This design comes from an exercise in tuning for small area and a short achievable clock period on the open sky130 flow, not from production work. At most, simulation tests tie the RTL to the original design; equivalence was not proved. Some runs may be left out. An edit can pass the tests and still lose a function that they never use. No functional check of the RTL was part of runs 2 to 5.

run_1/floorplan.png
(2 px per um) Pins as bars on the die edge. Tap cells in grey.
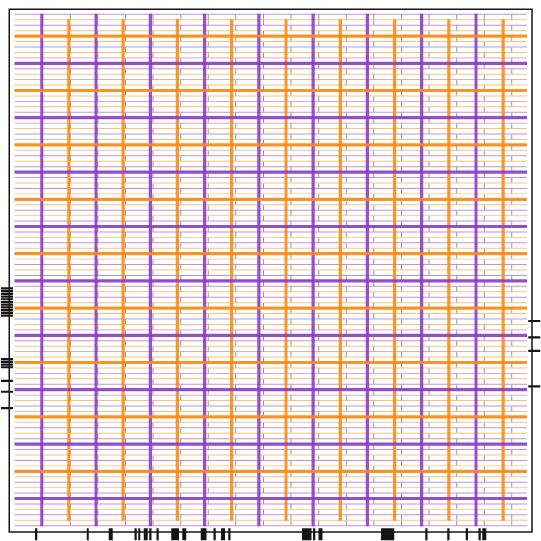
run_1/class_map.png
(1.5 px per um)
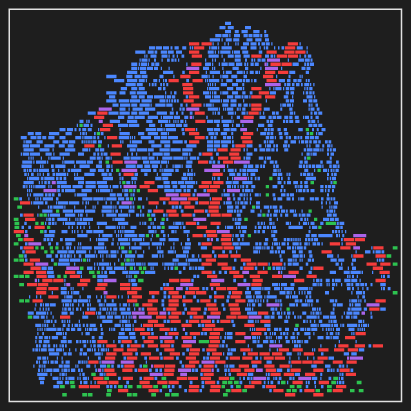
run_1/clock_wires.png
(1.5 px per um)
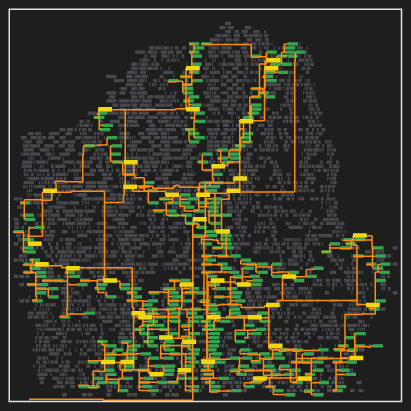
run_1/layers.png
(2 px per um)
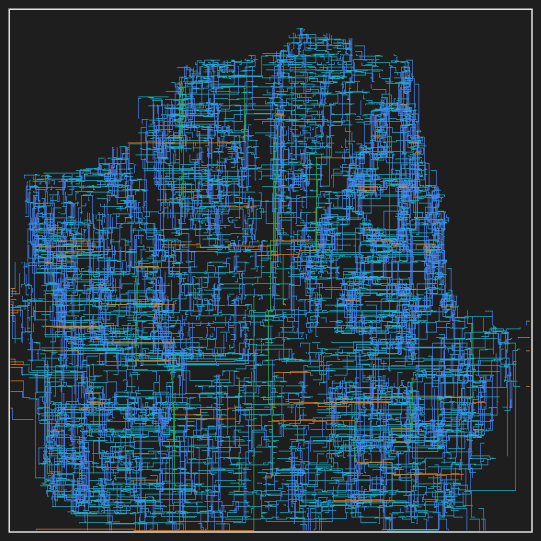
File: config.mk
export PLATFORM = sky130hd
export DESIGN_NAME = Butterfly_Unit
export DESIGN_NICKNAME = Butterfly_Unit
export VERILOG_FILES = /design/flow/design.v
export SDC_FILE = /design/flow/constraint.sdc
export NUM_CORES = 4
export LEC_CHECK = 0
export CAP_MARGIN = 20
export CORE_MARGIN = 2
export CORE_UTILIZATION = 40
export SLEW_MARGIN = 20
File: constraint.sdc
create_clock -name core_clock -period 6.5 [get_ports {clk}]
set_input_delay 1.3000 -clock core_clock [delete_from_list [all_inputs] [get_ports {clk}]]
set_output_delay 1.3000 -clock core_clock [all_outputs]
set_load 0.01 [all_outputs]
File: design.v
module Mod_Add(
    input clk,
    input reset,
    input [11:0] a,
    input [11:0] b,
    output reg [11:0] result
);
    parameter P = 13'd3329;
    wire [12:0] sum;
    wire [11:0] sum_mod;
    assign sum = a + b;
    assign sum_mod = (sum >= P) ? (sum - P) : sum[11:0];
    always @(posedge clk) begin
        if (reset)
            result <= 12'd0;
        else
            result <= sum_mod;
    end
endmodule
module Mod_Sub(
    input clk,
    input reset,
    input [11:0] a,
    input [11:0] b,
    output reg [11:0] result
);
    parameter P = 13'd3329;
    wire [12:0] diff;
    wire [11:0] diff_mod;
    assign diff = (a >= b) ? (a - b) : (13'd3329 + {1'b0, a} - {1'b0, b});
    assign diff_mod = diff[11:0];
    always @(posedge clk) begin
        if (reset)
            result <= 12'd0;
        else
            result <= diff_mod;
    end
endmodule
module Barrett_Reduce(
    input clk,
    input [23:0] Tbr,
    input reset,
    output reg [11:0] Rmdr
);
    parameter P = 13'd3329;
    parameter MU = 13'd5039;
    reg [23:0] Tbr1, Tbr2;
    reg [25:0] tq;
    reg [24:0] tq_mul_p;
    always @(posedge clk) begin
        if (reset) begin
            tq <= 26'd0;
            Tbr1 <= 24'd0;
        end else begin
            tq <= Tbr[23:11] * MU;
            Tbr1 <= Tbr;
        end
    end
    always @(posedge clk) begin
        if (reset) begin
            tq_mul_p <= 25'd0;
            Tbr2 <= 24'd0;
        end else begin
            tq_mul_p <= tq[25:13] * P;
            Tbr2 <= Tbr1;
        end
    end
    wire [24:0] Tbr2_ext;
    wire signed [25:0] r1_signed;
    wire [24:0] r1, r2, r3;
    assign Tbr2_ext = {1'b0, Tbr2};
    assign r1_signed = {1'b0, Tbr2_ext} - {1'b0, tq_mul_p};
    assign r1 = r1_signed[25] ? (r1_signed + P) : r1_signed[24:0];
    assign r2 = (r1 >= P) ? (r1 - P) : r1;
    assign r3 = (r2 >= P) ? (r2 - P) : r2;
    always @(posedge clk) begin
        if (reset)
            Rmdr <= 12'd0;
        else
            Rmdr <= r3[11:0];
    end
endmodule
module Mod_Mul(
    input clk,
    input reset,
    input [11:0] a,
    input [11:0] b,
    output wire [11:0] result
);
    parameter P = 13'd3329;
    reg [23:0] product;
    always @(posedge clk) begin
        if (reset)
            product <= 24'd0;
        else
            product <= a * b;
    end
    Barrett_Reduce barrett_inst (
        .clk(clk),
        .reset(reset),
        .Tbr(product),
        .Rmdr(result)
    );
endmodule
module Butterfly_Unit (
    input clk,
    input reset,
    input [1:0] operation,   
    input valid_in,
    input [11:0] a_in,
    input [11:0] b_in,
    input [11:0] zeta,      
    output reg [11:0] a_out,
    output reg [11:0] b_out,
    output reg valid_out
);
    parameter P = 13'd3329;
    localparam OP_NTT  = 2'b00;   
    localparam OP_INTT = 2'b01;   
    wire [11:0] add0, sub0;
    Mod_Add mod_add_0 (
        .clk(clk),
        .reset(reset),
        .a(a_in),
        .b(b_in),
        .result(add0)
    );
    Mod_Sub mod_sub_0 (
        .clk(clk),
        .reset(reset),
        .a(a_in),
        .b(b_in),
        .result(sub0)
    );
    reg [11:0] a_r1, b_r1;
    reg [11:0] zeta_r1;
    reg [1:0] op_r1;
    reg valid_r1;
    always @(posedge clk) begin
        if (reset) begin
            a_r1 <= 12'd0;
            b_r1 <= 12'd0;
            zeta_r1 <= 12'd0;
            op_r1 <= 2'b00;
            valid_r1 <= 1'b0;
        end else begin
            a_r1 <= a_in;
            b_r1 <= b_in;
            zeta_r1 <= zeta;
            op_r1 <= operation;
            valid_r1 <= valid_in;
        end
    end
    wire [11:0] mul_a, mul_b;
    assign mul_a = zeta_r1;
    assign mul_b = (op_r1 == OP_NTT) ? b_r1 : sub0;   
    wire [11:0] mul_result;
    Mod_Mul multiplier (
        .clk(clk),
        .reset(reset),
        .a(mul_a),
        .b(mul_b),
        .result(mul_result)   
    );
    reg [11:0] add0_d1, add0_d2, add0_d3, add0_d4;
    reg [11:0] a_d1, a_d2, a_d3, a_d4;
    reg [1:0] op_d1, op_d2, op_d3, op_d4;
    reg valid_d1, valid_d2, valid_d3, valid_d4;
    always @(posedge clk) begin
        if (reset) begin
            add0_d1 <= 12'd0; add0_d2 <= 12'd0; add0_d3 <= 12'd0; add0_d4 <= 12'd0;
            a_d1 <= 12'd0; a_d2 <= 12'd0; a_d3 <= 12'd0; a_d4 <= 12'd0;
            op_d1 <= 2'b00; op_d2 <= 2'b00; op_d3 <= 2'b00; op_d4 <= 2'b00;
            valid_d1 <= 1'b0; valid_d2 <= 1'b0; valid_d3 <= 1'b0; valid_d4 <= 1'b0;
        end else begin
            add0_d1 <= add0;
            a_d1 <= a_r1;
            op_d1 <= op_r1;
            valid_d1 <= valid_r1;
            add0_d2 <= add0_d1;
            a_d2 <= a_d1;
            op_d2 <= op_d1;
            valid_d2 <= valid_d1;
            add0_d3 <= add0_d2;
            a_d3 <= a_d2;
            op_d3 <= op_d2;
            valid_d3 <= valid_d2;
            add0_d4 <= add0_d3;
            a_d4 <= a_d3;
            op_d4 <= op_d3;
            valid_d4 <= valid_d3;
        end
    end
    wire [11:0] final_add, final_sub;
    Mod_Add mod_add_final (
        .clk(clk),
        .reset(reset),
        .a(a_d4),
        .b(mul_result),
        .result(final_add)
    );
    Mod_Sub mod_sub_final (
        .clk(clk),
        .reset(reset),
        .a(a_d4),
        .b(mul_result),
        .result(final_sub)
    );
    reg [11:0] add0_d5;
    reg [11:0] mul_d5;   
    reg [1:0] op_d5;
    reg valid_d5;
    always @(posedge clk) begin
        if (reset) begin
            add0_d5 <= 12'd0;
            mul_d5 <= 12'd0;
            op_d5 <= 2'b00;
            valid_d5 <= 1'b0;
        end else begin
            add0_d5 <= add0_d4;
            mul_d5 <= mul_result;
            op_d5 <= op_d4;
            valid_d5 <= valid_d4;
        end
    end
    always @(posedge clk) begin
        if (reset) begin
            a_out <= 12'd0;
            b_out <= 12'd0;
            valid_out <= 1'b0;
        end else begin
            valid_out <= valid_d5;
            if (valid_d5) begin
                case (op_d5)
                    OP_NTT: begin
                        a_out <= final_add;
                        b_out <= final_sub;
                    end
                    OP_INTT: begin
                        a_out <= add0_d5;
                        b_out <= mul_d5;   
                    end
                    default: begin
                        a_out <= 12'd0;
                        b_out <= 12'd0;
                    end
                endcase
            end
        end
    end
endmodule
File: run.sh
#!/bin/bash
# synth_recipe.tcl (not shown) runs the flow's synth.tcl, then flattens the netlist and writes it again
# the make line also repeats each setting of config.mk as NAME=value (left out here)
make -C /OpenROAD-flow-scripts/flow DESIGN_CONFIG=/design/flow/config.mk WORK_HOME=/design/flow/orfs CLKGATE_MAP_FILE= SYNTH_SCRIPT=/design/flow/synth_recipe.tcl finish
==> impl_metrics.yaml, run 1 <==
outcome:
  result_of_the_run: "complete, no violations"
finish:
  post_route_cells_drive_above_1_share: 0.0750
  layout-area-overhead-vs-synth_pct: 13.1
  final_cell_count_no_fill: 3849
  largest_register_ffs: 25
  nFillCells: 6209
  registers.top_by_ff_count: "multiplier.barrett_inst.tq_mul_p"
  n_antenna_cell: 0
  final_nets: 3508
  sequential_cell_area_um2: 7390
  multi_input_comb_area_um2: 17300
grt:
  number_of_global_route_vias_before_repair: 19300
  grt_antenna_before_repair: 0
  gr-max-usage-layer: "met2"
  grt_use_met3: 0.0212
  largest_net_degree_at_the_start_of_global_routing: 152
  met2_usage: 0.283
  grt_pass1_wl_mm: 93.4
  grt_overflow_total: 0
  grt_use_met1: 0.221
clock_network:
  cts_tree: "done"
  root_buffer: "clkbuf_16"
  cts.path.max_buffers: 3
  htreeDepth: 2
  clkSlewWorstSetupHoldPaths_ps: 60
  cts_hold_buf: 0
  clock_insertion_delay_worst_skew_ps: 580
  cts_inserted_buffers: 42
  clock_sinks: 369
setup_path:
  critPathBufInv: 6
  ff2ff_setup_slack_ps: 290
  crit_path_frequent_cell: "fa_1"
  startpoint_type: "register"
  crit_path_end_kind: "register"
  worst_ep_required_ps: 6970
  arrival_ps: 6680
  timing.rr.end: "multiplier.product[22]$_SDFF_PP0_"
  critPathMaxStageDelay_ps: 530
  r2r.worst_path.cells: 26
  setup.worst_path.class: "register to register"
  critPathTopFamily: "adder cells"
  cpMaxStageDelayCell: "fa_1"
  crit_reg_reg_startpoint: "op_r1[1]$_SDFF_PP0_"
sta:
  final-hold-violation-count: 0
  totalNegativeSetupSlack_ps: 0
  timing.final.max_slew_violations: 0
  setup_viol_count_final: 0
  tightest_slew_ps: 934
  layout_worst_path_cycle_share: 0.956
  period_minus_slack_ps: 6210
  timing.slew.headroom: 0.377
placed_design:
  placed_cells_incl_taps: 3771
  numPortBuffers: 65
  postPlaceCellArea_um2: 28200
  final_hpwl_dp_mm: 43.4
  replace_congestion: 0.881
worst_hold_path:
  min-delay-start: "add0_d4[2]$_SDFF_PP0_"
  min_path_cells: 1
  timing.hold.worst_endpoint: "add0_d5[2]$_SDFF_PP0_"
die:
  floorplan.initialDensity: 0.402
  rows: 94
  floorplan.die_area_um2: 67900
  floorplan.io_pins: 66
synthesis:
  synth_ff_type: "dfxtp_1"
  synthesis.area_per_instance_um2: 9.15
  synth.yosys.seq_area_share: 0.281
  synth-seq-cells: 369
  synth_edf_count: 0
  synth.net_count: 3433
  distinct_cell_type_count_after_synthesis: 80
  synth_warnings: 5
  postSynth.asyncResetShare: 0
detailed_routing:
  final_antenna_net_count: 0
  avgViaCountPerCell: 4.87
  initialDrtViolationCount: 869
  post-route-drc-count: 0
  first_pass_iters: 5
run:
  max_cap_violations: 0
Notes on floorplan.png above:
VSS: in purple. VDD: in orange.
18 straps on met4. The core has 94 rows. 66 signal pins sit on the boundary.
DIE HEIGHT: 261 um
die width: 261 um
core outline area: 65500 um^2

Notes on class_map.png above:
registers: in red, cells 369. remaining buffers and delay cells: in green, cells 137. remaining logic cells: in blue, cells 2403. clock drivers and dummy loads: in purple, cells 76.
final instance area: 29800 um^2
final cell utilization of the core: 0.454
sequential share of cell area: 0.248

Notes on clock_wires.png above:
clock-net drivers: in yellow, count 42. flip-flops: in green, count 369. clock wires: in orange, length 4730 um.
There are 43 routed clock nets.
worst clock skew on the final layout: 38.7 ps

Notes on layers.png above:
M1: in cyan, wire length 26.3 mm. M2: in blue, wire length 25.9 mm. M3: in orange, wire length 1570 um. M4: in green, wire length 1270 um.
total track usage: 0.166
total wire length: 55.1 mm
routed wirelength normalized by instance count: 14.3 um
total number of vias: 18700

run 1: cells in the mapped netlist (5+ instances only):
| cell | number | share of area |
|---|---|---|
| a2111oi_0 | 5 | 0.0017 |
| a211o_1 | 7 | 0.0023 |
| a211oi_1 | 11 | 0.0031 |
| a211oi_2 | 6 | 0.0029 |
| a21boi_0 | 9 | 0.0026 |
| a21o_1 | 36 | 0.010 |
| a21oi_1 | 149 | 0.028 |
| a31oi_1 | 16 | 0.0038 |
| and2_1 | 32 | 0.0076 |
| and3_1 | 12 | 0.0029 |
| and4_1 | 7 | 0.0023 |
| buf_1 | 8 | 0.0011 |
| clkbuf_1 | 94 | 0.013 |
| dfxtp_1 | 369 | 0.28 |
| fa_1 | 192 | 0.15 |
| ha_1 | 322 | 0.15 |
| inv_1 | 359 | 0.051 |
| mux2_2 | 34 | 0.015 |
| mux2i_1 | 11 | 0.0042 |
| nand2_1 | 170 | 0.024 |
| nand2b_1 | 24 | 0.0057 |
| nand3_1 | 30 | 0.0057 |
| nand3b_1 | 5 | 0.0014 |
| nand4_1 | 10 | 0.0024 |
| nor2_1 | 258 | 0.037 |
| nor2b_1 | 265 | 0.063 |
| nor3_1 | 43 | 0.0082 |
| nor4_1 | 12 | 0.0029 |
| o2111ai_1 | 6 | 0.0020 |
| o211ai_1 | 12 | 0.0034 |
| o21a_1 | 11 | 0.0031 |
| o21ai_0 | 56 | 0.011 |
| o21bai_1 | 36 | 0.010 |
| o31ai_1 | 5 | 0.0014 |
| or3_1 | 10 | 0.0024 |
| or4_1 | 7 | 0.0020 |
| xnor2_1 | 125 | 0.042 |
| xor2_1 | 39 | 0.013 |
run 1: per-stage QoR:
step                      hold WS (ps)  worst slack (ps)
after global placement             415             -58.9
after detailed placement           420              -176
after CTS                          414              23.6
after global routing               425             -80.2
after floorplan                    414              19.2
final                              413               286
run 1: layout make-up:
type / count / area share
clock buffer: 54 / 0.0395
clock inverter: 22 / 0.00941
inverter: 359 / 0.0453
multi-input combinational: 2044 / 0.580
sequential: 369 / 0.248
tap: 864 / 0.0363
timing repair buffer: 137 / 0.0413
run 1: logic make-up (layout without fill, tap and decap cells):
kind of cell / count (synthesis) / in the layout / synth area share
xor+xnor: 164 / 164 / 0.0545
compound gates: 414 / 414 / 0.105
fa+ha+maj: 514 / 514 / 0.299
buf+inv: 465 / 572 / 0.0673
simple gates: 907 / 907 / 0.175
mux: 45 / 45 / 0.0187
flops: 369 / 369 / 0.281
run 1: placed cells by master (no fill, tap or decap), types with 32 or more instances in the layout:
cell type,count
fa_1,192
clkbuf_16,42
inv_1,359
ha_1,321
a21oi_1,145
nor3_1,43
nor2_1,257
dfxtp_1,369
xnor2_1,125
buf_4,67
nor2b_1,265
xor2_1,39
nand2_1,170
o21bai_1,36
clkdlybuf4s50_1,64
a21o_1,36
o21ai_0,45
mux2_2,34
and2_1,32
run 1: worst max-delay path by stage:
stage                                   start                           endpoint  slack, ps  depth (start not counted)
after detailed placement  op_r1[1]$_SDFF_PP0_  multiplier.product[22]$_SDFF_PP0_       -180                         31
after global placement    op_r1[1]$_SDFF_PP0_  multiplier.product[22]$_SDFF_PP0_        -60                         29
final                     op_r1[1]$_SDFF_PP0_  multiplier.product[22]$_SDFF_PP0_        290                         26
after CTS                 op_r1[1]$_SDFF_PP0_  multiplier.product[22]$_SDFF_PP0_         20                         27
after floorplan           op_r1[1]$_SDFF_PP0_  multiplier.product[22]$_SDFF_PP0_         20                         32
after global routing      op_r1[1]$_SDFF_PP0_  multiplier.product[22]$_SDFF_PP0_        -80                         31
run 1: routing by layer:
metal	vias to the layer above	share of wire
met4	0	0.023
met5	-	0
met3	74	0.028
met1	8925	0.48
li1	9491	-
met2	243	0.47
run 1: timing repair:
| action | in CTS | in global routing |
|---|---|---|
| resized for setup | 7 | 31 |
| buffers inserted | 0 | 1 |
| pin swaps | 2 | 13 |
| setup endpoints to repair | 2 | 8 |
| gates cloned | 0 | 0 |
run_1/cts.png
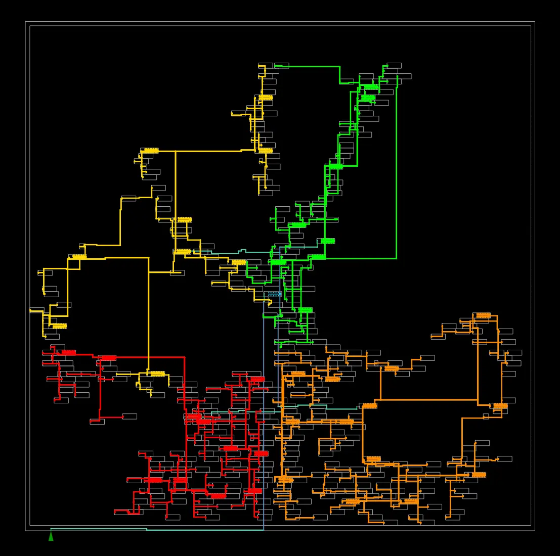

## Run 2: what changed since run 1
==> design.v (replaced) <==
module Mod_Reduce24 (
    input  [23:0] p,
    output [13:0] x       
);
    reg [11:0] t0, t1, t2;
    always @(*) begin
        case (p[15:12])
            4'd0: t0 = 12'd0;    4'd1: t0 = 12'd767;  4'd2: t0 = 12'd1534; 4'd3: t0 = 12'd2301;
            4'd4: t0 = 12'd3068; 4'd5: t0 = 12'd506;  4'd6: t0 = 12'd1273; 4'd7: t0 = 12'd2040;
            4'd8: t0 = 12'd2807; 4'd9: t0 = 12'd245;  4'd10: t0 = 12'd1012; 4'd11: t0 = 12'd1779;
            4'd12: t0 = 12'd2546; 4'd13: t0 = 12'd3313; 4'd14: t0 = 12'd751; default: t0 = 12'd1518;
        endcase
        case (p[19:16])
            4'd0: t1 = 12'd0;    4'd1: t1 = 12'd2285; 4'd2: t1 = 12'd1241; 4'd3: t1 = 12'd197;
            4'd4: t1 = 12'd2482; 4'd5: t1 = 12'd1438; 4'd6: t1 = 12'd394;  4'd7: t1 = 12'd2679;
            4'd8: t1 = 12'd1635; 4'd9: t1 = 12'd591;  4'd10: t1 = 12'd2876; 4'd11: t1 = 12'd1832;
            4'd12: t1 = 12'd788; 4'd13: t1 = 12'd3073; 4'd14: t1 = 12'd2029; default: t1 = 12'd985;
        endcase
        case (p[23:20])
            4'd0: t2 = 12'd0;    4'd1: t2 = 12'd3270; 4'd2: t2 = 12'd3211; 4'd3: t2 = 12'd3152;
            4'd4: t2 = 12'd3093; 4'd5: t2 = 12'd3034; 4'd6: t2 = 12'd2975; 4'd7: t2 = 12'd2916;
            4'd8: t2 = 12'd2857; 4'd9: t2 = 12'd2798; 4'd10: t2 = 12'd2739; 4'd11: t2 = 12'd2680;
            4'd12: t2 = 12'd2621; 4'd13: t2 = 12'd2562; 4'd14: t2 = 12'd2503; default: t2 = 12'd2444;
        endcase
    end
    assign x = {2'b00, p[11:0]} + {2'b00, t0} + {2'b00, t1} + {2'b00, t2};
endmodule
module Mod_Final14 (
    input  [13:0] x,
    output [11:0] r
);
    reg [11:0] t3;
    always @(*) begin
        case (x[13:12])
            2'd0: t3 = 12'd0; 2'd1: t3 = 12'd767; 2'd2: t3 = 12'd1534; default: t3 = 12'd2301;
        endcase
    end
    wire [12:0] y  = {1'b0, x[11:0]} + {1'b0, t3};       
    wire [13:0] ym = {1'b0, y} - 14'd3329;
    assign r = ym[13] ? y[11:0] : ym[11:0];
endmodule
module Butterfly_Unit (
    input clk,
    input reset,
    input [1:0] operation,   
    input valid_in,
    input [11:0] a_in,
    input [11:0] b_in,
    input [11:0] zeta,
    output reg [11:0] a_out,
    output reg [11:0] b_out,
    output reg valid_out
);
    localparam [12:0] Q = 13'd3329;
    wire        intt0 = operation[0];
    wire [12:0] d0    = {1'b0, a_in} - {1'b0, b_in};
    wire [11:0] d0q   = d0[12] ? (d0[11:0] + Q[11:0]) : d0[11:0];
    wire [11:0] m0    = intt0 ? d0q : b_in;
    wire [12:0] s0    = {1'b0, a_in} + (intt0 ? {1'b0, b_in} : 13'd0);
    reg [11:0] m1, z1;
    reg [12:0] s1;
    reg [1:0]  op1;
    reg        v1;
    always @(posedge clk) begin
        m1  <= m0;
        s1  <= s0;
        z1  <= zeta;
        op1 <= operation;
    end
    wire [23:0] p1 = z1 * m1;
    reg [23:0] p2;
    reg [12:0] s2;
    reg [1:0]  op2;
    reg        v2;
    always @(posedge clk) begin
        p2  <= p1;
        s2  <= s1;
        op2 <= op1;
    end
    wire [13:0] x2;
    wire [11:0] r2;
    Mod_Reduce24 red (.p(p2), .x(x2));
    Mod_Final14  fin (.x(x2), .r(r2));
    reg [11:0] r3;
    reg [12:0] s3;
    reg [1:0]  op3;
    reg        v3;
    always @(posedge clk) begin
        r3  <= r2;
        s3  <= s2;
        op3 <= op2;
    end
    wire [12:0] t3  = s3 + (op3[0] ? 13'd0 : {1'b0, r3});    
    wire [13:0] t3m = {1'b0, t3} - Q;
    wire [11:0] ao  = t3m[13] ? t3[11:0] : t3m[11:0];
    wire [12:0] u3  = {1'b0, s3[11:0]} - {1'b0, r3};
    wire [11:0] bo  = u3[12] ? (u3[11:0] + Q[11:0]) : u3[11:0];
    always @(posedge clk) begin
        if (op3[1]) begin
            a_out <= 12'd0;
            b_out <= 12'd0;
        end else begin
            a_out <= ao;
            b_out <= op3[0] ? r3 : bo;
        end
    end
    always @(posedge clk) begin
        if (reset) begin
            v1 <= 1'b0; v2 <= 1'b0; v3 <= 1'b0; valid_out <= 1'b0;
        end else begin
            v1 <= valid_in; v2 <= v1; v3 <= v2; valid_out <= v3;
        end
    end
endmodule
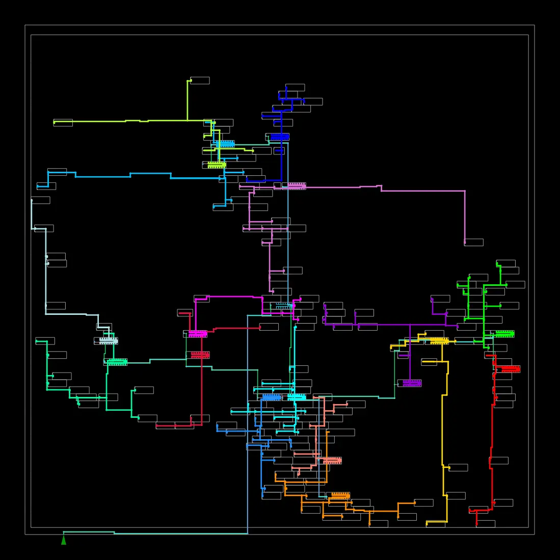
run_2/cts.png
number of H-tree levels: 4
number of sinks on the clock net: 155
clock buffer count from CTS: 17
sequential cells: 155
buffer cell driving the clock tree root: clkbuf_16

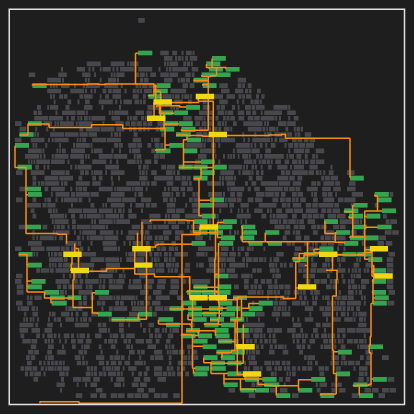
run_2/clock_wires.png
(2 px per um)
clock wires: in orange, length 2350 um. flip-flops: in green, count 155. clock-net drivers: in yellow, count 17.
Position of the flops: widely spread.

==> run 2 against run 1 <==
  * First-iteration DRC count shrank 37%
  * Routed wire length decreased by 39%
  * Fmax decreased by 2.3%
  * Critical endpoint is now r3[7]$_DFF_P_
  * Highest routed layer unchanged
==> impl_metrics.yaml, run 2 <==
sta:
  finalWorstSetupSlack_ps: 142
  layout_worst_path_cycle_share: 0.978
  timing.slew.headroom: 0.353
  final-hold-violation-count: 0
  setup_viol_count_final: 0
  clock.fmax_mhz: 157
  timing.final.max_slew_violations: 0
  clock_skew_ps: 12.7
  tightest_slew_ps: 964
  period_minus_slack_ps: 6360
finish:
  final_cell_count_no_fill: 2291
  final_cell_utilization_of_the_core: 0.476
  final_nets: 2147
  layout_common_cells: "inv_1 (252), ha_1 (168), dfxtp_1 (147)"
  layout-area-overhead-vs-synth_pct: 17.0
  layout_commonest_cell: "inv_1"
  post_route_cells_drive_above_1_share: 0.108
  largest_registers: "s1 (13), s2 (13), s3 (13)"
  n_antenna_cell: 0
placed_design:
  final_hpwl_dp_mm: 27.2
  replace_congestion: 0.846
  postPlaceCellArea_um2: 16300
  placed_cells_incl_taps: 2249
  dp_worst_setup_slack_ps: -305
  numPortBuffers: 65
synthesis:
  postSynth.asyncResetShare: 0
  synth_ff_type: "dfxtp_1"
  synth_area_leaders: "dfxtp_1 (21%), fa_1 (16%), ha_1 (15%)"
  synth_warnings: 3
  distinct_cell_type_count_after_synthesis: 83
  yosys.cell_count.top_type: "inv_1"
  synth.net_count: 2050
  synth_top_cells_by_count: "inv_1 (255), ha_1 (177), dfxtp_1 (155)"
  netlist.area_leader.share: 0.208
  synth-seq-cells: 155
  syn_area_um2: 14900
  synth.yosys.seq_area_share: 0.208
  synth_edf_count: 0
  synthesis.area_per_instance_um2: 8.69
  synth_largest_area_cell: "dfxtp_1"
grt:
  grt_pass1_wl_mm: 56.3
  grt_antenna_before_repair: 0
  largest_net_degree_at_the_start_of_global_routing: 33
  grt.total_usage: 0.178
  number_of_global_route_vias_before_repair: 11600
  grt_overflow_total: 0
die:
  core_um2: 36600
  floorplan.io_pins: 66
  die-height_um: 197
  rows: 70
  dieWidth_um: 197
  floorplan.initialDensity: 0.407
  floorplan.die_area_um2: 38800
detailed_routing:
  via_count: 11700
  wl_mm: 33.5
  post-route-drc-count: 0
  first_pass_iters: 4
  wire_per_inst_um: 14.6
  avgViaCountPerCell: 5.11
  initialDrtViolationCount: 546
  final_antenna_net_count: 0
setup_path:
  critPathBufInv: 3
  crit_path_end_kind: "register"
  r2r.worst_path.cells: 33
  arrival_ps: 6690
  worst_ep_required_ps: 6830
  critPathTopFamily: "compound AO/OA/AOI/OAI gates"
  setup.worst_path.class: "register to register"
  startpoint_type: "register"
  crit_reg_reg_startpoint: "p2[0]$_DFF_P_"
  ff2ff_setup_slack_ps: 140
  critPathMaxStageDelay_ps: 550
  timing.rr.end: "r3[7]$_DFF_P_"
  worst-path-max-fanout: 4
  cpMaxStageDelayCell: "fa_1"
worst_hold_path:
  min-delay-start: "s1[12]$_DFF_P_"
  min_path_cells: 0
  timing.hold.worst_endpoint: "s2[12]$_DFF_P_"
clock_network:
  cts.path.max_buffers: 2
  cts_tree: "done"
  clkSlewWorstSetupHoldPaths_ps: 80
  cts_hold_buf: 0
  clock_insertion_delay_worst_skew_ps: 440
outcome:
  result_of_the_run: "complete, no violations"
run:
  max_cap_violations: 0
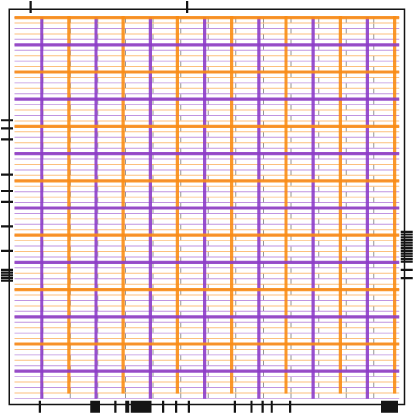
run_2/floorplan.png
(2 px per um) Pins as bars on the die edge. Tap cells in grey.
VDD: in orange. VSS: in purple.
14 straps on met5. 14 straps on met4. 66 signal pins sit on the boundary.

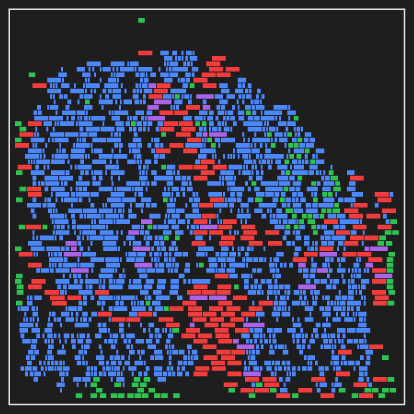
run_2/class_map.png
(2 px per um)
clock drivers and dummy loads: in purple, cells 32. remaining buffers and delay cells: in green, cells 126. remaining logic cells: in blue, cells 1510. registers: in red, cells 155.
sequential share of cell area: 0.179
final instance area: 17400 um^2

run 2: cell count changes in the layout (fill, tap and decap cells not counted), moves of 75 or more:
cell / previous run / this run
fa_1: 192 / 117
inv_1: 359 / 252
ha_1: 321 / 168
nor2_1: 257 / 106
nor2b_1: 265 / 25
dfxtp_1: 369 / 147
run 2: routing by layer:
layer  GRT usage  part of all wire
met3      0.0240             0.024
met4      0.0451             0.011
met2       0.302              0.48
met1       0.239              0.49
met5           0                 0
run 2: layout make-up:
cell class / instances / area (um^2)
Clock inverter: 15 / 196
Multi-Input combinational cell: 1254 / 11000
Clock buffer: 17 / 425
Tap cell: 468 / 586
Timing Repair Buffer: 126 / 1130
Fill cell: 3536 / 19200
Sequential cell: 155 / 3110
Inverter: 256 / 963
run 2: cell families after synthesis:
family,count (synthesis),share of synthesized area
AO/OA/AOI/OAI,333,0.151
buffers and inverters,304,0.0774
XOR/XNOR,96,0.0570
AND/OR/NAND/NOR,496,0.169
adder cells (fa/ha/maj),296,0.309
multiplexers,33,0.0277
flip-flops,155,0.208
run 2: worst register-to-register path, delay by kind of cell (launching register included):
family / cells / cell delay [ps]
AOI/OAI and AO/OA: 14 / 2080
buffers and inverters: 3 / 260
DFF: 1 / 340
adders and majority gates: 7 / 1980
and+or+nand+nor: 5 / 1010
xor gates and xnor gates: 4 / 580
run 2: worst max-delay path by stage:
stage	from	end	slack, ps	depth (start not counted)
global route	p2[0]$_DFF_P_	r3[6]$_DFF_P_	-210	34
CTS	p2[0]$_DFF_P_	r3[4]$_DFF_P_	2	34
global placement	p2[0]$_DFF_P_	r3[4]$_DFF_P_	-130	32
detailed placement	p2[0]$_DFF_P_	r3[4]$_DFF_P_	-310	32
finish	p2[0]$_DFF_P_	r3[7]$_DFF_P_	140	33
floorplan	p2[0]$_DFF_P_	r3[6]$_DFF_P_	9	32
run 2: repair_timing:
| item | 4_1_cts | 5_1_grt |
|---|---|---|
| endpoints found under the setup margin | 12 | 28 |
| pin swaps | 18 | 18 |
| resized for setup | 31 | 51 |
| setup buffers | 6 | 4 |
run 2: metrics by stage:
step           hold WS [ps]  TNS, ps
3_5_place_dp            312    -2750
4_1_cts                 328        0
6_report                328        0
5_1_grt                 330    -1750
2_1_floorplan           310        0
3_3_place_gp            310     -905
run_2/layers.png
(2 px per um)
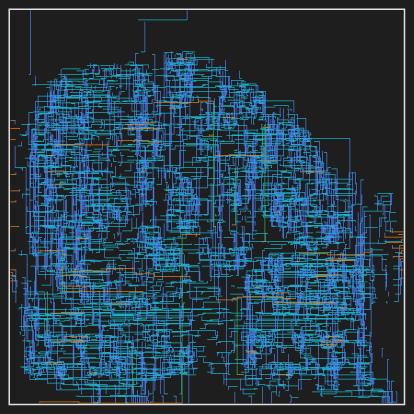

--- run 3 (changed files replaced; the others as in run 2) ---
==> design.v <==
module Mul12_CS (
    input  [11:0] a,
    input  [11:0] b,
    output [23:0] x,
    output [23:0] y
);
    wire s1, c1, s2, c2, s3, c3, s4, c4, s5, c5, s6, c6, s7, c7, s8, c8;
    wire s9, c9, s10, c10, s11, c11, s12, c12, s13, c13, s14, c14, s15, c15, s16, c16;
    wire s17, c17, s18, c18, s19, c19, s20, c20, s21, c21, s22, c22, s23, c23, s24, c24;
    wire s25, c25, s26, c26, s27, c27, s28, c28, s29, c29, s30, c30, s31, c31, s32, c32;
    wire s33, c33, s34, c34, s35, c35, s36, c36, s37, c37, s38, c38, s39, c39, s40, c40;
    wire s41, c41, s42, c42, s43, c43, s44, c44, s45, c45, s46, c46, s47, c47, s48, c48;
    wire s49, c49, s50, c50, s51, c51, s52, c52, s53, c53, s54, c54, s55, c55, s56, c56;
    wire s57, c57, s58, c58, s59, c59, s60, c60, s61, c61, s62, c62, s63, c63, s64, c64;
    wire s65, c65, s66, c66, s67, c67, s68, c68, s69, c69, s70, c70, s71, c71, s72, c72;
    wire s73, c73, s74, c74, s75, c75, s76, c76, s77, c77, s78, c78, s79, c79, s80, c80;
    wire s81, c81, s82, c82, s83, c83, s84, c84, s85, c85, s86, c86, s87, c87, s88, c88;
    wire s89, c89, s90, c90, s91, c91, s92, c92, s93, c93, s94, c94, s95, c95, s96, c96;
    wire s97, c97, s98, c98, s99, c99, s100, c100, s101, c101, s102, c102, s103, c103, s104, c104;
    wire s105, c105, s106, c106, s107, c107, s108, c108, s109, c109, s110, c110;
    assign s1 = (a[0] & b[9]) ^ (a[1] & b[8]);
    assign c1 = (a[0] & b[9]) & (a[1] & b[8]);
    assign s2 = (a[0] & b[10]) ^ (a[1] & b[9]) ^ (a[2] & b[8]);
    assign c2 = ((a[0] & b[10]) & (a[1] & b[9])) | ((a[0] & b[10]) & (a[2] & b[8])) | ((a[1] & b[9]) & (a[2] & b[8]));
    assign s3 = (a[3] & b[7]) ^ (a[4] & b[6]);
    assign c3 = (a[3] & b[7]) & (a[4] & b[6]);
    assign s4 = (a[0] & b[11]) ^ (a[1] & b[10]) ^ (a[2] & b[9]);
    assign c4 = ((a[0] & b[11]) & (a[1] & b[10])) | ((a[0] & b[11]) & (a[2] & b[9])) | ((a[1] & b[10]) & (a[2] & b[9]));
    assign s5 = (a[3] & b[8]) ^ (a[4] & b[7]) ^ (a[5] & b[6]);
    assign c5 = ((a[3] & b[8]) & (a[4] & b[7])) | ((a[3] & b[8]) & (a[5] & b[6])) | ((a[4] & b[7]) & (a[5] & b[6]));
    assign s6 = (a[6] & b[5]) ^ (a[7] & b[4]);
    assign c6 = (a[6] & b[5]) & (a[7] & b[4]);
    assign s7 = (a[1] & b[11]) ^ (a[2] & b[10]) ^ (a[3] & b[9]);
    assign c7 = ((a[1] & b[11]) & (a[2] & b[10])) | ((a[1] & b[11]) & (a[3] & b[9])) | ((a[2] & b[10]) & (a[3] & b[9]));
    assign s8 = (a[4] & b[8]) ^ (a[5] & b[7]) ^ (a[6] & b[6]);
    assign c8 = ((a[4] & b[8]) & (a[5] & b[7])) | ((a[4] & b[8]) & (a[6] & b[6])) | ((a[5] & b[7]) & (a[6] & b[6]));
    assign s9 = (a[7] & b[5]) ^ (a[8] & b[4]);
    assign c9 = (a[7] & b[5]) & (a[8] & b[4]);
    assign s10 = (a[2] & b[11]) ^ (a[3] & b[10]) ^ (a[4] & b[9]);
    assign c10 = ((a[2] & b[11]) & (a[3] & b[10])) | ((a[2] & b[11]) & (a[4] & b[9])) | ((a[3] & b[10]) & (a[4] & b[9]));
    assign s11 = (a[5] & b[8]) ^ (a[6] & b[7]) ^ (a[7] & b[6]);
    assign c11 = ((a[5] & b[8]) & (a[6] & b[7])) | ((a[5] & b[8]) & (a[7] & b[6])) | ((a[6] & b[7]) & (a[7] & b[6]));
    assign s12 = (a[3] & b[11]) ^ (a[4] & b[10]) ^ (a[5] & b[9]);
    assign c12 = ((a[3] & b[11]) & (a[4] & b[10])) | ((a[3] & b[11]) & (a[5] & b[9])) | ((a[4] & b[10]) & (a[5] & b[9]));
    assign s13 = (a[0] & b[6]) ^ (a[1] & b[5]);
    assign c13 = (a[0] & b[6]) & (a[1] & b[5]);
    assign s14 = (a[0] & b[7]) ^ (a[1] & b[6]) ^ (a[2] & b[5]);
    assign c14 = ((a[0] & b[7]) & (a[1] & b[6])) | ((a[0] & b[7]) & (a[2] & b[5])) | ((a[1] & b[6]) & (a[2] & b[5]));
    assign s15 = (a[3] & b[4]) ^ (a[4] & b[3]);
    assign c15 = (a[3] & b[4]) & (a[4] & b[3]);
    assign s16 = (a[0] & b[8]) ^ (a[1] & b[7]) ^ (a[2] & b[6]);
    assign c16 = ((a[0] & b[8]) & (a[1] & b[7])) | ((a[0] & b[8]) & (a[2] & b[6])) | ((a[1] & b[7]) & (a[2] & b[6]));
    assign s17 = (a[3] & b[5]) ^ (a[4] & b[4]) ^ (a[5] & b[3]);
    assign c17 = ((a[3] & b[5]) & (a[4] & b[4])) | ((a[3] & b[5]) & (a[5] & b[3])) | ((a[4] & b[4]) & (a[5] & b[3]));
    assign s18 = (a[6] & b[2]) ^ (a[7] & b[1]);
    assign c18 = (a[6] & b[2]) & (a[7] & b[1]);
    assign s19 = s1 ^ (a[2] & b[7]) ^ (a[3] & b[6]);
    assign c19 = (s1 & (a[2] & b[7])) | (s1 & (a[3] & b[6])) | ((a[2] & b[7]) & (a[3] & b[6]));
    assign s20 = (a[4] & b[5]) ^ (a[5] & b[4]) ^ (a[6] & b[3]);
    assign c20 = ((a[4] & b[5]) & (a[5] & b[4])) | ((a[4] & b[5]) & (a[6] & b[3])) | ((a[5] & b[4]) & (a[6] & b[3]));
    assign s21 = (a[7] & b[2]) ^ (a[8] & b[1]) ^ (a[9] & b[0]);
    assign c21 = ((a[7] & b[2]) & (a[8] & b[1])) | ((a[7] & b[2]) & (a[9] & b[0])) | ((a[8] & b[1]) & (a[9] & b[0]));
    assign s22 = s2 ^ s3 ^ (a[5] & b[5]);
    assign c22 = (s2 & s3) | (s2 & (a[5] & b[5])) | (s3 & (a[5] & b[5]));
    assign s23 = (a[6] & b[4]) ^ (a[7] & b[3]) ^ (a[8] & b[2]);
    assign c23 = ((a[6] & b[4]) & (a[7] & b[3])) | ((a[6] & b[4]) & (a[8] & b[2])) | ((a[7] & b[3]) & (a[8] & b[2]));
    assign s24 = (a[9] & b[1]) ^ (a[10] & b[0]) ^ c1;
    assign c24 = ((a[9] & b[1]) & (a[10] & b[0])) | ((a[9] & b[1]) & c1) | ((a[10] & b[0]) & c1);
    assign s25 = s4 ^ s5 ^ s6;
    assign c25 = (s4 & s5) | (s4 & s6) | (s5 & s6);
    assign s26 = (a[8] & b[3]) ^ (a[9] & b[2]) ^ (a[10] & b[1]);
    assign c26 = ((a[8] & b[3]) & (a[9] & b[2])) | ((a[8] & b[3]) & (a[10] & b[1])) | ((a[9] & b[2]) & (a[10] & b[1]));
    assign s27 = (a[11] & b[0]) ^ c2 ^ c3;
    assign c27 = ((a[11] & b[0]) & c2) | ((a[11] & b[0]) & c3) | (c2 & c3);
    assign s28 = s7 ^ s8 ^ s9;
    assign c28 = (s7 & s8) | (s7 & s9) | (s8 & s9);
    assign s29 = (a[9] & b[3]) ^ (a[10] & b[2]) ^ (a[11] & b[1]);
    assign c29 = ((a[9] & b[3]) & (a[10] & b[2])) | ((a[9] & b[3]) & (a[11] & b[1])) | ((a[10] & b[2]) & (a[11] & b[1]));
    assign s30 = c4 ^ c5 ^ c6;
    assign c30 = (c4 & c5) | (c4 & c6) | (c5 & c6);
    assign s31 = s10 ^ s11 ^ (a[8] & b[5]);
    assign c31 = (s10 & s11) | (s10 & (a[8] & b[5])) | (s11 & (a[8] & b[5]));
    assign s32 = (a[9] & b[4]) ^ (a[10] & b[3]) ^ (a[11] & b[2]);
    assign c32 = ((a[9] & b[4]) & (a[10] & b[3])) | ((a[9] & b[4]) & (a[11] & b[2])) | ((a[10] & b[3]) & (a[11] & b[2]));
    assign s33 = c7 ^ c8 ^ c9;
    assign c33 = (c7 & c8) | (c7 & c9) | (c8 & c9);
    assign s34 = s12 ^ (a[6] & b[8]) ^ (a[7] & b[7]);
    assign c34 = (s12 & (a[6] & b[8])) | (s12 & (a[7] & b[7])) | ((a[6] & b[8]) & (a[7] & b[7]));
    assign s35 = (a[8] & b[6]) ^ (a[9] & b[5]) ^ (a[10] & b[4]);
    assign c35 = ((a[8] & b[6]) & (a[9] & b[5])) | ((a[8] & b[6]) & (a[10] & b[4])) | ((a[9] & b[5]) & (a[10] & b[4]));
    assign s36 = (a[11] & b[3]) ^ c10 ^ c11;
    assign c36 = ((a[11] & b[3]) & c10) | ((a[11] & b[3]) & c11) | (c10 & c11);
    assign s37 = (a[4] & b[11]) ^ (a[5] & b[10]) ^ (a[6] & b[9]);
    assign c37 = ((a[4] & b[11]) & (a[5] & b[10])) | ((a[4] & b[11]) & (a[6] & b[9])) | ((a[5] & b[10]) & (a[6] & b[9]));
    assign s38 = (a[7] & b[8]) ^ (a[8] & b[7]) ^ (a[9] & b[6]);
    assign c38 = ((a[7] & b[8]) & (a[8] & b[7])) | ((a[7] & b[8]) & (a[9] & b[6])) | ((a[8] & b[7]) & (a[9] & b[6]));
    assign s39 = (a[10] & b[5]) ^ (a[11] & b[4]) ^ c12;
    assign c39 = ((a[10] & b[5]) & (a[11] & b[4])) | ((a[10] & b[5]) & c12) | ((a[11] & b[4]) & c12);
    assign s40 = (a[5] & b[11]) ^ (a[6] & b[10]) ^ (a[7] & b[9]);
    assign c40 = ((a[5] & b[11]) & (a[6] & b[10])) | ((a[5] & b[11]) & (a[7] & b[9])) | ((a[6] & b[10]) & (a[7] & b[9]));
    assign s41 = (a[8] & b[8]) ^ (a[9] & b[7]) ^ (a[10] & b[6]);
    assign c41 = ((a[8] & b[8]) & (a[9] & b[7])) | ((a[8] & b[8]) & (a[10] & b[6])) | ((a[9] & b[7]) & (a[10] & b[6]));
    assign s42 = (a[6] & b[11]) ^ (a[7] & b[10]) ^ (a[8] & b[9]);
    assign c42 = ((a[6] & b[11]) & (a[7] & b[10])) | ((a[6] & b[11]) & (a[8] & b[9])) | ((a[7] & b[10]) & (a[8] & b[9]));
    assign s43 = (a[0] & b[4]) ^ (a[1] & b[3]);
    assign c43 = (a[0] & b[4]) & (a[1] & b[3]);
    assign s44 = (a[0] & b[5]) ^ (a[1] & b[4]) ^ (a[2] & b[3]);
    assign c44 = ((a[0] & b[5]) & (a[1] & b[4])) | ((a[0] & b[5]) & (a[2] & b[3])) | ((a[1] & b[4]) & (a[2] & b[3]));
    assign s45 = (a[3] & b[2]) ^ (a[4] & b[1]);
    assign c45 = (a[3] & b[2]) & (a[4] & b[1]);
    assign s46 = s13 ^ (a[2] & b[4]) ^ (a[3] & b[3]);
    assign c46 = (s13 & (a[2] & b[4])) | (s13 & (a[3] & b[3])) | ((a[2] & b[4]) & (a[3] & b[3]));
    assign s47 = (a[4] & b[2]) ^ (a[5] & b[1]) ^ (a[6] & b[0]);
    assign c47 = ((a[4] & b[2]) & (a[5] & b[1])) | ((a[4] & b[2]) & (a[6] & b[0])) | ((a[5] & b[1]) & (a[6] & b[0]));
    assign s48 = s14 ^ s15 ^ (a[5] & b[2]);
    assign c48 = (s14 & s15) | (s14 & (a[5] & b[2])) | (s15 & (a[5] & b[2]));
    assign s49 = (a[6] & b[1]) ^ (a[7] & b[0]) ^ c13;
    assign c49 = ((a[6] & b[1]) & (a[7] & b[0])) | ((a[6] & b[1]) & c13) | ((a[7] & b[0]) & c13);
    assign s50 = s16 ^ s17 ^ s18;
    assign c50 = (s16 & s17) | (s16 & s18) | (s17 & s18);
    assign s51 = (a[8] & b[0]) ^ c14 ^ c15;
    assign c51 = ((a[8] & b[0]) & c14) | ((a[8] & b[0]) & c15) | (c14 & c15);
    assign s52 = s19 ^ s20 ^ s21;
    assign c52 = (s19 & s20) | (s19 & s21) | (s20 & s21);
    assign s53 = c16 ^ c17 ^ c18;
    assign c53 = (c16 & c17) | (c16 & c18) | (c17 & c18);
    assign s54 = s22 ^ s23 ^ s24;
    assign c54 = (s22 & s23) | (s22 & s24) | (s23 & s24);
    assign s55 = c19 ^ c20 ^ c21;
    assign c55 = (c19 & c20) | (c19 & c21) | (c20 & c21);
    assign s56 = s25 ^ s26 ^ s27;
    assign c56 = (s25 & s26) | (s25 & s27) | (s26 & s27);
    assign s57 = c22 ^ c23 ^ c24;
    assign c57 = (c22 & c23) | (c22 & c24) | (c23 & c24);
    assign s58 = s28 ^ s29 ^ s30;
    assign c58 = (s28 & s29) | (s28 & s30) | (s29 & s30);
    assign s59 = c25 ^ c26 ^ c27;
    assign c59 = (c25 & c26) | (c25 & c27) | (c26 & c27);
    assign s60 = s31 ^ s32 ^ s33;
    assign c60 = (s31 & s32) | (s31 & s33) | (s32 & s33);
    assign s61 = c28 ^ c29 ^ c30;
    assign c61 = (c28 & c29) | (c28 & c30) | (c29 & c30);
    assign s62 = s34 ^ s35 ^ s36;
    assign c62 = (s34 & s35) | (s34 & s36) | (s35 & s36);
    assign s63 = c31 ^ c32 ^ c33;
    assign c63 = (c31 & c32) | (c31 & c33) | (c32 & c33);
    assign s64 = s37 ^ s38 ^ s39;
    assign c64 = (s37 & s38) | (s37 & s39) | (s38 & s39);
    assign s65 = c34 ^ c35 ^ c36;
    assign c65 = (c34 & c35) | (c34 & c36) | (c35 & c36);
    assign s66 = s40 ^ s41 ^ (a[11] & b[5]);
    assign c66 = (s40 & s41) | (s40 & (a[11] & b[5])) | (s41 & (a[11] & b[5]));
    assign s67 = c37 ^ c38 ^ c39;
    assign c67 = (c37 & c38) | (c37 & c39) | (c38 & c39);
    assign s68 = s42 ^ (a[9] & b[8]) ^ (a[10] & b[7]);
    assign c68 = (s42 & (a[9] & b[8])) | (s42 & (a[10] & b[7])) | ((a[9] & b[8]) & (a[10] & b[7]));
    assign s69 = (a[11] & b[6]) ^ c40 ^ c41;
    assign c69 = ((a[11] & b[6]) & c40) | ((a[11] & b[6]) & c41) | (c40 & c41);
    assign s70 = (a[7] & b[11]) ^ (a[8] & b[10]) ^ (a[9] & b[9]);
    assign c70 = ((a[7] & b[11]) & (a[8] & b[10])) | ((a[7] & b[11]) & (a[9] & b[9])) | ((a[8] & b[10]) & (a[9] & b[9]));
    assign s71 = (a[10] & b[8]) ^ (a[11] & b[7]) ^ c42;
    assign c71 = ((a[10] & b[8]) & (a[11] & b[7])) | ((a[10] & b[8]) & c42) | ((a[11] & b[7]) & c42);
    assign s72 = (a[8] & b[11]) ^ (a[9] & b[10]) ^ (a[10] & b[9]);
    assign c72 = ((a[8] & b[11]) & (a[9] & b[10])) | ((a[8] & b[11]) & (a[10] & b[9])) | ((a[9] & b[10]) & (a[10] & b[9]));
    assign s73 = (a[0] & b[3]) ^ (a[1] & b[2]);
    assign c73 = (a[0] & b[3]) & (a[1] & b[2]);
    assign s74 = s43 ^ (a[2] & b[2]) ^ (a[3] & b[1]);
    assign c74 = (s43 & (a[2] & b[2])) | (s43 & (a[3] & b[1])) | ((a[2] & b[2]) & (a[3] & b[1]));
    assign s75 = s44 ^ s45 ^ (a[5] & b[0]);
    assign c75 = (s44 & s45) | (s44 & (a[5] & b[0])) | (s45 & (a[5] & b[0]));
    assign s76 = s46 ^ s47 ^ c44;
    assign c76 = (s46 & s47) | (s46 & c44) | (s47 & c44);
    assign s77 = s48 ^ s49 ^ c46;
    assign c77 = (s48 & s49) | (s48 & c46) | (s49 & c46);
    assign s78 = s50 ^ s51 ^ c48;
    assign c78 = (s50 & s51) | (s50 & c48) | (s51 & c48);
    assign s79 = s52 ^ s53 ^ c50;
    assign c79 = (s52 & s53) | (s52 & c50) | (s53 & c50);
    assign s80 = s54 ^ s55 ^ c52;
    assign c80 = (s54 & s55) | (s54 & c52) | (s55 & c52);
    assign s81 = s56 ^ s57 ^ c54;
    assign c81 = (s56 & s57) | (s56 & c54) | (s57 & c54);
    assign s82 = s58 ^ s59 ^ c56;
    assign c82 = (s58 & s59) | (s58 & c56) | (s59 & c56);
    assign s83 = s60 ^ s61 ^ c58;
    assign c83 = (s60 & s61) | (s60 & c58) | (s61 & c58);
    assign s84 = s62 ^ s63 ^ c60;
    assign c84 = (s62 & s63) | (s62 & c60) | (s63 & c60);
    assign s85 = s64 ^ s65 ^ c62;
    assign c85 = (s64 & s65) | (s64 & c62) | (s65 & c62);
    assign s86 = s66 ^ s67 ^ c64;
    assign c86 = (s66 & s67) | (s66 & c64) | (s67 & c64);
    assign s87 = s68 ^ s69 ^ c66;
    assign c87 = (s68 & s69) | (s68 & c66) | (s69 & c66);
    assign s88 = s70 ^ s71 ^ c68;
    assign c88 = (s70 & s71) | (s70 & c68) | (s71 & c68);
    assign s89 = s72 ^ (a[11] & b[8]) ^ c70;
    assign c89 = (s72 & (a[11] & b[8])) | (s72 & c70) | ((a[11] & b[8]) & c70);
    assign s90 = (a[9] & b[11]) ^ (a[10] & b[10]) ^ (a[11] & b[9]);
    assign c90 = ((a[9] & b[11]) & (a[10] & b[10])) | ((a[9] & b[11]) & (a[11] & b[9])) | ((a[10] & b[10]) & (a[11] & b[9]));
    assign s91 = (a[0] & b[2]) ^ (a[1] & b[1]);
    assign c91 = (a[0] & b[2]) & (a[1] & b[1]);
    assign s92 = s73 ^ (a[2] & b[1]) ^ (a[3] & b[0]);
    assign c92 = (s73 & (a[2] & b[1])) | (s73 & (a[3] & b[0])) | ((a[2] & b[1]) & (a[3] & b[0]));
    assign s93 = s74 ^ (a[4] & b[0]) ^ c73;
    assign c93 = (s74 & (a[4] & b[0])) | (s74 & c73) | ((a[4] & b[0]) & c73);
    assign s94 = s75 ^ c43 ^ c74;
    assign c94 = (s75 & c43) | (s75 & c74) | (c43 & c74);
    assign s95 = s76 ^ c45 ^ c75;
    assign c95 = (s76 & c45) | (s76 & c75) | (c45 & c75);
    assign s96 = s77 ^ c47 ^ c76;
    assign c96 = (s77 & c47) | (s77 & c76) | (c47 & c76);
    assign s97 = s78 ^ c49 ^ c77;
    assign c97 = (s78 & c49) | (s78 & c77) | (c49 & c77);
    assign s98 = s79 ^ c51 ^ c78;
    assign c98 = (s79 & c51) | (s79 & c78) | (c51 & c78);
    assign s99 = s80 ^ c53 ^ c79;
    assign c99 = (s80 & c53) | (s80 & c79) | (c53 & c79);
    assign s100 = s81 ^ c55 ^ c80;
    assign c100 = (s81 & c55) | (s81 & c80) | (c55 & c80);
    assign s101 = s82 ^ c57 ^ c81;
    assign c101 = (s82 & c57) | (s82 & c81) | (c57 & c81);
    assign s102 = s83 ^ c59 ^ c82;
    assign c102 = (s83 & c59) | (s83 & c82) | (c59 & c82);
    assign s103 = s84 ^ c61 ^ c83;
    assign c103 = (s84 & c61) | (s84 & c83) | (c61 & c83);
    assign s104 = s85 ^ c63 ^ c84;
    assign c104 = (s85 & c63) | (s85 & c84) | (c63 & c84);
    assign s105 = s86 ^ c65 ^ c85;
    assign c105 = (s86 & c65) | (s86 & c85) | (c65 & c85);
    assign s106 = s87 ^ c67 ^ c86;
    assign c106 = (s87 & c67) | (s87 & c86) | (c67 & c86);
    assign s107 = s88 ^ c69 ^ c87;
    assign c107 = (s88 & c69) | (s88 & c87) | (c69 & c87);
    assign s108 = s89 ^ c71 ^ c88;
    assign c108 = (s89 & c71) | (s89 & c88) | (c71 & c88);
    assign s109 = s90 ^ c72 ^ c89;
    assign c109 = (s90 & c72) | (s90 & c89) | (c72 & c89);
    assign s110 = (a[10] & b[11]) ^ (a[11] & b[10]) ^ c90;
    assign c110 = ((a[10] & b[11]) & (a[11] & b[10])) | ((a[10] & b[11]) & c90) | ((a[11] & b[10]) & c90);
    assign x = {1'b0, (a[11] & b[11]), s110, s109, s108, s107, s106, s105, s104, s103, s102, s101, s100, s99, s98, s97, s96, s95, s94, s93, s92, s91, (a[0] & b[1]), (a[0] & b[0])};
    assign y = {1'b0, c110, c109, c108, c107, c106, c105, c104, c103, c102, c101, c100, c99, c98, c97, c96, c95, c94, c93, c92, c91, (a[2] & b[0]), (a[1] & b[0]), 1'b0};
endmodule
module Tab_P12 (input [3:0] h, output [11:0] t);
    assign t[0] = (~h[3] & ~h[2] & ~h[1] & ~h[0]) | (~h[3] & ~h[2] & ~h[1] & h[0]) | (~h[3] & ~h[2] & h[1] & h[0]) | (~h[3] & h[2] & h[1] & ~h[0]) | (h[3] & ~h[2] & ~h[1] & ~h[0]) | (h[3] & ~h[2] & h[1] & h[0]) | (h[3] & h[2] & ~h[1] & h[0]) | (h[3] & h[2] & h[1] & ~h[0]);
    assign t[1] = (~h[3] & ~h[2] & ~h[1] & h[0]) | (~h[3] & ~h[2] & h[1] & ~h[0]) | (~h[3] & h[2] & ~h[1] & h[0]) | (h[3] & ~h[2] & ~h[1] & ~h[0]) | (h[3] & ~h[2] & ~h[1] & h[0]) | (h[3] & ~h[2] & h[1] & h[0]) | (h[3] & h[2] & ~h[1] & ~h[0]) | (h[3] & h[2] & h[1] & ~h[0]) | (h[3] & h[2] & h[1] & h[0]);
    assign t[2] = (~h[3] & ~h[2] & ~h[1] & h[0]) | (~h[3] & ~h[2] & h[1] & ~h[0]) | (~h[3] & ~h[2] & h[1] & h[0]) | (~h[3] & h[2] & ~h[1] & ~h[0]) | (h[3] & ~h[2] & ~h[1] & ~h[0]) | (h[3] & ~h[2] & ~h[1] & h[0]) | (h[3] & ~h[2] & h[1] & ~h[0]) | (h[3] & h[2] & h[1] & ~h[0]) | (h[3] & h[2] & h[1] & h[0]);
    assign t[3] = (~h[3] & ~h[2] & ~h[1] & h[0]) | (~h[3] & ~h[2] & h[1] & ~h[0]) | (~h[3] & ~h[2] & h[1] & h[0]) | (~h[3] & h[2] & ~h[1] & ~h[0]) | (~h[3] & h[2] & ~h[1] & h[0]) | (~h[3] & h[2] & h[1] & ~h[0]) | (~h[3] & h[2] & h[1] & h[0]) | (h[3] & h[2] & h[1] & ~h[0]) | (h[3] & h[2] & h[1] & h[0]);
    assign t[4] = (~h[3] & ~h[2] & ~h[1] & h[0]) | (~h[3] & ~h[2] & h[1] & ~h[0]) | (~h[3] & ~h[2] & h[1] & h[0]) | (~h[3] & h[2] & ~h[1] & ~h[0]) | (~h[3] & h[2] & ~h[1] & h[0]) | (~h[3] & h[2] & h[1] & ~h[0]) | (~h[3] & h[2] & h[1] & h[0]) | (h[3] & ~h[2] & ~h[1] & ~h[0]) | (h[3] & ~h[2] & ~h[1] & h[0]) | (h[3] & ~h[2] & h[1] & ~h[0]) | (h[3] & ~h[2] & h[1] & h[0]) | (h[3] & h[2] & ~h[1] & ~h[0]) | (h[3] & h[2] & ~h[1] & h[0]);
    assign t[5] = (~h[3] & ~h[2] & ~h[1] & h[0]) | (~h[3] & ~h[2] & h[1] & ~h[0]) | (~h[3] & ~h[2] & h[1] & h[0]) | (~h[3] & h[2] & ~h[1] & ~h[0]) | (~h[3] & h[2] & ~h[1] & h[0]) | (~h[3] & h[2] & h[1] & ~h[0]) | (~h[3] & h[2] & h[1] & h[0]) | (h[3] & ~h[2] & ~h[1] & ~h[0]) | (h[3] & ~h[2] & ~h[1] & h[0]) | (h[3] & ~h[2] & h[1] & ~h[0]) | (h[3] & ~h[2] & h[1] & h[0]) | (h[3] & h[2] & ~h[1] & ~h[0]) | (h[3] & h[2] & ~h[1] & h[0]) | (h[3] & h[2] & h[1] & ~h[0]) | (h[3] & h[2] & h[1] & h[0]);
    assign t[6] = (~h[3] & ~h[2] & ~h[1] & h[0]) | (~h[3] & ~h[2] & h[1] & ~h[0]) | (~h[3] & ~h[2] & h[1] & h[0]) | (~h[3] & h[2] & ~h[1] & ~h[0]) | (~h[3] & h[2] & ~h[1] & h[0]) | (~h[3] & h[2] & h[1] & ~h[0]) | (~h[3] & h[2] & h[1] & h[0]) | (h[3] & ~h[2] & ~h[1] & ~h[0]) | (h[3] & ~h[2] & ~h[1] & h[0]) | (h[3] & ~h[2] & h[1] & ~h[0]) | (h[3] & ~h[2] & h[1] & h[0]) | (h[3] & h[2] & ~h[1] & ~h[0]) | (h[3] & h[2] & ~h[1] & h[0]) | (h[3] & h[2] & h[1] & ~h[0]) | (h[3] & h[2] & h[1] & h[0]);
    assign t[7] = (~h[3] & ~h[2] & ~h[1] & h[0]) | (~h[3] & ~h[2] & h[1] & ~h[0]) | (~h[3] & ~h[2] & h[1] & h[0]) | (~h[3] & h[2] & ~h[1] & ~h[0]) | (~h[3] & h[2] & ~h[1] & h[0]) | (~h[3] & h[2] & h[1] & ~h[0]) | (~h[3] & h[2] & h[1] & h[0]) | (h[3] & ~h[2] & ~h[1] & ~h[0]) | (h[3] & ~h[2] & ~h[1] & h[0]) | (h[3] & ~h[2] & h[1] & ~h[0]) | (h[3] & ~h[2] & h[1] & h[0]) | (h[3] & h[2] & ~h[1] & ~h[0]) | (h[3] & h[2] & ~h[1] & h[0]) | (h[3] & h[2] & h[1] & ~h[0]) | (h[3] & h[2] & h[1] & h[0]);
    assign t[8] = (~h[3] & ~h[2] & ~h[1] & ~h[0]) | (~h[3] & ~h[2] & h[1] & ~h[0]) | (~h[3] & h[2] & ~h[1] & ~h[0]) | (~h[3] & h[2] & ~h[1] & h[0]) | (~h[3] & h[2] & h[1] & h[0]) | (h[3] & ~h[2] & ~h[1] & h[0]) | (h[3] & ~h[2] & h[1] & ~h[0]) | (h[3] & h[2] & ~h[1] & ~h[0]) | (h[3] & h[2] & h[1] & h[0]);
    assign t[9] = (~h[3] & ~h[2] & ~h[1] & h[0]) | (~h[3] & h[2] & ~h[1] & ~h[0]) | (~h[3] & h[2] & h[1] & h[0]) | (h[3] & ~h[2] & ~h[1] & ~h[0]) | (h[3] & ~h[2] & h[1] & ~h[0]) | (h[3] & ~h[2] & h[1] & h[0]) | (h[3] & h[2] & h[1] & ~h[0]);
    assign t[10] = (~h[3] & ~h[2] & ~h[1] & ~h[0]) | (~h[3] & ~h[2] & h[1] & ~h[0]) | (~h[3] & h[2] & h[1] & ~h[0]) | (~h[3] & h[2] & h[1] & h[0]) | (h[3] & ~h[2] & ~h[1] & h[0]) | (h[3] & ~h[2] & h[1] & h[0]) | (h[3] & h[2] & ~h[1] & h[0]) | (h[3] & h[2] & h[1] & h[0]);
    assign t[11] = (~h[3] & ~h[2] & ~h[1] & ~h[0]) | (~h[3] & ~h[2] & h[1] & h[0]) | (~h[3] & h[2] & ~h[1] & ~h[0]) | (h[3] & ~h[2] & ~h[1] & ~h[0]) | (h[3] & ~h[2] & ~h[1] & h[0]) | (h[3] & h[2] & ~h[1] & ~h[0]) | (h[3] & h[2] & ~h[1] & h[0]);
endmodule
module Tab_P16 (input [3:0] h, output [11:0] t);
    assign t[0] = (~h[3] & ~h[2] & ~h[1] & h[0]) | (~h[3] & ~h[2] & h[1] & ~h[0]) | (~h[3] & ~h[2] & h[1] & h[0]) | (~h[3] & h[2] & h[1] & h[0]) | (h[3] & ~h[2] & ~h[1] & ~h[0]) | (h[3] & ~h[2] & ~h[1] & h[0]) | (h[3] & h[2] & ~h[1] & h[0]) | (h[3] & h[2] & h[1] & ~h[0]) | (h[3] & h[2] & h[1] & h[0]);
    assign t[1] = (~h[3] & h[2] & ~h[1] & ~h[0]) | (~h[3] & h[2] & ~h[1] & h[0]) | (~h[3] & h[2] & h[1] & ~h[0]) | (~h[3] & h[2] & h[1] & h[0]) | (h[3] & ~h[2] & ~h[1] & ~h[0]) | (h[3] & ~h[2] & ~h[1] & h[0]);
    assign t[2] = (~h[3] & ~h[2] & ~h[1] & h[0]) | (~h[3] & ~h[2] & h[1] & h[0]) | (~h[3] & h[2] & ~h[1] & h[0]) | (~h[3] & h[2] & h[1] & h[0]) | (h[3] & ~h[2] & ~h[1] & h[0]) | (h[3] & ~h[2] & h[1] & ~h[0]) | (h[3] & h[2] & ~h[1] & ~h[0]) | (h[3] & h[2] & h[1] & ~h[0]);
    assign t[3] = (~h[3] & ~h[2] & ~h[1] & h[0]) | (~h[3] & ~h[2] & h[1] & ~h[0]) | (~h[3] & h[2] & ~h[1] & h[0]) | (~h[3] & h[2] & h[1] & ~h[0]) | (h[3] & ~h[2] & ~h[1] & h[0]) | (h[3] & ~h[2] & h[1] & ~h[0]) | (h[3] & ~h[2] & h[1] & h[0]) | (h[3] & h[2] & h[1] & ~h[0]) | (h[3] & h[2] & h[1] & h[0]);
    assign t[4] = (~h[3] & ~h[2] & h[1] & ~h[0]) | (~h[3] & h[2] & ~h[1] & ~h[0]) | (~h[3] & h[2] & ~h[1] & h[0]) | (~h[3] & h[2] & h[1] & h[0]) | (h[3] & ~h[2] & h[1] & ~h[0]) | (h[3] & h[2] & ~h[1] & ~h[0]) | (h[3] & h[2] & h[1] & h[0]);
    assign t[5] = (~h[3] & ~h[2] & ~h[1] & h[0]) | (~h[3] & h[2] & ~h[1] & ~h[0]) | (~h[3] & h[2] & h[1] & h[0]) | (h[3] & ~h[2] & ~h[1] & ~h[0]) | (h[3] & ~h[2] & h[1] & ~h[0]) | (h[3] & ~h[2] & h[1] & h[0]) | (h[3] & h[2] & h[1] & ~h[0]);
    assign t[6] = (~h[3] & ~h[2] & ~h[1] & h[0]) | (~h[3] & ~h[2] & h[1] & ~h[0]) | (~h[3] & ~h[2] & h[1] & h[0]) | (~h[3] & h[2] & h[1] & h[0]) | (h[3] & ~h[2] & ~h[1] & ~h[0]) | (h[3] & ~h[2] & ~h[1] & h[0]) | (h[3] & h[2] & h[1] & ~h[0]) | (h[3] & h[2] & h[1] & h[0]);
    assign t[7] = (~h[3] & ~h[2] & ~h[1] & h[0]) | (~h[3] & ~h[2] & h[1] & ~h[0]) | (~h[3] & ~h[2] & h[1] & h[0]) | (~h[3] & h[2] & ~h[1] & ~h[0]) | (~h[3] & h[2] & ~h[1] & h[0]) | (~h[3] & h[2] & h[1] & ~h[0]) | (h[3] & h[2] & h[1] & ~h[0]) | (h[3] & h[2] & h[1] & h[0]);
    assign t[8] = (~h[3] & h[2] & ~h[1] & ~h[0]) | (~h[3] & h[2] & ~h[1] & h[0]) | (~h[3] & h[2] & h[1] & ~h[0]) | (h[3] & ~h[2] & h[1] & ~h[0]) | (h[3] & ~h[2] & h[1] & h[0]) | (h[3] & h[2] & ~h[1] & ~h[0]) | (h[3] & h[2] & h[1] & ~h[0]) | (h[3] & h[2] & h[1] & h[0]);
    assign t[9] = (~h[3] & h[2] & h[1] & h[0]) | (h[3] & ~h[2] & ~h[1] & ~h[0]) | (h[3] & ~h[2] & ~h[1] & h[0]) | (h[3] & ~h[2] & h[1] & ~h[0]) | (h[3] & ~h[2] & h[1] & h[0]) | (h[3] & h[2] & ~h[1] & ~h[0]) | (h[3] & h[2] & h[1] & ~h[0]) | (h[3] & h[2] & h[1] & h[0]);
    assign t[10] = (~h[3] & ~h[2] & h[1] & ~h[0]) | (~h[3] & h[2] & ~h[1] & h[0]) | (h[3] & ~h[2] & ~h[1] & ~h[0]) | (h[3] & ~h[2] & h[1] & h[0]) | (h[3] & h[2] & ~h[1] & h[0]) | (h[3] & h[2] & h[1] & ~h[0]);
    assign t[11] = (~h[3] & ~h[2] & ~h[1] & h[0]) | (~h[3] & h[2] & ~h[1] & ~h[0]) | (~h[3] & h[2] & h[1] & h[0]) | (h[3] & ~h[2] & h[1] & ~h[0]) | (h[3] & h[2] & ~h[1] & h[0]);
endmodule
module Tab_P20 (input [3:0] h, output [11:0] t);
    assign t[0] = (~h[3] & ~h[2] & ~h[1] & ~h[0]) | (~h[3] & ~h[2] & h[1] & ~h[0]) | (~h[3] & h[2] & ~h[1] & ~h[0]) | (~h[3] & h[2] & h[1] & ~h[0]) | (h[3] & ~h[2] & ~h[1] & ~h[0]) | (h[3] & ~h[2] & h[1] & ~h[0]) | (h[3] & h[2] & ~h[1] & ~h[0]) | (h[3] & h[2] & h[1] & ~h[0]);
    assign t[1] = (~h[3] & ~h[2] & ~h[1] & h[0]) | (~h[3] & ~h[2] & h[1] & ~h[0]) | (~h[3] & h[2] & ~h[1] & h[0]) | (~h[3] & h[2] & h[1] & ~h[0]) | (h[3] & ~h[2] & ~h[1] & h[0]) | (h[3] & ~h[2] & h[1] & ~h[0]) | (h[3] & h[2] & ~h[1] & h[0]) | (h[3] & h[2] & h[1] & ~h[0]);
    assign t[2] = (~h[3] & ~h[2] & ~h[1] & h[0]) | (~h[3] & h[2] & ~h[1] & ~h[0]) | (~h[3] & h[2] & h[1] & ~h[0]) | (~h[3] & h[2] & h[1] & h[0]) | (h[3] & ~h[2] & ~h[1] & h[0]) | (h[3] & h[2] & ~h[1] & ~h[0]) | (h[3] & h[2] & h[1] & ~h[0]) | (h[3] & h[2] & h[1] & h[0]);
    assign t[3] = (~h[3] & ~h[2] & h[1] & ~h[0]) | (~h[3] & h[2] & ~h[1] & h[0]) | (~h[3] & h[2] & h[1] & ~h[0]) | (h[3] & ~h[2] & ~h[1] & ~h[0]) | (h[3] & ~h[2] & ~h[1] & h[0]) | (h[3] & ~h[2] & h[1] & h[0]) | (h[3] & h[2] & ~h[1] & ~h[0]) | (h[3] & h[2] & h[1] & h[0]);
    assign t[4] = (~h[3] & ~h[2] & h[1] & h[0]) | (~h[3] & h[2] & ~h[1] & ~h[0]) | (~h[3] & h[2] & ~h[1] & h[0]) | (~h[3] & h[2] & h[1] & ~h[0]) | (h[3] & ~h[2] & h[1] & ~h[0]) | (h[3] & ~h[2] & h[1] & h[0]) | (h[3] & h[2] & ~h[1] & ~h[0]);
    assign t[5] = (~h[3] & h[2] & h[1] & h[0]) | (h[3] & ~h[2] & ~h[1] & ~h[0]) | (h[3] & ~h[2] & ~h[1] & h[0]) | (h[3] & ~h[2] & h[1] & ~h[0]) | (h[3] & ~h[2] & h[1] & h[0]) | (h[3] & h[2] & ~h[1] & ~h[0]);
    assign t[6] = (~h[3] & ~h[2] & ~h[1] & h[0]) | (~h[3] & ~h[2] & h[1] & h[0]) | (~h[3] & h[2] & ~h[1] & h[0]) | (~h[3] & h[2] & h[1] & h[0]) | (h[3] & ~h[2] & ~h[1] & h[0]) | (h[3] & ~h[2] & h[1] & h[0]) | (h[3] & h[2] & h[1] & ~h[0]);
    assign t[7] = (~h[3] & ~h[2] & ~h[1] & h[0]) | (~h[3] & ~h[2] & h[1] & ~h[0]) | (~h[3] & h[2] & ~h[1] & h[0]) | (~h[3] & h[2] & h[1] & ~h[0]) | (h[3] & ~h[2] & ~h[1] & h[0]) | (h[3] & ~h[2] & h[1] & ~h[0]) | (h[3] & h[2] & h[1] & ~h[0]) | (h[3] & h[2] & h[1] & h[0]);
    assign t[8] = (~h[3] & ~h[2] & ~h[1] & ~h[0]) | (~h[3] & h[2] & ~h[1] & h[0]) | (~h[3] & h[2] & h[1] & ~h[0]) | (~h[3] & h[2] & h[1] & h[0]) | (h[3] & ~h[2] & ~h[1] & ~h[0]) | (h[3] & h[2] & h[1] & ~h[0]) | (h[3] & h[2] & h[1] & h[0]);
    assign t[9] = (~h[3] & h[2] & ~h[1] & h[0]) | (~h[3] & h[2] & h[1] & ~h[0]) | (~h[3] & h[2] & h[1] & h[0]) | (h[3] & ~h[2] & ~h[1] & ~h[0]) | (h[3] & ~h[2] & ~h[1] & h[0]) | (h[3] & ~h[2] & h[1] & ~h[0]) | (h[3] & ~h[2] & h[1] & h[0]) | (h[3] & h[2] & ~h[1] & ~h[0]) | (h[3] & h[2] & ~h[1] & h[0]);
    assign t[10] = (~h[3] & ~h[2] & ~h[1] & ~h[0]) | (~h[3] & ~h[2] & ~h[1] & h[0]) | (~h[3] & ~h[2] & h[1] & ~h[0]) | (~h[3] & ~h[2] & h[1] & h[0]) | (~h[3] & h[2] & ~h[1] & ~h[0]);
    assign t[11] = (~h[3] & ~h[2] & ~h[1] & ~h[0]) | (~h[3] & ~h[2] & ~h[1] & h[0]) | (~h[3] & ~h[2] & h[1] & ~h[0]) | (~h[3] & ~h[2] & h[1] & h[0]) | (~h[3] & h[2] & ~h[1] & ~h[0]) | (~h[3] & h[2] & ~h[1] & h[0]) | (~h[3] & h[2] & h[1] & ~h[0]) | (~h[3] & h[2] & h[1] & h[0]) | (h[3] & ~h[2] & ~h[1] & ~h[0]) | (h[3] & ~h[2] & ~h[1] & h[0]) | (h[3] & ~h[2] & h[1] & ~h[0]) | (h[3] & ~h[2] & h[1] & h[0]) | (h[3] & h[2] & ~h[1] & ~h[0]) | (h[3] & h[2] & ~h[1] & h[0]) | (h[3] & h[2] & h[1] & ~h[0]) | (h[3] & h[2] & h[1] & h[0]);
endmodule
module Tab_F12 (input [2:0] h, output [11:0] t);
    assign t[0] = (~h[2] & ~h[1] & h[0]) | (~h[2] & h[1] & h[0]);
    assign t[1] = (~h[2] & ~h[1] & h[0]) | (~h[2] & h[1] & ~h[0]);
    assign t[2] = (~h[2] & ~h[1] & h[0]) | (~h[2] & h[1] & ~h[0]) | (~h[2] & h[1] & h[0]) | (h[2] & ~h[1] & ~h[0]);
    assign t[3] = (~h[2] & ~h[1] & h[0]) | (~h[2] & h[1] & ~h[0]) | (~h[2] & h[1] & h[0]) | (h[2] & ~h[1] & ~h[0]);
    assign t[4] = (~h[2] & ~h[1] & h[0]) | (~h[2] & h[1] & ~h[0]) | (~h[2] & h[1] & h[0]) | (h[2] & ~h[1] & ~h[0]);
    assign t[5] = (~h[2] & ~h[1] & h[0]) | (~h[2] & h[1] & ~h[0]) | (~h[2] & h[1] & h[0]) | (h[2] & ~h[1] & ~h[0]);
    assign t[6] = (~h[2] & ~h[1] & h[0]) | (~h[2] & h[1] & ~h[0]) | (~h[2] & h[1] & h[0]) | (h[2] & ~h[1] & ~h[0]);
    assign t[7] = (~h[2] & ~h[1] & h[0]) | (~h[2] & h[1] & ~h[0]) | (~h[2] & h[1] & h[0]) | (h[2] & ~h[1] & ~h[0]);
    assign t[8] = (~h[2] & h[1] & ~h[0]) | (h[2] & ~h[1] & ~h[0]);
    assign t[9] = (~h[2] & ~h[1] & h[0]) | (h[2] & ~h[1] & ~h[0]);
    assign t[10] = (~h[2] & h[1] & ~h[0]);
    assign t[11] = (~h[2] & h[1] & h[0]) | (h[2] & ~h[1] & ~h[0]);
endmodule
module CSA #(parameter W = 8) (
    input  [W-1:0] a,
    input  [W-1:0] b,
    input  [W-1:0] c,
    output [W-1:0] s,
    output [W-1:0] y       
);
    wire [W-1:0] maj = (a & b) | (a & c) | (b & c);
    assign s = a ^ b ^ c;
    assign y = {maj[W-2:0], 1'b0};
endmodule
module Butterfly_Unit (
    input clk,
    input reset,
    input [1:0] operation,   
    input valid_in,
    input [11:0] a_in,
    input [11:0] b_in,
    input [11:0] zeta,
    output reg [11:0] a_out,
    output reg [11:0] b_out,
    output reg valid_out
);
    localparam [12:0] Q = 13'd3329;
    wire        intt0 = operation[0];
    wire [12:0] d0    = {1'b0, a_in} - {1'b0, b_in};
    wire [12:0] dq0   = {1'b0, a_in} + {1'b0, ~b_in} + 13'd3330;    
    wire [11:0] m0    = !intt0 ? b_in : (d0[12] ? dq0[11:0] : d0[11:0]);
    wire [12:0] s0    = {1'b0, a_in} + {1'b0, b_in & {12{intt0}}};
    reg [11:0] m1, z1;
    reg [12:0] s1;
    reg [1:0]  op1;
    reg        v1;
    always @(posedge clk) begin
        m1  <= m0;
        s1  <= s0;
        z1  <= zeta;
        op1 <= operation;
    end
    wire [23:0] px1, py1;
    Mul12_CS mul (.a(z1), .b(m1), .x(px1), .y(py1));
    reg [23:0] px2, py2;
    reg [12:0] s2;
    reg [1:0]  op2;
    reg        v2;
    always @(posedge clk) begin
        px2 <= px1;
        py2 <= py1;
        s2  <= s1;
        op2 <= op1;
    end
    wire [11:0] h2 = px2[23:12] + py2[23:12];
    wire [11:0] t0, t1, t2;
    Tab_P12 tab0 (.h(h2[3:0]),  .t(t0));
    Tab_P16 tab1 (.h(h2[7:4]),  .t(t1));
    Tab_P20 tab2 (.h(h2[11:8]), .t(t2));
    wire [14:0] sa, ca, sb, cb, sc, cc;
    CSA #(15) csa_a (.a({3'b000, px2[11:0]}), .b({3'b000, py2[11:0]}), .c({3'b000, t0}), .s(sa), .y(ca));
    CSA #(15) csa_b (.a(sa), .b(ca), .c({3'b000, t1}), .s(sb), .y(cb));
    CSA #(15) csa_c (.a(sb), .b(cb), .c({3'b000, t2}), .s(sc), .y(cc));
    reg [14:0] xs3, xc3;
    reg [12:0] s3;
    reg [1:0]  op3;
    reg        v3;
    always @(posedge clk) begin
        xs3 <= sc;
        xc3 <= cc;
        s3  <= s2;
        op3 <= op2;
    end
    wire [14:0] x3 = xs3 + xc3;           
    wire [11:0] f3;
    Tab_F12 tab3 (.h(x3[14:12]), .t(f3));
    wire [12:0] y3  = {1'b0, x3[11:0]} + {1'b0, f3};              
    wire [13:0] ym3 = {2'b00, x3[11:0]} + {2'b00, f3} - {1'b0, Q};
    wire [11:0] r3  = ym3[13] ? y3[11:0] : ym3[11:0];
    reg [11:0] r4;
    reg [12:0] s4;
    reg [1:0]  op4;
    reg        v4;
    always @(posedge clk) begin
        r4  <= r3;
        s4  <= s3;
        op4 <= op3;
    end
    wire [11:0] rn4 = r4 & {12{~op4[0]}};
    wire [12:0] t4  = s4 + {1'b0, rn4};                            
    wire [13:0] tm4 = {1'b0, s4} + {2'b00, rn4} - {1'b0, Q};
    wire [11:0] ao4 = tm4[13] ? t4[11:0] : tm4[11:0];
    wire [12:0] u4  = {1'b0, s4[11:0]} - {1'b0, r4};
    wire [12:0] uq4 = {1'b0, s4[11:0]} + {1'b0, ~r4} + 13'd3330;    
    wire [11:0] bo4 = op4[0] ? r4 : (u4[12] ? uq4[11:0] : u4[11:0]);
    always @(posedge clk) begin
        a_out <= op4[1] ? 12'd0 : ao4;
        b_out <= op4[1] ? 12'd0 : bo4;
    end
    always @(posedge clk) begin
        if (reset) begin
            v1 <= 1'b0; v2 <= 1'b0; v3 <= 1'b0; v4 <= 1'b0; valid_out <= 1'b0;
        end else begin
            v1 <= valid_in; v2 <= v1; v3 <= v2; v4 <= v3; valid_out <= v4;
        end
    end
endmodule
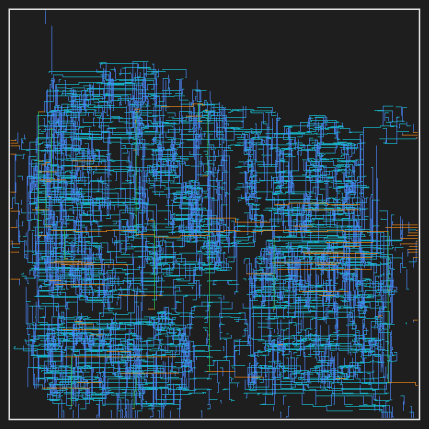
run_3/layers.png
(2 px per um)
M2: in blue, wire length 16700 um. M4: in green, wire length 502 um. M3: in orange, wire length 1130 um. M1: in cyan, wire length 16300 um.
routed wirelength normalized by instance count: 14.9 um
total track usage: 0.175
total wire length: 34.6 mm
total number of vias: 11400

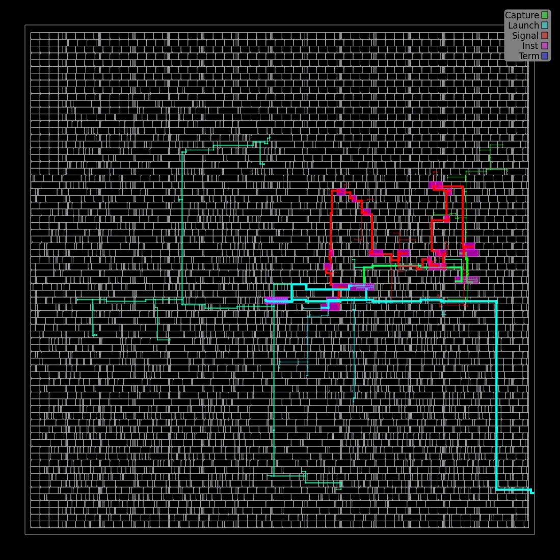
run_3/critical_path.png
final cell utilization of the core: 0.451
number of standard cells in the final layout excluding fillers: 2325
Fin Setup TNS: 0 ps
shortest period the worst path allows: 5180 ps
Worst Setup Slack, final: 1320 ps

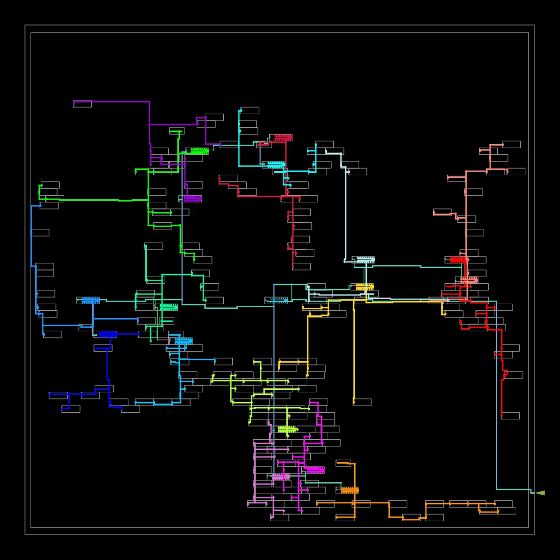
run_3/cts.png
number of sinks on the clock net: 196
sequential cells: 196

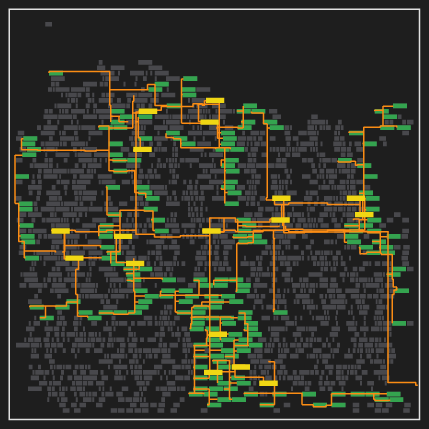
run_3/clock_wires.png
(2 px per um)
flip-flops: in green, count 196. clock-net drivers: in yellow, count 17. clock wires: in orange, length 2570 um.
Position of the flops: widely spread.

==> run 3 against run 2 <==
  * Die area rose by 7.7%
  * Register-to-register slack better by 1200 ps
  * Synthesized cell count grew 2.0%
  * Design area is 2.6% higher
  * Still clean on timing, DRC and antenna
  * Clock skew rose by 1.2 ps
  * Worst hold slack worse by 1.5 ps
  * Routed wire length increased by 3.5%
  * Non-clock buffer count shrank 55
==> impl_metrics.yaml, run 3 <==
outcome:
  result_of_the_run: "complete, no violations"
synthesis:
  fraction_of_the_mapped_netlist_area_in_compound_gates: 0.129
  synth_edf_count: 0
  distinct_cell_type_count_after_synthesis: 75
  netlist.area_leader.share: 0.244
  synth.area.mux_share: 0.0159
  synth_simple_gate_area_share: 0.141
  post_synth_fa_ha_maj_area_fraction: 0.330
  postSynth.asyncResetShare: 0
  largest_family_of_logic_cells_by_synthesized_area: "adder cells"
  synth_xor_xnor_area_share: 0.0614
  synth_area_leaders: "dfxtp_1 (24%), fa_1 (20%), ha_1 (13%)"
  synth_warnings: 1
  yosys.cell_count.top_type: "inv_1"
  synth_ff_type: "dfxtp_1"
  synth.net_count: 2116
  synth_top_cells_by_count: "inv_1 (283), dfxtp_1 (196), ha_1 (167)"
  synthesis.area_per_instance_um2: 9.18
die:
  floorplan.initialDensity: 0.405
  core_um2: 39600
  die-height_um: 204
  dieWidth_um: 204
  rows: 73
detailed_routing:
  post-route-drc-count: 0
  final_antenna_net_count: 0
  first_pass_iters: 5
  initialDrtViolationCount: 432
setup_path:
  setup.worst_path.class: "register to register"
  crit_path_frequent_cell: "ha_1"
  arrival_ps: 5540
  worst_ep_required_ps: 6860
  crit_path_end_kind: "register"
  startpoint_type: "register"
sta:
  timing.slew.headroom: 0.386
  clock.fmax_mhz: 193
  setup_viol_count_final: 0
  tightest_slew_ps: 918
  timing.final.max_slew_violations: 0
  worst_hold_slack_ps: 327
finish:
  final_nets: 2155
  n_antenna_cell: 0
  largest_register_ffs: 23
  layout_common_cells: "inv_1 (283), dfxtp_1 (196), ha_1 (167)"
  layout_commonest_cell: "inv_1"
  layout-area-overhead-vs-synth_pct: 11.3
  final_cell_area_um2: 17900
  post_route_cells_drive_above_1_share: 0.0372
  registers.top_by_ff_count: "px2"
  nFillCells: 3826
clock_network:
  post_cts_setup_buffers: 0
  cts_tree: "done"
  cts_hold_buf: 0
  clock_insertion_delay_worst_skew_ps: 470
  clkSlewWorstSetupHoldPaths_ps: 90
  root_buffer: "clkbuf_16"
  cts_inserted_buffers: 17
  cts.path.max_buffers: 2
placed_design:
  final_hpwl_dp_mm: 27.9
  placed_cells_incl_taps: 2293
  dp_worst_setup_slack_ps: 1350
  numPortBuffers: 65
grt:
  grt_antenna_before_repair: 0
  grt_overflow_total: 0
run:
  max_cap_violations: 0
## run 3: cell types whose count changed in the layout (fill, tap and decap cells not counted), sizes merged, moves of 25 or more
cell / before / now
buf: 61 / 6
inv: 262 / 293
dfxtp: 155 / 196
nor3: 38 / 13
fa: 119 / 160
and2: 103 / 136
## run 3: area by class of cell
class                      instances  area, um^2  share of cell area
clock inverter                    15         231              0.0130
inverter                         284        1070              0.0597
sequential                       196        3920               0.220
clock buffer                      17         425              0.0238
tap                              525         657              0.0368
multi-input combinational       1217       10900               0.608
timing repair buffer              71         696              0.0389
## run 3: path summary, 6_finish.rpt
check        cells after the start              to           start  slack [ps]
max reg2reg                     19   r4[6]$_DFF_P_  xs3[1]$_DFF_P_        1320
min reg2reg                      0  op3[0]$_DFF_P_  op2[0]$_DFF_P_         330
min                              0  op3[0]$_DFF_P_  op2[0]$_DFF_P_         330
max                             19   r4[6]$_DFF_P_  xs3[1]$_DFF_P_        1320
## run 3: layer usage
| metal | up-vias | share of wire | GRT usage |
|---|---|---|---|
| li1 | 5722 | - | - |
| met1 | 5472 | 0.47 | 0.227 |
| met2 | 157 | 0.48 | 0.304 |
| met3 | 33 | 0.033 | 0.0258 |
| met4 | 0 | 0.014 | 0.0466 |
| met5 | - | 0 | 0 |
## run 3: kinds of logic after synthesis
logic type | Yosys count
simple gates | 444
buf+inv | 335
fa+ha+maj | 327
compound gates | 311
flops | 196
xor+xnor | 109
mux | 25
other cells | 1
## run 3: worst max-delay path: cells and delay by family (launching register included)
family	cells	cell delay [ps]
compound gates	9	2040
fa+ha+maj	4	1400
simple gates	3	680
mux	1	350
flops	1	310
buf+inv	2	290
run_3/floorplan.png
(2 px per um) Pins as bars on the die edge. Tap cells in grey.
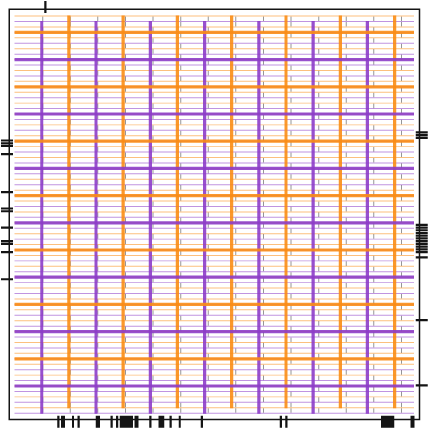

## Run 4: what changed since run 3
--- a/config.mk
+++ b/config.mk
@@ -8,4 +8,5 @@
 export CAP_MARGIN = 20
 export CORE_MARGIN = 2
 export CORE_UTILIZATION = 40
+export SETUP_SLACK_MARGIN = 2.7
 export SLEW_MARGIN = 20
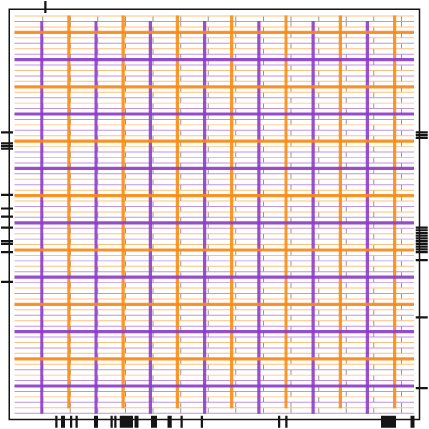
run_4/floorplan.png
(2 px per um) Pins as bars on the die edge. Tap cells in grey.
VDD: in orange. VSS: in purple.
14 straps on met5. 14 straps on met4. 74 met1 rails follow the rows.

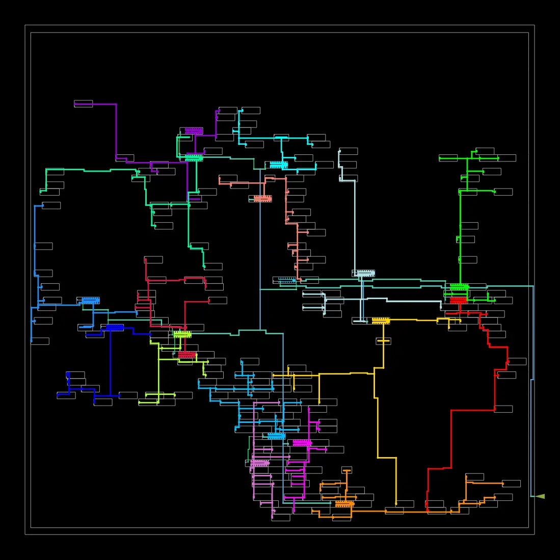
run_4/cts.png

==> run 4 against run 3 <==
  * Still clean
  * Critical path depth is 2 higher
  * Cell count rose by 1.2%
  * Sequential cell count is the same
  * Worst hold slack got worse by 4.6 ps
  * Design area up 3.5%
  * Die area is the same
  * Core utilization grew 1.6 points
==> impl_metrics.yaml, run 4 <==
setup_path:
  startpoint_type: "register"
  r2r.worst_path.cells: 21
  crit_path_end_kind: "register"
  worstSetupStartpoint: "xc3[1]$_DFF_P_"
  critPathMaxStageDelay_ps: 360
  timing.rr.end: "r4[6]$_DFF_P_"
  worst-path-max-fanout: 7
  arrival_ps: 4610
grt:
  grt_pass1_wl_mm: 59.2
  grt.total_usage: 0.178
  grt_antenna_before_repair: 0
  largest_net_degree_at_the_start_of_global_routing: 36
  grt_overflow_total: 0
finish:
  registers.top_by_ff_count: "px2"
  nFillCells: 3780
  layout-area-overhead-vs-synth_pct: 15.1
  layout_common_cells: "inv_1 (278), dfxtp_1 (194), fa_1 (158)"
  final_nets: 2184
  n_antenna_cell: 0
  post_route_cells_drive_above_1_share: 0.0809
  layout_commonest_cell: "inv_1"
  largest_register_ffs: 23
detailed_routing:
  final_antenna_net_count: 0
  post-route-drc-count: 0
  via_count: 11500
  wl_mm: 35.6
  avgViaCountPerCell: 4.89
  wire_per_inst_um: 15.1
  initialDrtViolationCount: 538
  first_pass_iters: 5
clock_network:
  root_buffer: "clkbuf_16"
  clock_insertion_delay_worst_skew_ps: 460
  cts_tree: "done"
  cts.path.max_buffers: 2
  cts_inserted_buffers: 17
synthesis:
  synth-seq-cells: 196
  postSynth.asyncResetShare: 0
  netlist.area_leader.share: 0.244
  syn_area_um2: 16100
  synth_area_leaders: "dfxtp_1 (24%), fa_1 (20%), ha_1 (13%)"
  synth_edf_count: 0
  fraction_of_the_mapped_netlist_area_in_compound_gates: 0.129
  yosys.cell_count.top_type: "inv_1"
  synthesis.area_per_instance_um2: 9.18
  distinct_cell_type_count_after_synthesis: 75
  synth_simple_gate_area_share: 0.141
  synth.area.mux_share: 0.0159
  largest_family_of_logic_cells_by_synthesized_area: "adder cells"
  synth.yosys.seq_area_share: 0.244
  synth_top_cells_by_count: "inv_1 (283), dfxtp_1 (196), ha_1 (167)"
  synth_warnings: 1
  synth_ff_type: "dfxtp_1"
outcome:
  result_of_the_run: "complete, no violations"
placed_design:
  dp_worst_setup_slack_ps: 1860
  final_hpwl_dp_mm: 27.9
  numPortBuffers: 65
sta:
  tightest_slew_ps: 696
  final-hold-violation-count: 0
  totalNegativeSetupSlack_ps: 0
  timing.final.max_slew_violations: 0
  layout_worst_path_cycle_share: 0.657
  timing.slew.headroom: 0.535
  setup_viol_count_final: 0
  clock.fmax_mhz: 234
run:
  max_cap_violations: 0
die:
  floorplan.initialDensity: 0.405
  dieWidth_um: 204
  floorplan.die_area_um2: 41700
  core_um2: 39600
  die-height_um: 204
  rows: 73
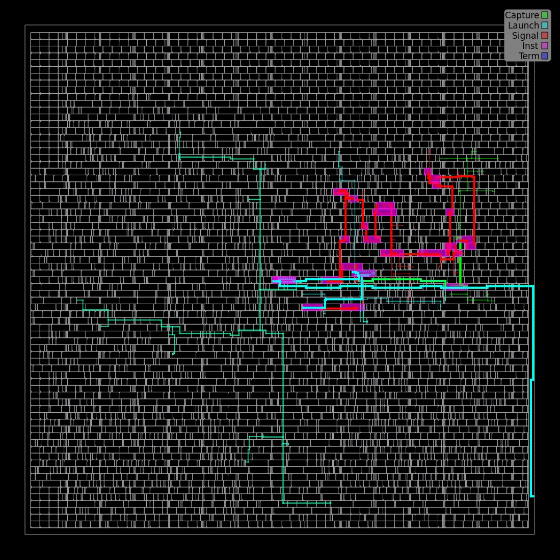
run_4/critical_path.png
Worst Setup Slack, final: 2230 ps
number of standard cells in the final layout excluding fillers: 2354
final cell utilization of the core: 0.466
shortest period the worst path allows: 4270 ps

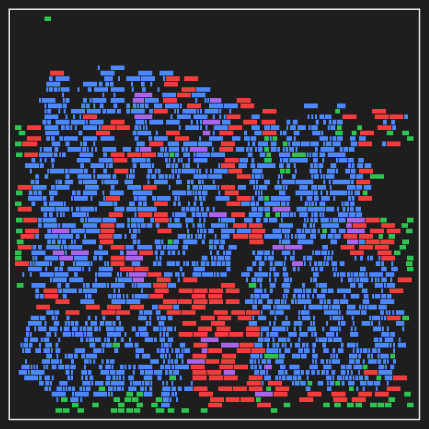
run_4/class_map.png
(2 px per um)
remaining logic cells: in blue, cells 1502. clock drivers and dummy loads: in purple, cells 32. remaining buffers and delay cells: in green, cells 99. registers: in red, cells 196.

## run 4: cell counts after synthesis
No cell type changed its count.
## run 4: worst max-delay path: cells and delay by family, from the launching register on
family	cells	cell delay, ps
compound gates	9	1410
fa+ha+maj	4	1050
buf+inv	4	530
flops	1	340
mux	1	320
simple gates	3	510
## run 4: cells by family (layout without fill, tap and decap cells)
family	after synthesis	count (layout)
other cells	1	1
mux	25	25
compound gates	311	311
xor+xnor	109	110
flops	196	196
buf+inv	335	415
fa+ha+maj	327	327
simple gates	444	444
## run 4: cell type report
| class | instances | area [um^2] | area share |
|---|---|---|---|
| Sequential cell | 196 | 3930 | 0.212 |
| Timing Repair Buffer | 99 | 962 | 0.0521 |
| Clock inverter | 15 | 223 | 0.0121 |
| Multi-Input combinational cell | 1218 | 11200 | 0.607 |
| Inverter | 284 | 1070 | 0.0579 |
| Clock buffer | 17 | 425 | 0.0230 |
| Tap cell | 525 | 657 | 0.0355 |
## run 4: how the worst min path moves through the flow
stage / from / endpoint
after global placement: op1[1]$_DFF_P_ / op2[1]$_DFF_P_
after CTS: op3[1]$_DFF_P_ / op4[1]$_DFF_P_
after detailed placement: s1[4]$_DFF_P_ / s2[4]$_DFF_P_
after floorplan: op1[0]$_DFF_P_ / op2[0]$_DFF_P_
after global routing: s2[1]$_DFF_P_ / s3[1]$_DFF_P_
final: op3[1]$_DFF_P_ / op4[1]$_DFF_P_
## run 4: what timing repair did
item | CTS | global route
resized for setup | 24 | 32
hold buffers | 0 | 0
gates cloned | 0 | 1
endpoints found under the setup margin | 39 | 42
setup buffers | 15 | 14
pin swaps | 17 | 6
## run 4: metrics by stage
step / cell area [um^2] / hold WS (ps) / std cells / util
after floorplan: 16200 / 310 / 1748 / -
after global placement: 17300 / 310 / 2292 / 0.437
after detailed placement: 17300 / 312 / 2292 / 0.437
after CTS: 18200 / 324 / 2339 / 0.459
after global routing: 18500 / 329 / 2354 / 0.466
final: 18500 / 322 / 2354 / 0.466
## run 4: layer usage
layer  track usage  vias up  part of all wire
met5             0        -                 0
met4        0.0440        0             0.012
met3        0.0265       32             0.032
met2         0.303      168              0.48
met1         0.236     5538              0.48
li1              -     5771                 -
run_4/clock_wires.png
(2 px per um)
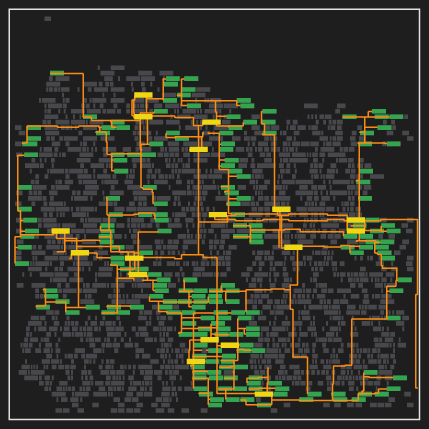

## Run 5: what changed since run 4
--- a/config.mk
+++ b/config.mk
@@ -8,5 +8,5 @@
 export CAP_MARGIN = 20
 export CORE_MARGIN = 2
 export CORE_UTILIZATION = 40
-export SETUP_SLACK_MARGIN = 2.7
+export SETUP_SLACK_MARGIN = 3.5
 export SLEW_MARGIN = 20
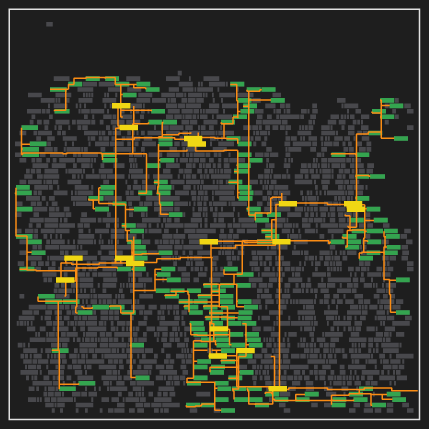
run_5/clock_wires.png
(2 px per um)
clock wires: in orange, length 2570 um. clock-net drivers: in yellow, count 17. flip-flops: in green, count 196.
Position of the flops: widely spread.
Skew-Pair Late Insertion Delay: 450 ps
worst clock skew on the final layout: 11.9 ps

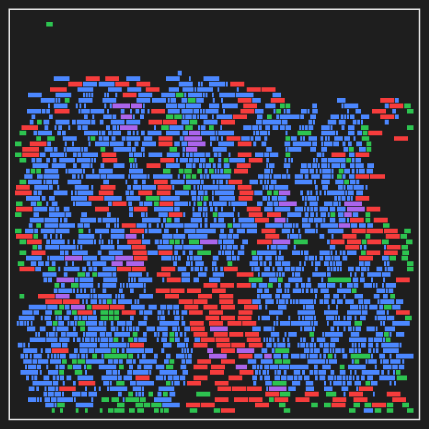
run_5/class_map.png
(2 px per um)
remaining buffers and delay cells: in green, cells 205. registers: in red, cells 196. remaining logic cells: in blue, cells 1504. clock drivers and dummy loads: in purple, cells 32.

==> run 5 against run 4 <==
  * Still clean on timing, DRC and antenna
  * Worst setup slack got worse by 87 ps
  * Register-to-register slack got worse by 90 ps
  * Sequential cell count unchanged
  * Global-route usage is 1.7 points higher
  * Area after synthesis is the same
  * Clock-buffer cell count stayed put
  * Sequential share of layout area shrank 2.1 points
  * Routed wire length increased by 11%
==> impl_metrics.yaml, run 5 <==
placed_design:
  placed_cells_incl_taps: 2291
  final_hpwl_dp_mm: 28.4
  replace_congestion: 0.865
  postPlaceCellArea_um2: 17800
  dp_worst_setup_slack_ps: 1850
  numPortBuffers: 65
detailed_routing:
  initialDrtViolationCount: 615
  avgViaCountPerCell: 4.98
  wire_per_inst_um: 16.1
  first_pass_iters: 5
  post-route-drc-count: 0
  wl_mm: 39.6
  final_antenna_net_count: 0
  via_count: 12300
clock_network:
  htreeDepth: 4
  root_buffer: "clkbuf_16"
  clock_sinks: 196
  cts_tree: "done"
  cts.path.max_buffers: 2
  clkSlewWorstSetupHoldPaths_ps: 90
  cts_inserted_buffers: 17
finish:
  registers.top_by_ff_count: "px2"
  sequential_cell_area_um2: 4000
  layout_commonest_cell: "inv_1"
  multi_input_comb_area_um2: 12500
  layout_common_cells: "inv_1 (223), dfxtp_1 (166), ha_1 (124)"
  largest_register_ffs: 23
  n_antenna_cell: 0
  final_cell_area_um2: 20900
  nFillCells: 3549
  post_route_cells_drive_above_1_share: 0.290
  layout-area-overhead-vs-synth_pct: 30.3
  final_nets: 2292
setup_path:
  crit_path_end_kind: "register"
  worstSetupEndpoint: "r4[1]$_DFF_P_"
  setup.worst_path.class: "register to register"
  startpoint_type: "register"
  timing.rr.end: "r4[1]$_DFF_P_"
  worst-path-max-fanout: 7
  arrival_ps: 4720
  worst_ep_required_ps: 6870
  worstSetupStartpoint: "xs3[1]$_DFF_P_"
  r2r.worst_path.cells: 21
  crit_reg_reg_startpoint: "xs3[1]$_DFF_P_"
  ff2ff_setup_slack_ps: 2140
die:
  die-height_um: 204
  dieWidth_um: 204
  floorplan.die_area_um2: 41700
  rows: 73
  floorplan.initialDensity: 0.405
  floorplan.io_pins: 66
  core_um2: 39600
synthesis:
  synth-seq-cells: 196
  yosys.cell_count.top_type: "inv_1"
  synth_area_leaders: "dfxtp_1 (24%), fa_1 (20%), ha_1 (13%)"
  synth_edf_count: 0
  synth.net_count: 2116
  postSynth.asyncResetShare: 0
  synth_ff_type: "dfxtp_1"
  syn_inst: 1748
  synth_largest_area_cell: "dfxtp_1"
  synth_warnings: 1
  synth.yosys.seq_area_share: 0.244
  netlist.area_leader.share: 0.244
  synth_top_cells_by_count: "inv_1 (283), dfxtp_1 (196), ha_1 (167)"
  synthesis.area_per_instance_um2: 9.18
  syn_area_um2: 16100
  distinct_cell_type_count_after_synthesis: 75
sta:
  worst_hold_slack_ps: 316
  final-hold-violation-count: 0
  tightest_slew_ps: 599
  timing.final.max_slew_violations: 0
  grt_setup_unrepaired: "true"
  timing.slew.headroom: 0.598
  totalNegativeSetupSlack_ps: 0
  layout_worst_path_cycle_share: 0.670
  setup_viol_count_final: 0
  clock.fmax_mhz: 230
grt:
  number_of_global_route_vias_before_repair: 12800
  grt.total_usage: 0.195
  grt_antenna_before_repair: 0
  grt_pass1_wl_mm: 65.0
  largest_net_degree_at_the_start_of_global_routing: 26
  grt_overflow_total: 0
run:
  max_cap_violations: 0
outcome:
  result_of_the_run: "complete, no violations"
worst_hold_path:
  min_path_cells: 0
  worst_hold_path_type: "register to register"
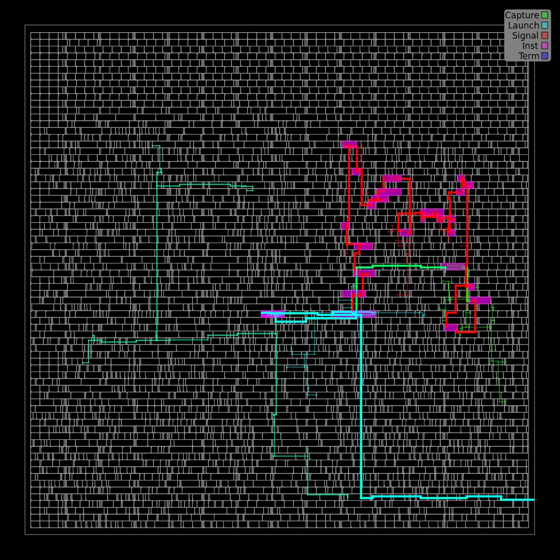
run_5/critical_path.png
number of standard cells in the final layout excluding fillers: 2462
shortest period the worst path allows: 4360 ps
Worst Setup Slack, final: 2140 ps
final cell utilization of the core: 0.528

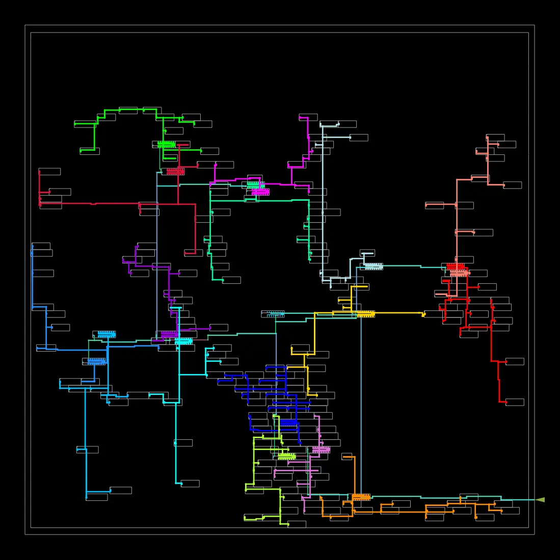
run_5/cts.png

## run 5: cell counts after synthesis
No cell type changed its count.
## run 5: per-layer routing
metal	track usage	wire length, um	share of wire	vias up
met5	0	0	0	-
met4	0.0580	761	0.019	0
met3	0.0244	1030	0.026	46
met2	0.338	19600	0.50	214
met1	0.254	18100	0.46	6007
li1	-	-	-	6005
## run 5: layout make-up
| class | count | share of cell area |
|---|---|---|
| multi-input cells | 1220 | 0.598 |
| flip-flops and latches | 196 | 0.191 |
| repair buffers | 205 | 0.0955 |
| inverters | 284 | 0.0518 |
| well taps | 525 | 0.0314 |
| clock buffers | 17 | 0.0203 |
| clock inverters | 15 | 0.0112 |
## run 5: worst min-delay path by stage
stage / startpoint / end / slack (ps)
floorplan: op1[0]$_DFF_P_ / op2[0]$_DFF_P_ / 310
finish: s3[0]$_DFF_P_ / s4[0]$_DFF_P_ / 320
global placement: s3[12]$_DFF_P_ / s4[12]$_DFF_P_ / 310
CTS: s3[0]$_DFF_P_ / s4[0]$_DFF_P_ / 320
detailed placement: s1[5]$_DFF_P_ / s2[5]$_DFF_P_ / 310
global route: op2[1]$_DFF_P_ / op3[1]$_DFF_P_ / 320
## run 5: worst max-delay path: stages (launching register included)
cell	delay, ps
dfxtp_2	340
ha_4	160
fa_2	360
a211oi_4	260
o21ai_2	120
a221oi_2	310
o21ai_2	140
buf_4	160
nor3b_4	200
a221oi_4	60
buf_12	160
ha_1	360
inv_1	100
ha_4	260
o21a_1	180
o21a_1	190
a21oi_2	190
o21ai_2	90
a21boi_1	160
buf_6	150
buf_4	130
mux2i_2	210
## run 5: cell families (layout without fill, tap and decap cells)
| family | count (synthesis) | after routing | share of synthesized area |
|---|---|---|---|
| compound gates | 311 | 312 | 0.129 |
| xor+xnor | 109 | 111 | 0.0614 |
| fa+ha+maj | 327 | 327 | 0.330 |
| buf+inv | 335 | 521 | 0.0790 |
| flops | 196 | 196 | 0.244 |
| mux | 25 | 25 | 0.0159 |
| other cells | 1 | 1 | 0.000234 |
| simple gates | 444 | 444 | 0.141 |
## run 5: what timing repair did
action / in CTS / in global routing
setup endpoints to repair: 100 / 92
hold endpoints to repair: 0 / 0
cloned: 6 / 0
buffers inserted: 106 / 27
gates resized for setup: 286 / 153
hold buffers: 0 / 0
pin swaps: 90 / 88
run_5/layers.png
(2 px per um)
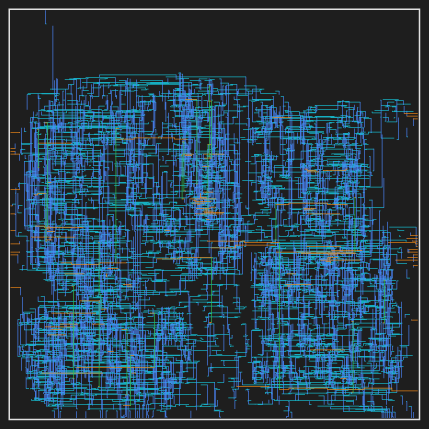

## Run 6: what changed since run 5
--- a/design.v
+++ b/design.v
@@ -283,30 +283,19 @@
     assign t[10] = (~h[3] & ~h[2] & ~h[1] & ~h[0]) | (~h[3] & ~h[2] & ~h[1] & h[0]) | (~h[3] & ~h[2] & h[1] & ~h[0]) | (~h[3] & ~h[2] & h[1] & h[0]) | (~h[3] & h[2] & ~h[1] & ~h[0]);
     assign t[11] = (~h[3] & ~h[2] & ~h[1] & ~h[0]) | (~h[3] & ~h[2] & ~h[1] & h[0]) | (~h[3] & ~h[2] & h[1] & ~h[0]) | (~h[3] & ~h[2] & h[1] & h[0]) | (~h[3] & h[2] & ~h[1] & ~h[0]) | (~h[3] & h[2] & ~h[1] & h[0]) | (~h[3] & h[2] & h[1] & ~h[0]) | (~h[3] & h[2] & h[1] & h[0]) | (h[3] & ~h[2] & ~h[1] & ~h[0]) | (h[3] & ~h[2] & ~h[1] & h[0]) | (h[3] & ~h[2] & h[1] & ~h[0]) | (h[3] & ~h[2] & h[1] & h[0]) | (h[3] & h[2] & ~h[1] & ~h[0]) | (h[3] & h[2] & ~h[1] & h[0]) | (h[3] & h[2] & h[1] & ~h[0]) | (h[3] & h[2] & h[1] & h[0]);
 endmodule
-module Tab_F12 (input [2:0] h, output [11:0] t);
-    assign t[0] = (~h[2] & ~h[1] & h[0]) | (~h[2] & h[1] & h[0]);
-    assign t[1] = (~h[2] & ~h[1] & h[0]) | (~h[2] & h[1] & ~h[0]);
-    assign t[2] = (~h[2] & ~h[1] & h[0]) | (~h[2] & h[1] & ~h[0]) | (~h[2] & h[1] & h[0]) | (h[2] & ~h[1] & ~h[0]);
-    assign t[3] = (~h[2] & ~h[1] & h[0]) | (~h[2] & h[1] & ~h[0]) | (~h[2] & h[1] & h[0]) | (h[2] & ~h[1] & ~h[0]);
-    assign t[4] = (~h[2] & ~h[1] & h[0]) | (~h[2] & h[1] & ~h[0]) | (~h[2] & h[1] & h[0]) | (h[2] & ~h[1] & ~h[0]);
-    assign t[5] = (~h[2] & ~h[1] & h[0]) | (~h[2] & h[1] & ~h[0]) | (~h[2] & h[1] & h[0]) | (h[2] & ~h[1] & ~h[0]);
-    assign t[6] = (~h[2] & ~h[1] & h[0]) | (~h[2] & h[1] & ~h[0]) | (~h[2] & h[1] & h[0]) | (h[2] & ~h[1] & ~h[0]);
-    assign t[7] = (~h[2] & ~h[1] & h[0]) | (~h[2] & h[1] & ~h[0]) | (~h[2] & h[1] & h[0]) | (h[2] & ~h[1] & ~h[0]);
-    assign t[8] = (~h[2] & h[1] & ~h[0]) | (h[2] & ~h[1] & ~h[0]);
-    assign t[9] = (~h[2] & ~h[1] & h[0]) | (h[2] & ~h[1] & ~h[0]);
-    assign t[10] = (~h[2] & h[1] & ~h[0]);
-    assign t[11] = (~h[2] & h[1] & h[0]) | (h[2] & ~h[1] & ~h[0]);
-endmodule
-module CSA #(parameter W = 8) (
-    input  [W-1:0] a,
-    input  [W-1:0] b,
-    input  [W-1:0] c,
-    output [W-1:0] s,
-    output [W-1:0] y       
-);
-    wire [W-1:0] maj = (a & b) | (a & c) | (b & c);
-    assign s = a ^ b ^ c;
-    assign y = {maj[W-2:0], 1'b0};
+module Tab_F12 (input [1:0] h, output [11:0] t);
+    assign t[0] = (~h[1] & h[0]) | (h[1] & h[0]);
+    assign t[1] = (~h[1] & h[0]) | (h[1] & ~h[0]);
+    assign t[2] = (~h[1] & h[0]) | (h[1] & ~h[0]) | (h[1] & h[0]);
+    assign t[3] = (~h[1] & h[0]) | (h[1] & ~h[0]) | (h[1] & h[0]);
+    assign t[4] = (~h[1] & h[0]) | (h[1] & ~h[0]) | (h[1] & h[0]);
+    assign t[5] = (~h[1] & h[0]) | (h[1] & ~h[0]) | (h[1] & h[0]);
+    assign t[6] = (~h[1] & h[0]) | (h[1] & ~h[0]) | (h[1] & h[0]);
+    assign t[7] = (~h[1] & h[0]) | (h[1] & ~h[0]) | (h[1] & h[0]);
+    assign t[8] = (h[1] & ~h[0]);
+    assign t[9] = (~h[1] & h[0]);
+    assign t[10] = (h[1] & ~h[0]);
+    assign t[11] = (h[1] & h[0]);
 endmodule
 module Butterfly_Unit (
     input clk,
@@ -338,40 +327,42 @@
     end
     wire [23:0] px1, py1;
     Mul12_CS mul (.a(z1), .b(m1), .x(px1), .y(py1));
-    reg [23:0] px2, py2;
+    wire [23:0] p1 = px1 + py1;
+    reg [23:0] p2;
     reg [12:0] s2;
     reg [1:0]  op2;
     reg        v2;
     always @(posedge clk) begin
-        px2 <= px1;
-        py2 <= py1;
+        p2  <= p1;
         s2  <= s1;
         op2 <= op1;
     end
-    wire [11:0] h2 = px2[23:12] + py2[23:12];
     wire [11:0] t0, t1, t2;
-    Tab_P12 tab0 (.h(h2[3:0]),  .t(t0));
-    Tab_P16 tab1 (.h(h2[7:4]),  .t(t1));
-    Tab_P20 tab2 (.h(h2[11:8]), .t(t2));
-    wire [14:0] sa, ca, sb, cb, sc, cc;
-    CSA #(15) csa_a (.a({3'b000, px2[11:0]}), .b({3'b000, py2[11:0]}), .c({3'b000, t0}), .s(sa), .y(ca));
-    CSA #(15) csa_b (.a(sa), .b(ca), .c({3'b000, t1}), .s(sb), .y(cb));
-    CSA #(15) csa_c (.a(sb), .b(cb), .c({3'b000, t2}), .s(sc), .y(cc));
-    reg [14:0] xs3, xc3;
+    Tab_P12 tab0 (.h(p2[15:12]), .t(t0));
+    Tab_P16 tab1 (.h(p2[19:16]), .t(t1));
+    Tab_P20 tab2 (.h(p2[23:20]), .t(t2));
+    wire [13:0] o1 = {2'b00, p2[11:0]};
+    wire [13:0] o2 = {2'b00, t0};
+    wire [13:0] o3 = {2'b00, t1};
+    wire [13:0] o4 = {2'b00, t2};
+    wire [13:0] cs1 = o1 ^ o2 ^ o3;
+    wire [13:0] cc1 = {(o1[12:0] & o2[12:0]) | (o1[12:0] & o3[12:0]) | (o2[12:0] & o3[12:0]), 1'b0};
+    wire [13:0] cs2 = cs1 ^ cc1 ^ o4;
+    wire [13:0] cc2 = {(cs1[12:0] & cc1[12:0]) | (cs1[12:0] & o4[12:0]) | (cc1[12:0] & o4[12:0]), 1'b0};
+    wire [13:0] x2 = cs2 + cc2;           
+    reg [13:0] x3;
     reg [12:0] s3;
     reg [1:0]  op3;
     reg        v3;
     always @(posedge clk) begin
-        xs3 <= sc;
-        xc3 <= cc;
+        x3  <= x2;
         s3  <= s2;
         op3 <= op2;
     end
-    wire [14:0] x3 = xs3 + xc3;           
-    wire [11:0] f3;
-    Tab_F12 tab3 (.h(x3[14:12]), .t(f3));
-    wire [12:0] y3  = {1'b0, x3[11:0]} + {1'b0, f3};              
-    wire [13:0] ym3 = {2'b00, x3[11:0]} + {2'b00, f3} - {1'b0, Q};
+    wire [11:0] t3;
+    Tab_F12 tab3 (.h(x3[13:12]), .t(t3));
+    wire [12:0] y3  = {1'b0, x3[11:0]} + {1'b0, t3};      
+    wire [13:0] ym3 = {1'b0, y3} - {1'b0, Q};
     wire [11:0] r3  = ym3[13] ? y3[11:0] : ym3[11:0];
     reg [11:0] r4;
     reg [12:0] s4;
@@ -383,8 +374,8 @@
         op4 <= op3;
     end
     wire [11:0] rn4 = r4 & {12{~op4[0]}};
-    wire [12:0] t4  = s4 + {1'b0, rn4};                            
-    wire [13:0] tm4 = {1'b0, s4} + {2'b00, rn4} - {1'b0, Q};
+    wire [12:0] t4  = s4 + {1'b0, rn4};                    
+    wire [13:0] tm4 = {1'b0, t4} - {1'b0, Q};
     wire [11:0] ao4 = tm4[13] ? t4[11:0] : tm4[11:0];
     wire [12:0] u4  = {1'b0, s4[11:0]} - {1'b0, r4};
     wire [12:0] uq4 = {1'b0, s4[11:0]} + {1'b0, ~r4} + 13'd3330;    
--- a/config.mk
+++ b/config.mk
@@ -8,5 +8,5 @@
 export CAP_MARGIN = 20
 export CORE_MARGIN = 2
 export CORE_UTILIZATION = 40
-export SETUP_SLACK_MARGIN = 3.5
+export SETUP_SLACK_MARGIN = 2.5
 export SLEW_MARGIN = 20
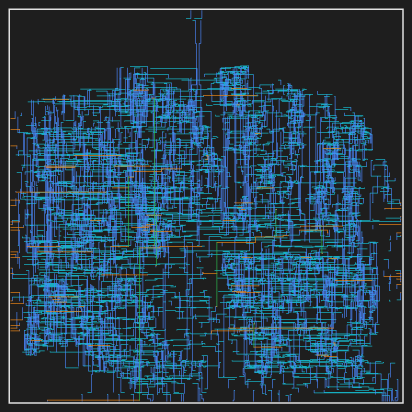
run_6/layers.png
(2 px per um)
M3: in orange, wire length 874 um. M4: in green, wire length 275 um. M1: in cyan, wire length 16000 um. M2: in blue, wire length 16800 um.
total wire length: 33.9 mm
total track usage: 0.178
routed wirelength normalized by instance count: 15.2 um
total number of vias: 11400

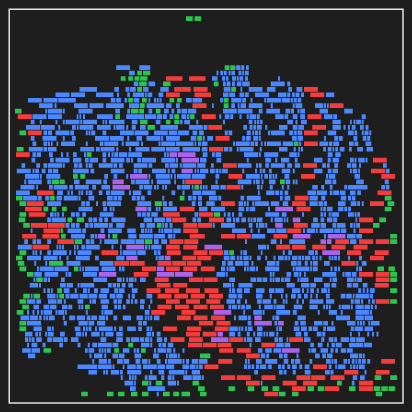
run_6/class_map.png
(2 px per um)
clock drivers and dummy loads: in purple, cells 32. remaining buffers and delay cells: in green, cells 130. remaining logic cells: in blue, cells 1436. registers: in red, cells 163.
core outline area: 36400 um^2
final cell utilization of the core: 0.478
row count: 70
final instance area: 17400 um^2
sequential share of cell area: 0.191

==> run 6 against run 5 <==
  * Core utilization down 5.0 points
  * Via count down 7.4%
  * Synthesized cell count down 5.3%
  * Routed wire length down 14%
==> impl_metrics.yaml, run 6 <==
outcome:
  result_of_the_run: "complete, no violations"
synthesis:
  postSynth.asyncResetShare: 0
  synth.net_count: 1981
  synth_warnings: 1
  synth.yosys.seq_area_share: 0.221
  distinct_cell_type_count_after_synthesis: 77
  synthesis.area_per_instance_um2: 8.92
  synth_edf_count: 0
  yosys.cell_count.top_type: "inv_1"
  synth_area_leaders: "dfxtp_1 (22%), fa_1 (20%), ha_1 (12%)"
  synth_ff_type: "dfxtp_1"
  synth_largest_area_cell: "dfxtp_1"
  netlist.area_leader.share: 0.221
  syn_area_um2: 14800
  syn_inst: 1655
finish:
  final_nets: 2074
  layout-area-overhead-vs-synth_pct: 18.1
  n_antenna_cell: 0
  layout_commonest_cell: "inv_1"
  nFillCells: 3466
  layout_common_cells: "inv_1 (215), fa_1 (139), dfxtp_1 (139)"
  registers.top_by_ff_count: "p2"
  largest_register_ffs: 24
  post_route_cells_drive_above_1_share: 0.131
  largest_registers: "p2 (24), x3 (14)"
  multi_input_comb_area_um2: 10900
detailed_routing:
  avgViaCountPerCell: 5.10
  initialDrtViolationCount: 468
  post-route-drc-count: 0
  first_pass_iters: 5
  final_antenna_net_count: 0
setup_path:
  startpoint_type: "register"
  worst_ep_required_ps: 6850
  r2r.worst_path.cells: 17
  worst-path-max-fanout: 6
  timing.rr.end: "p2[20]$_DFF_P_"
  ff2ff_setup_slack_ps: 1460
  arrival_ps: 5390
  crit_path_end_kind: "register"
die:
  die-height_um: 196
  floorplan.initialDensity: 0.405
  floorplan.io_pins: 66
  dieWidth_um: 196
  floorplan.die_area_um2: 38400
placed_design:
  numPortBuffers: 65
  replace_congestion: 0.855
  postPlaceCellArea_um2: 15900
clock_network:
  cts.path.max_buffers: 2
  clock_insertion_delay_worst_skew_ps: 430
  cts_inserted_buffers: 17
  cts_tree: "done"
  clkSlewWorstSetupHoldPaths_ps: 70
  htreeDepth: 4
grt:
  number_of_global_route_vias_before_repair: 11000
  grt_overflow_total: 0
  largest_net_degree_at_the_start_of_global_routing: 37
  grt_antenna_before_repair: 0
sta:
  layout_worst_path_cycle_share: 0.776
  tightest_slew_ps: 988
  final-hold-violation-count: 0
  clock_skew_ps: 11.3
  timing.final.max_slew_violations: 0
  totalNegativeSetupSlack_ps: 0
  timing.slew.headroom: 0.333
  grt_setup_unrepaired: "true"
worst_hold_path:
  worst_hold_path_type: "register to register"
  min_path_cells: 0
  min-delay-start: "s3[1]$_DFF_P_"
run:
  max_cap_violations: 0
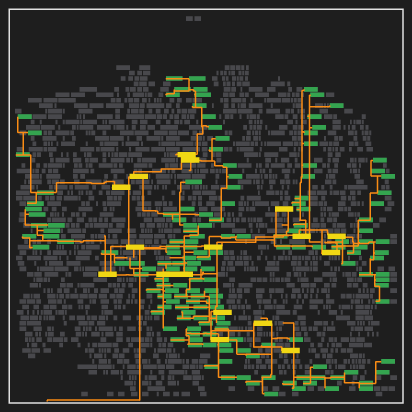
run_6/clock_wires.png
(2 px per um)
clock wires: in orange, length 2110 um. flip-flops: in green, count 163. clock-net drivers: in yellow, count 17.
There are 18 routed clock nets.

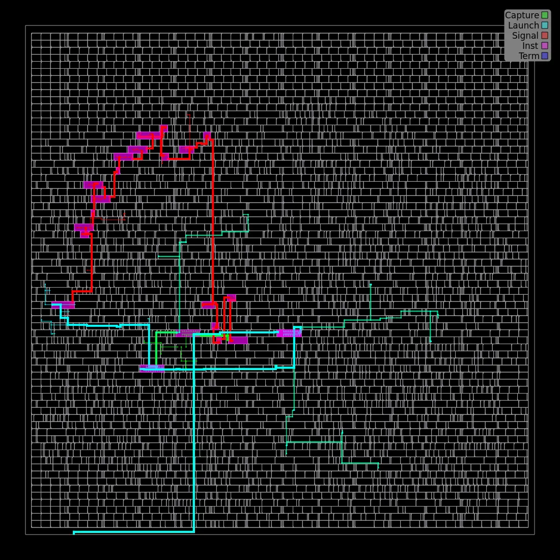
run_6/critical_path.png
Worst Setup Slack, final: 1460 ps
shortest period the worst path allows: 5040 ps
number of standard cells in the final layout excluding fillers: 2229

run 6: cell count changes after synthesis, moves of 9 or more:
cell / change
inv_1: -59
dfxtp_1: -33
ha_1: -27
nor2_1: +16
fa_1: -15
a21oi_1: -13
xnor2_1: -13
o21ai_0: -11
a31oi_1: +10
a21o_1: +9
run 6: per-stage QoR:
step,instances,hold WS (ps),util,setup WS [ps]
final,2229,322,0.478,1460
after global routing,2229,329,0.478,1230
after CTS,2219,324,0.471,1450
after detailed placement,2136,312,0.437,1130
after global placement,2136,310,0.437,1270
after floorplan,1655,310,-,1580
run 6: worst max-delay path by stage:
| stage | from | to |
|---|---|---|
| after global routing | z1[4]$_DFF_P_ | p2[20]$_DFF_P_ |
| after floorplan | m1[8]$_DFF_P_ | p2[21]$_DFF_P_ |
| after CTS | z1[4]$_DFF_P_ | p2[22]$_DFF_P_ |
| after global placement | m1[8]$_DFF_P_ | p2[21]$_DFF_P_ |
| final | z1[4]$_DFF_P_ | p2[20]$_DFF_P_ |
| after detailed placement | m1[7]$_DFF_P_ | p2[22]$_DFF_P_ |
run 6: critical path, stage by stage, from the launching register on:
cell and delay [ps]:
dfxtp_4 370, and2_4 160, fa_1 530, inv_1 50, fa_1 450, fa_1 520, inv_2 40, fa_1 550
fa_1 450, ha_4 240, o21a_1 180, o211ai_1 280, a2bb2oi_2 190, o211ai_1 200, a31oi_2 310, o21bai_1 100
a21oi_1 200, xnor2_1 150
run 6: kinds of logic (layout without fill, tap and decap cells):
logic type               Yosys count  count (layout)  synth area share
buffers and inverters            280             386            0.0719
adder cells (fa/ha/maj)          285             285             0.315
AND/OR/NAND/NOR                  490             490             0.172
other                              1               1          0.000254
flip-flops                       163             163             0.221
multiplexers                      23              23            0.0161
XOR/XNOR                          95              95            0.0564
AO/OA/AOI/OAI                    318             318             0.147
run 6: final cells by class:
type,count,share of cell area
inverter,224,0.0484
clock inverter,15,0.0101
clock buffer,17,0.0244
multi-input combinational,1212,0.623
tap,468,0.0336
sequential,163,0.191
timing repair buffer,130,0.0692
run 6: layer usage:
layer / GRT usage / share of wire / up-vias
met4: 0.0325 / 0.0081 / 0
met5: 0 / 0 / -
li1: - / - / 5657
met1: 0.240 / 0.47 / 5526
met2: 0.310 / 0.49 / 157
met3: 0.0213 / 0.026 / 21
run 6: timing repair:
item | CTS | global route
hold buffers | 0 | 0
buffers inserted | 51 | 10
setup endpoints to repair | 28 | 33
pin swaps | 57 | 29
gates resized for setup | 87 | 46

==> re-timing with driven ports <==
How much do the figures lean on ideal ports? The routed layouts below were timed once more, with nothing changed but the port constraints. Step 1: set_driving_cell puts a clkbuf_16 on clk and a buf_2 on each other input, an assumption about the parent block. Step 2 moves the port delays by t, midway between the first and last clock arrival at a register: inputs arrive t later, outputs are due t later. That takes back most of the time a late clock gives input paths. Three values: no drivers, after step 1, after step 2; two values: the first two.
run | shift t [ns] | slack for setup (ns) | hold WS [ns] | worst setup path after step 2 | latest minus earliest clock arrival (ns)
run 1 | 0.613 | 0.286 / 0.286 / 0.286 | 0.413 / 0.413 / 0.413 | register to register | 0.041 / 0.041
run 2 | 0.484 | 0.142 / 0.142 / 0.142 | 0.328 / 0.328 / 0.328 | register to register | 0.014 / 0.015
run 3 | 0.512 | 1.319 / 1.319 / 1.319 | 0.327 / 0.327 / 0.327 | register to register | 0.014 / 0.014
run 4 | 0.505 | 2.232 / 2.232 / 2.232 | 0.322 / 0.322 / 0.322 | register to register | 0.016 / 0.016
run 5 | 0.501 | 2.145 / 2.145 / 2.145 | 0.316 / 0.316 / 0.316 | register to register | 0.014 / 0.014
run 6 | 0.475 | 1.457 / 1.457 / 1.457 | 0.322 / 0.322 / 0.322 | register to register | 0.013 / 0.013
After both steps every run listed still meets setup and hold.
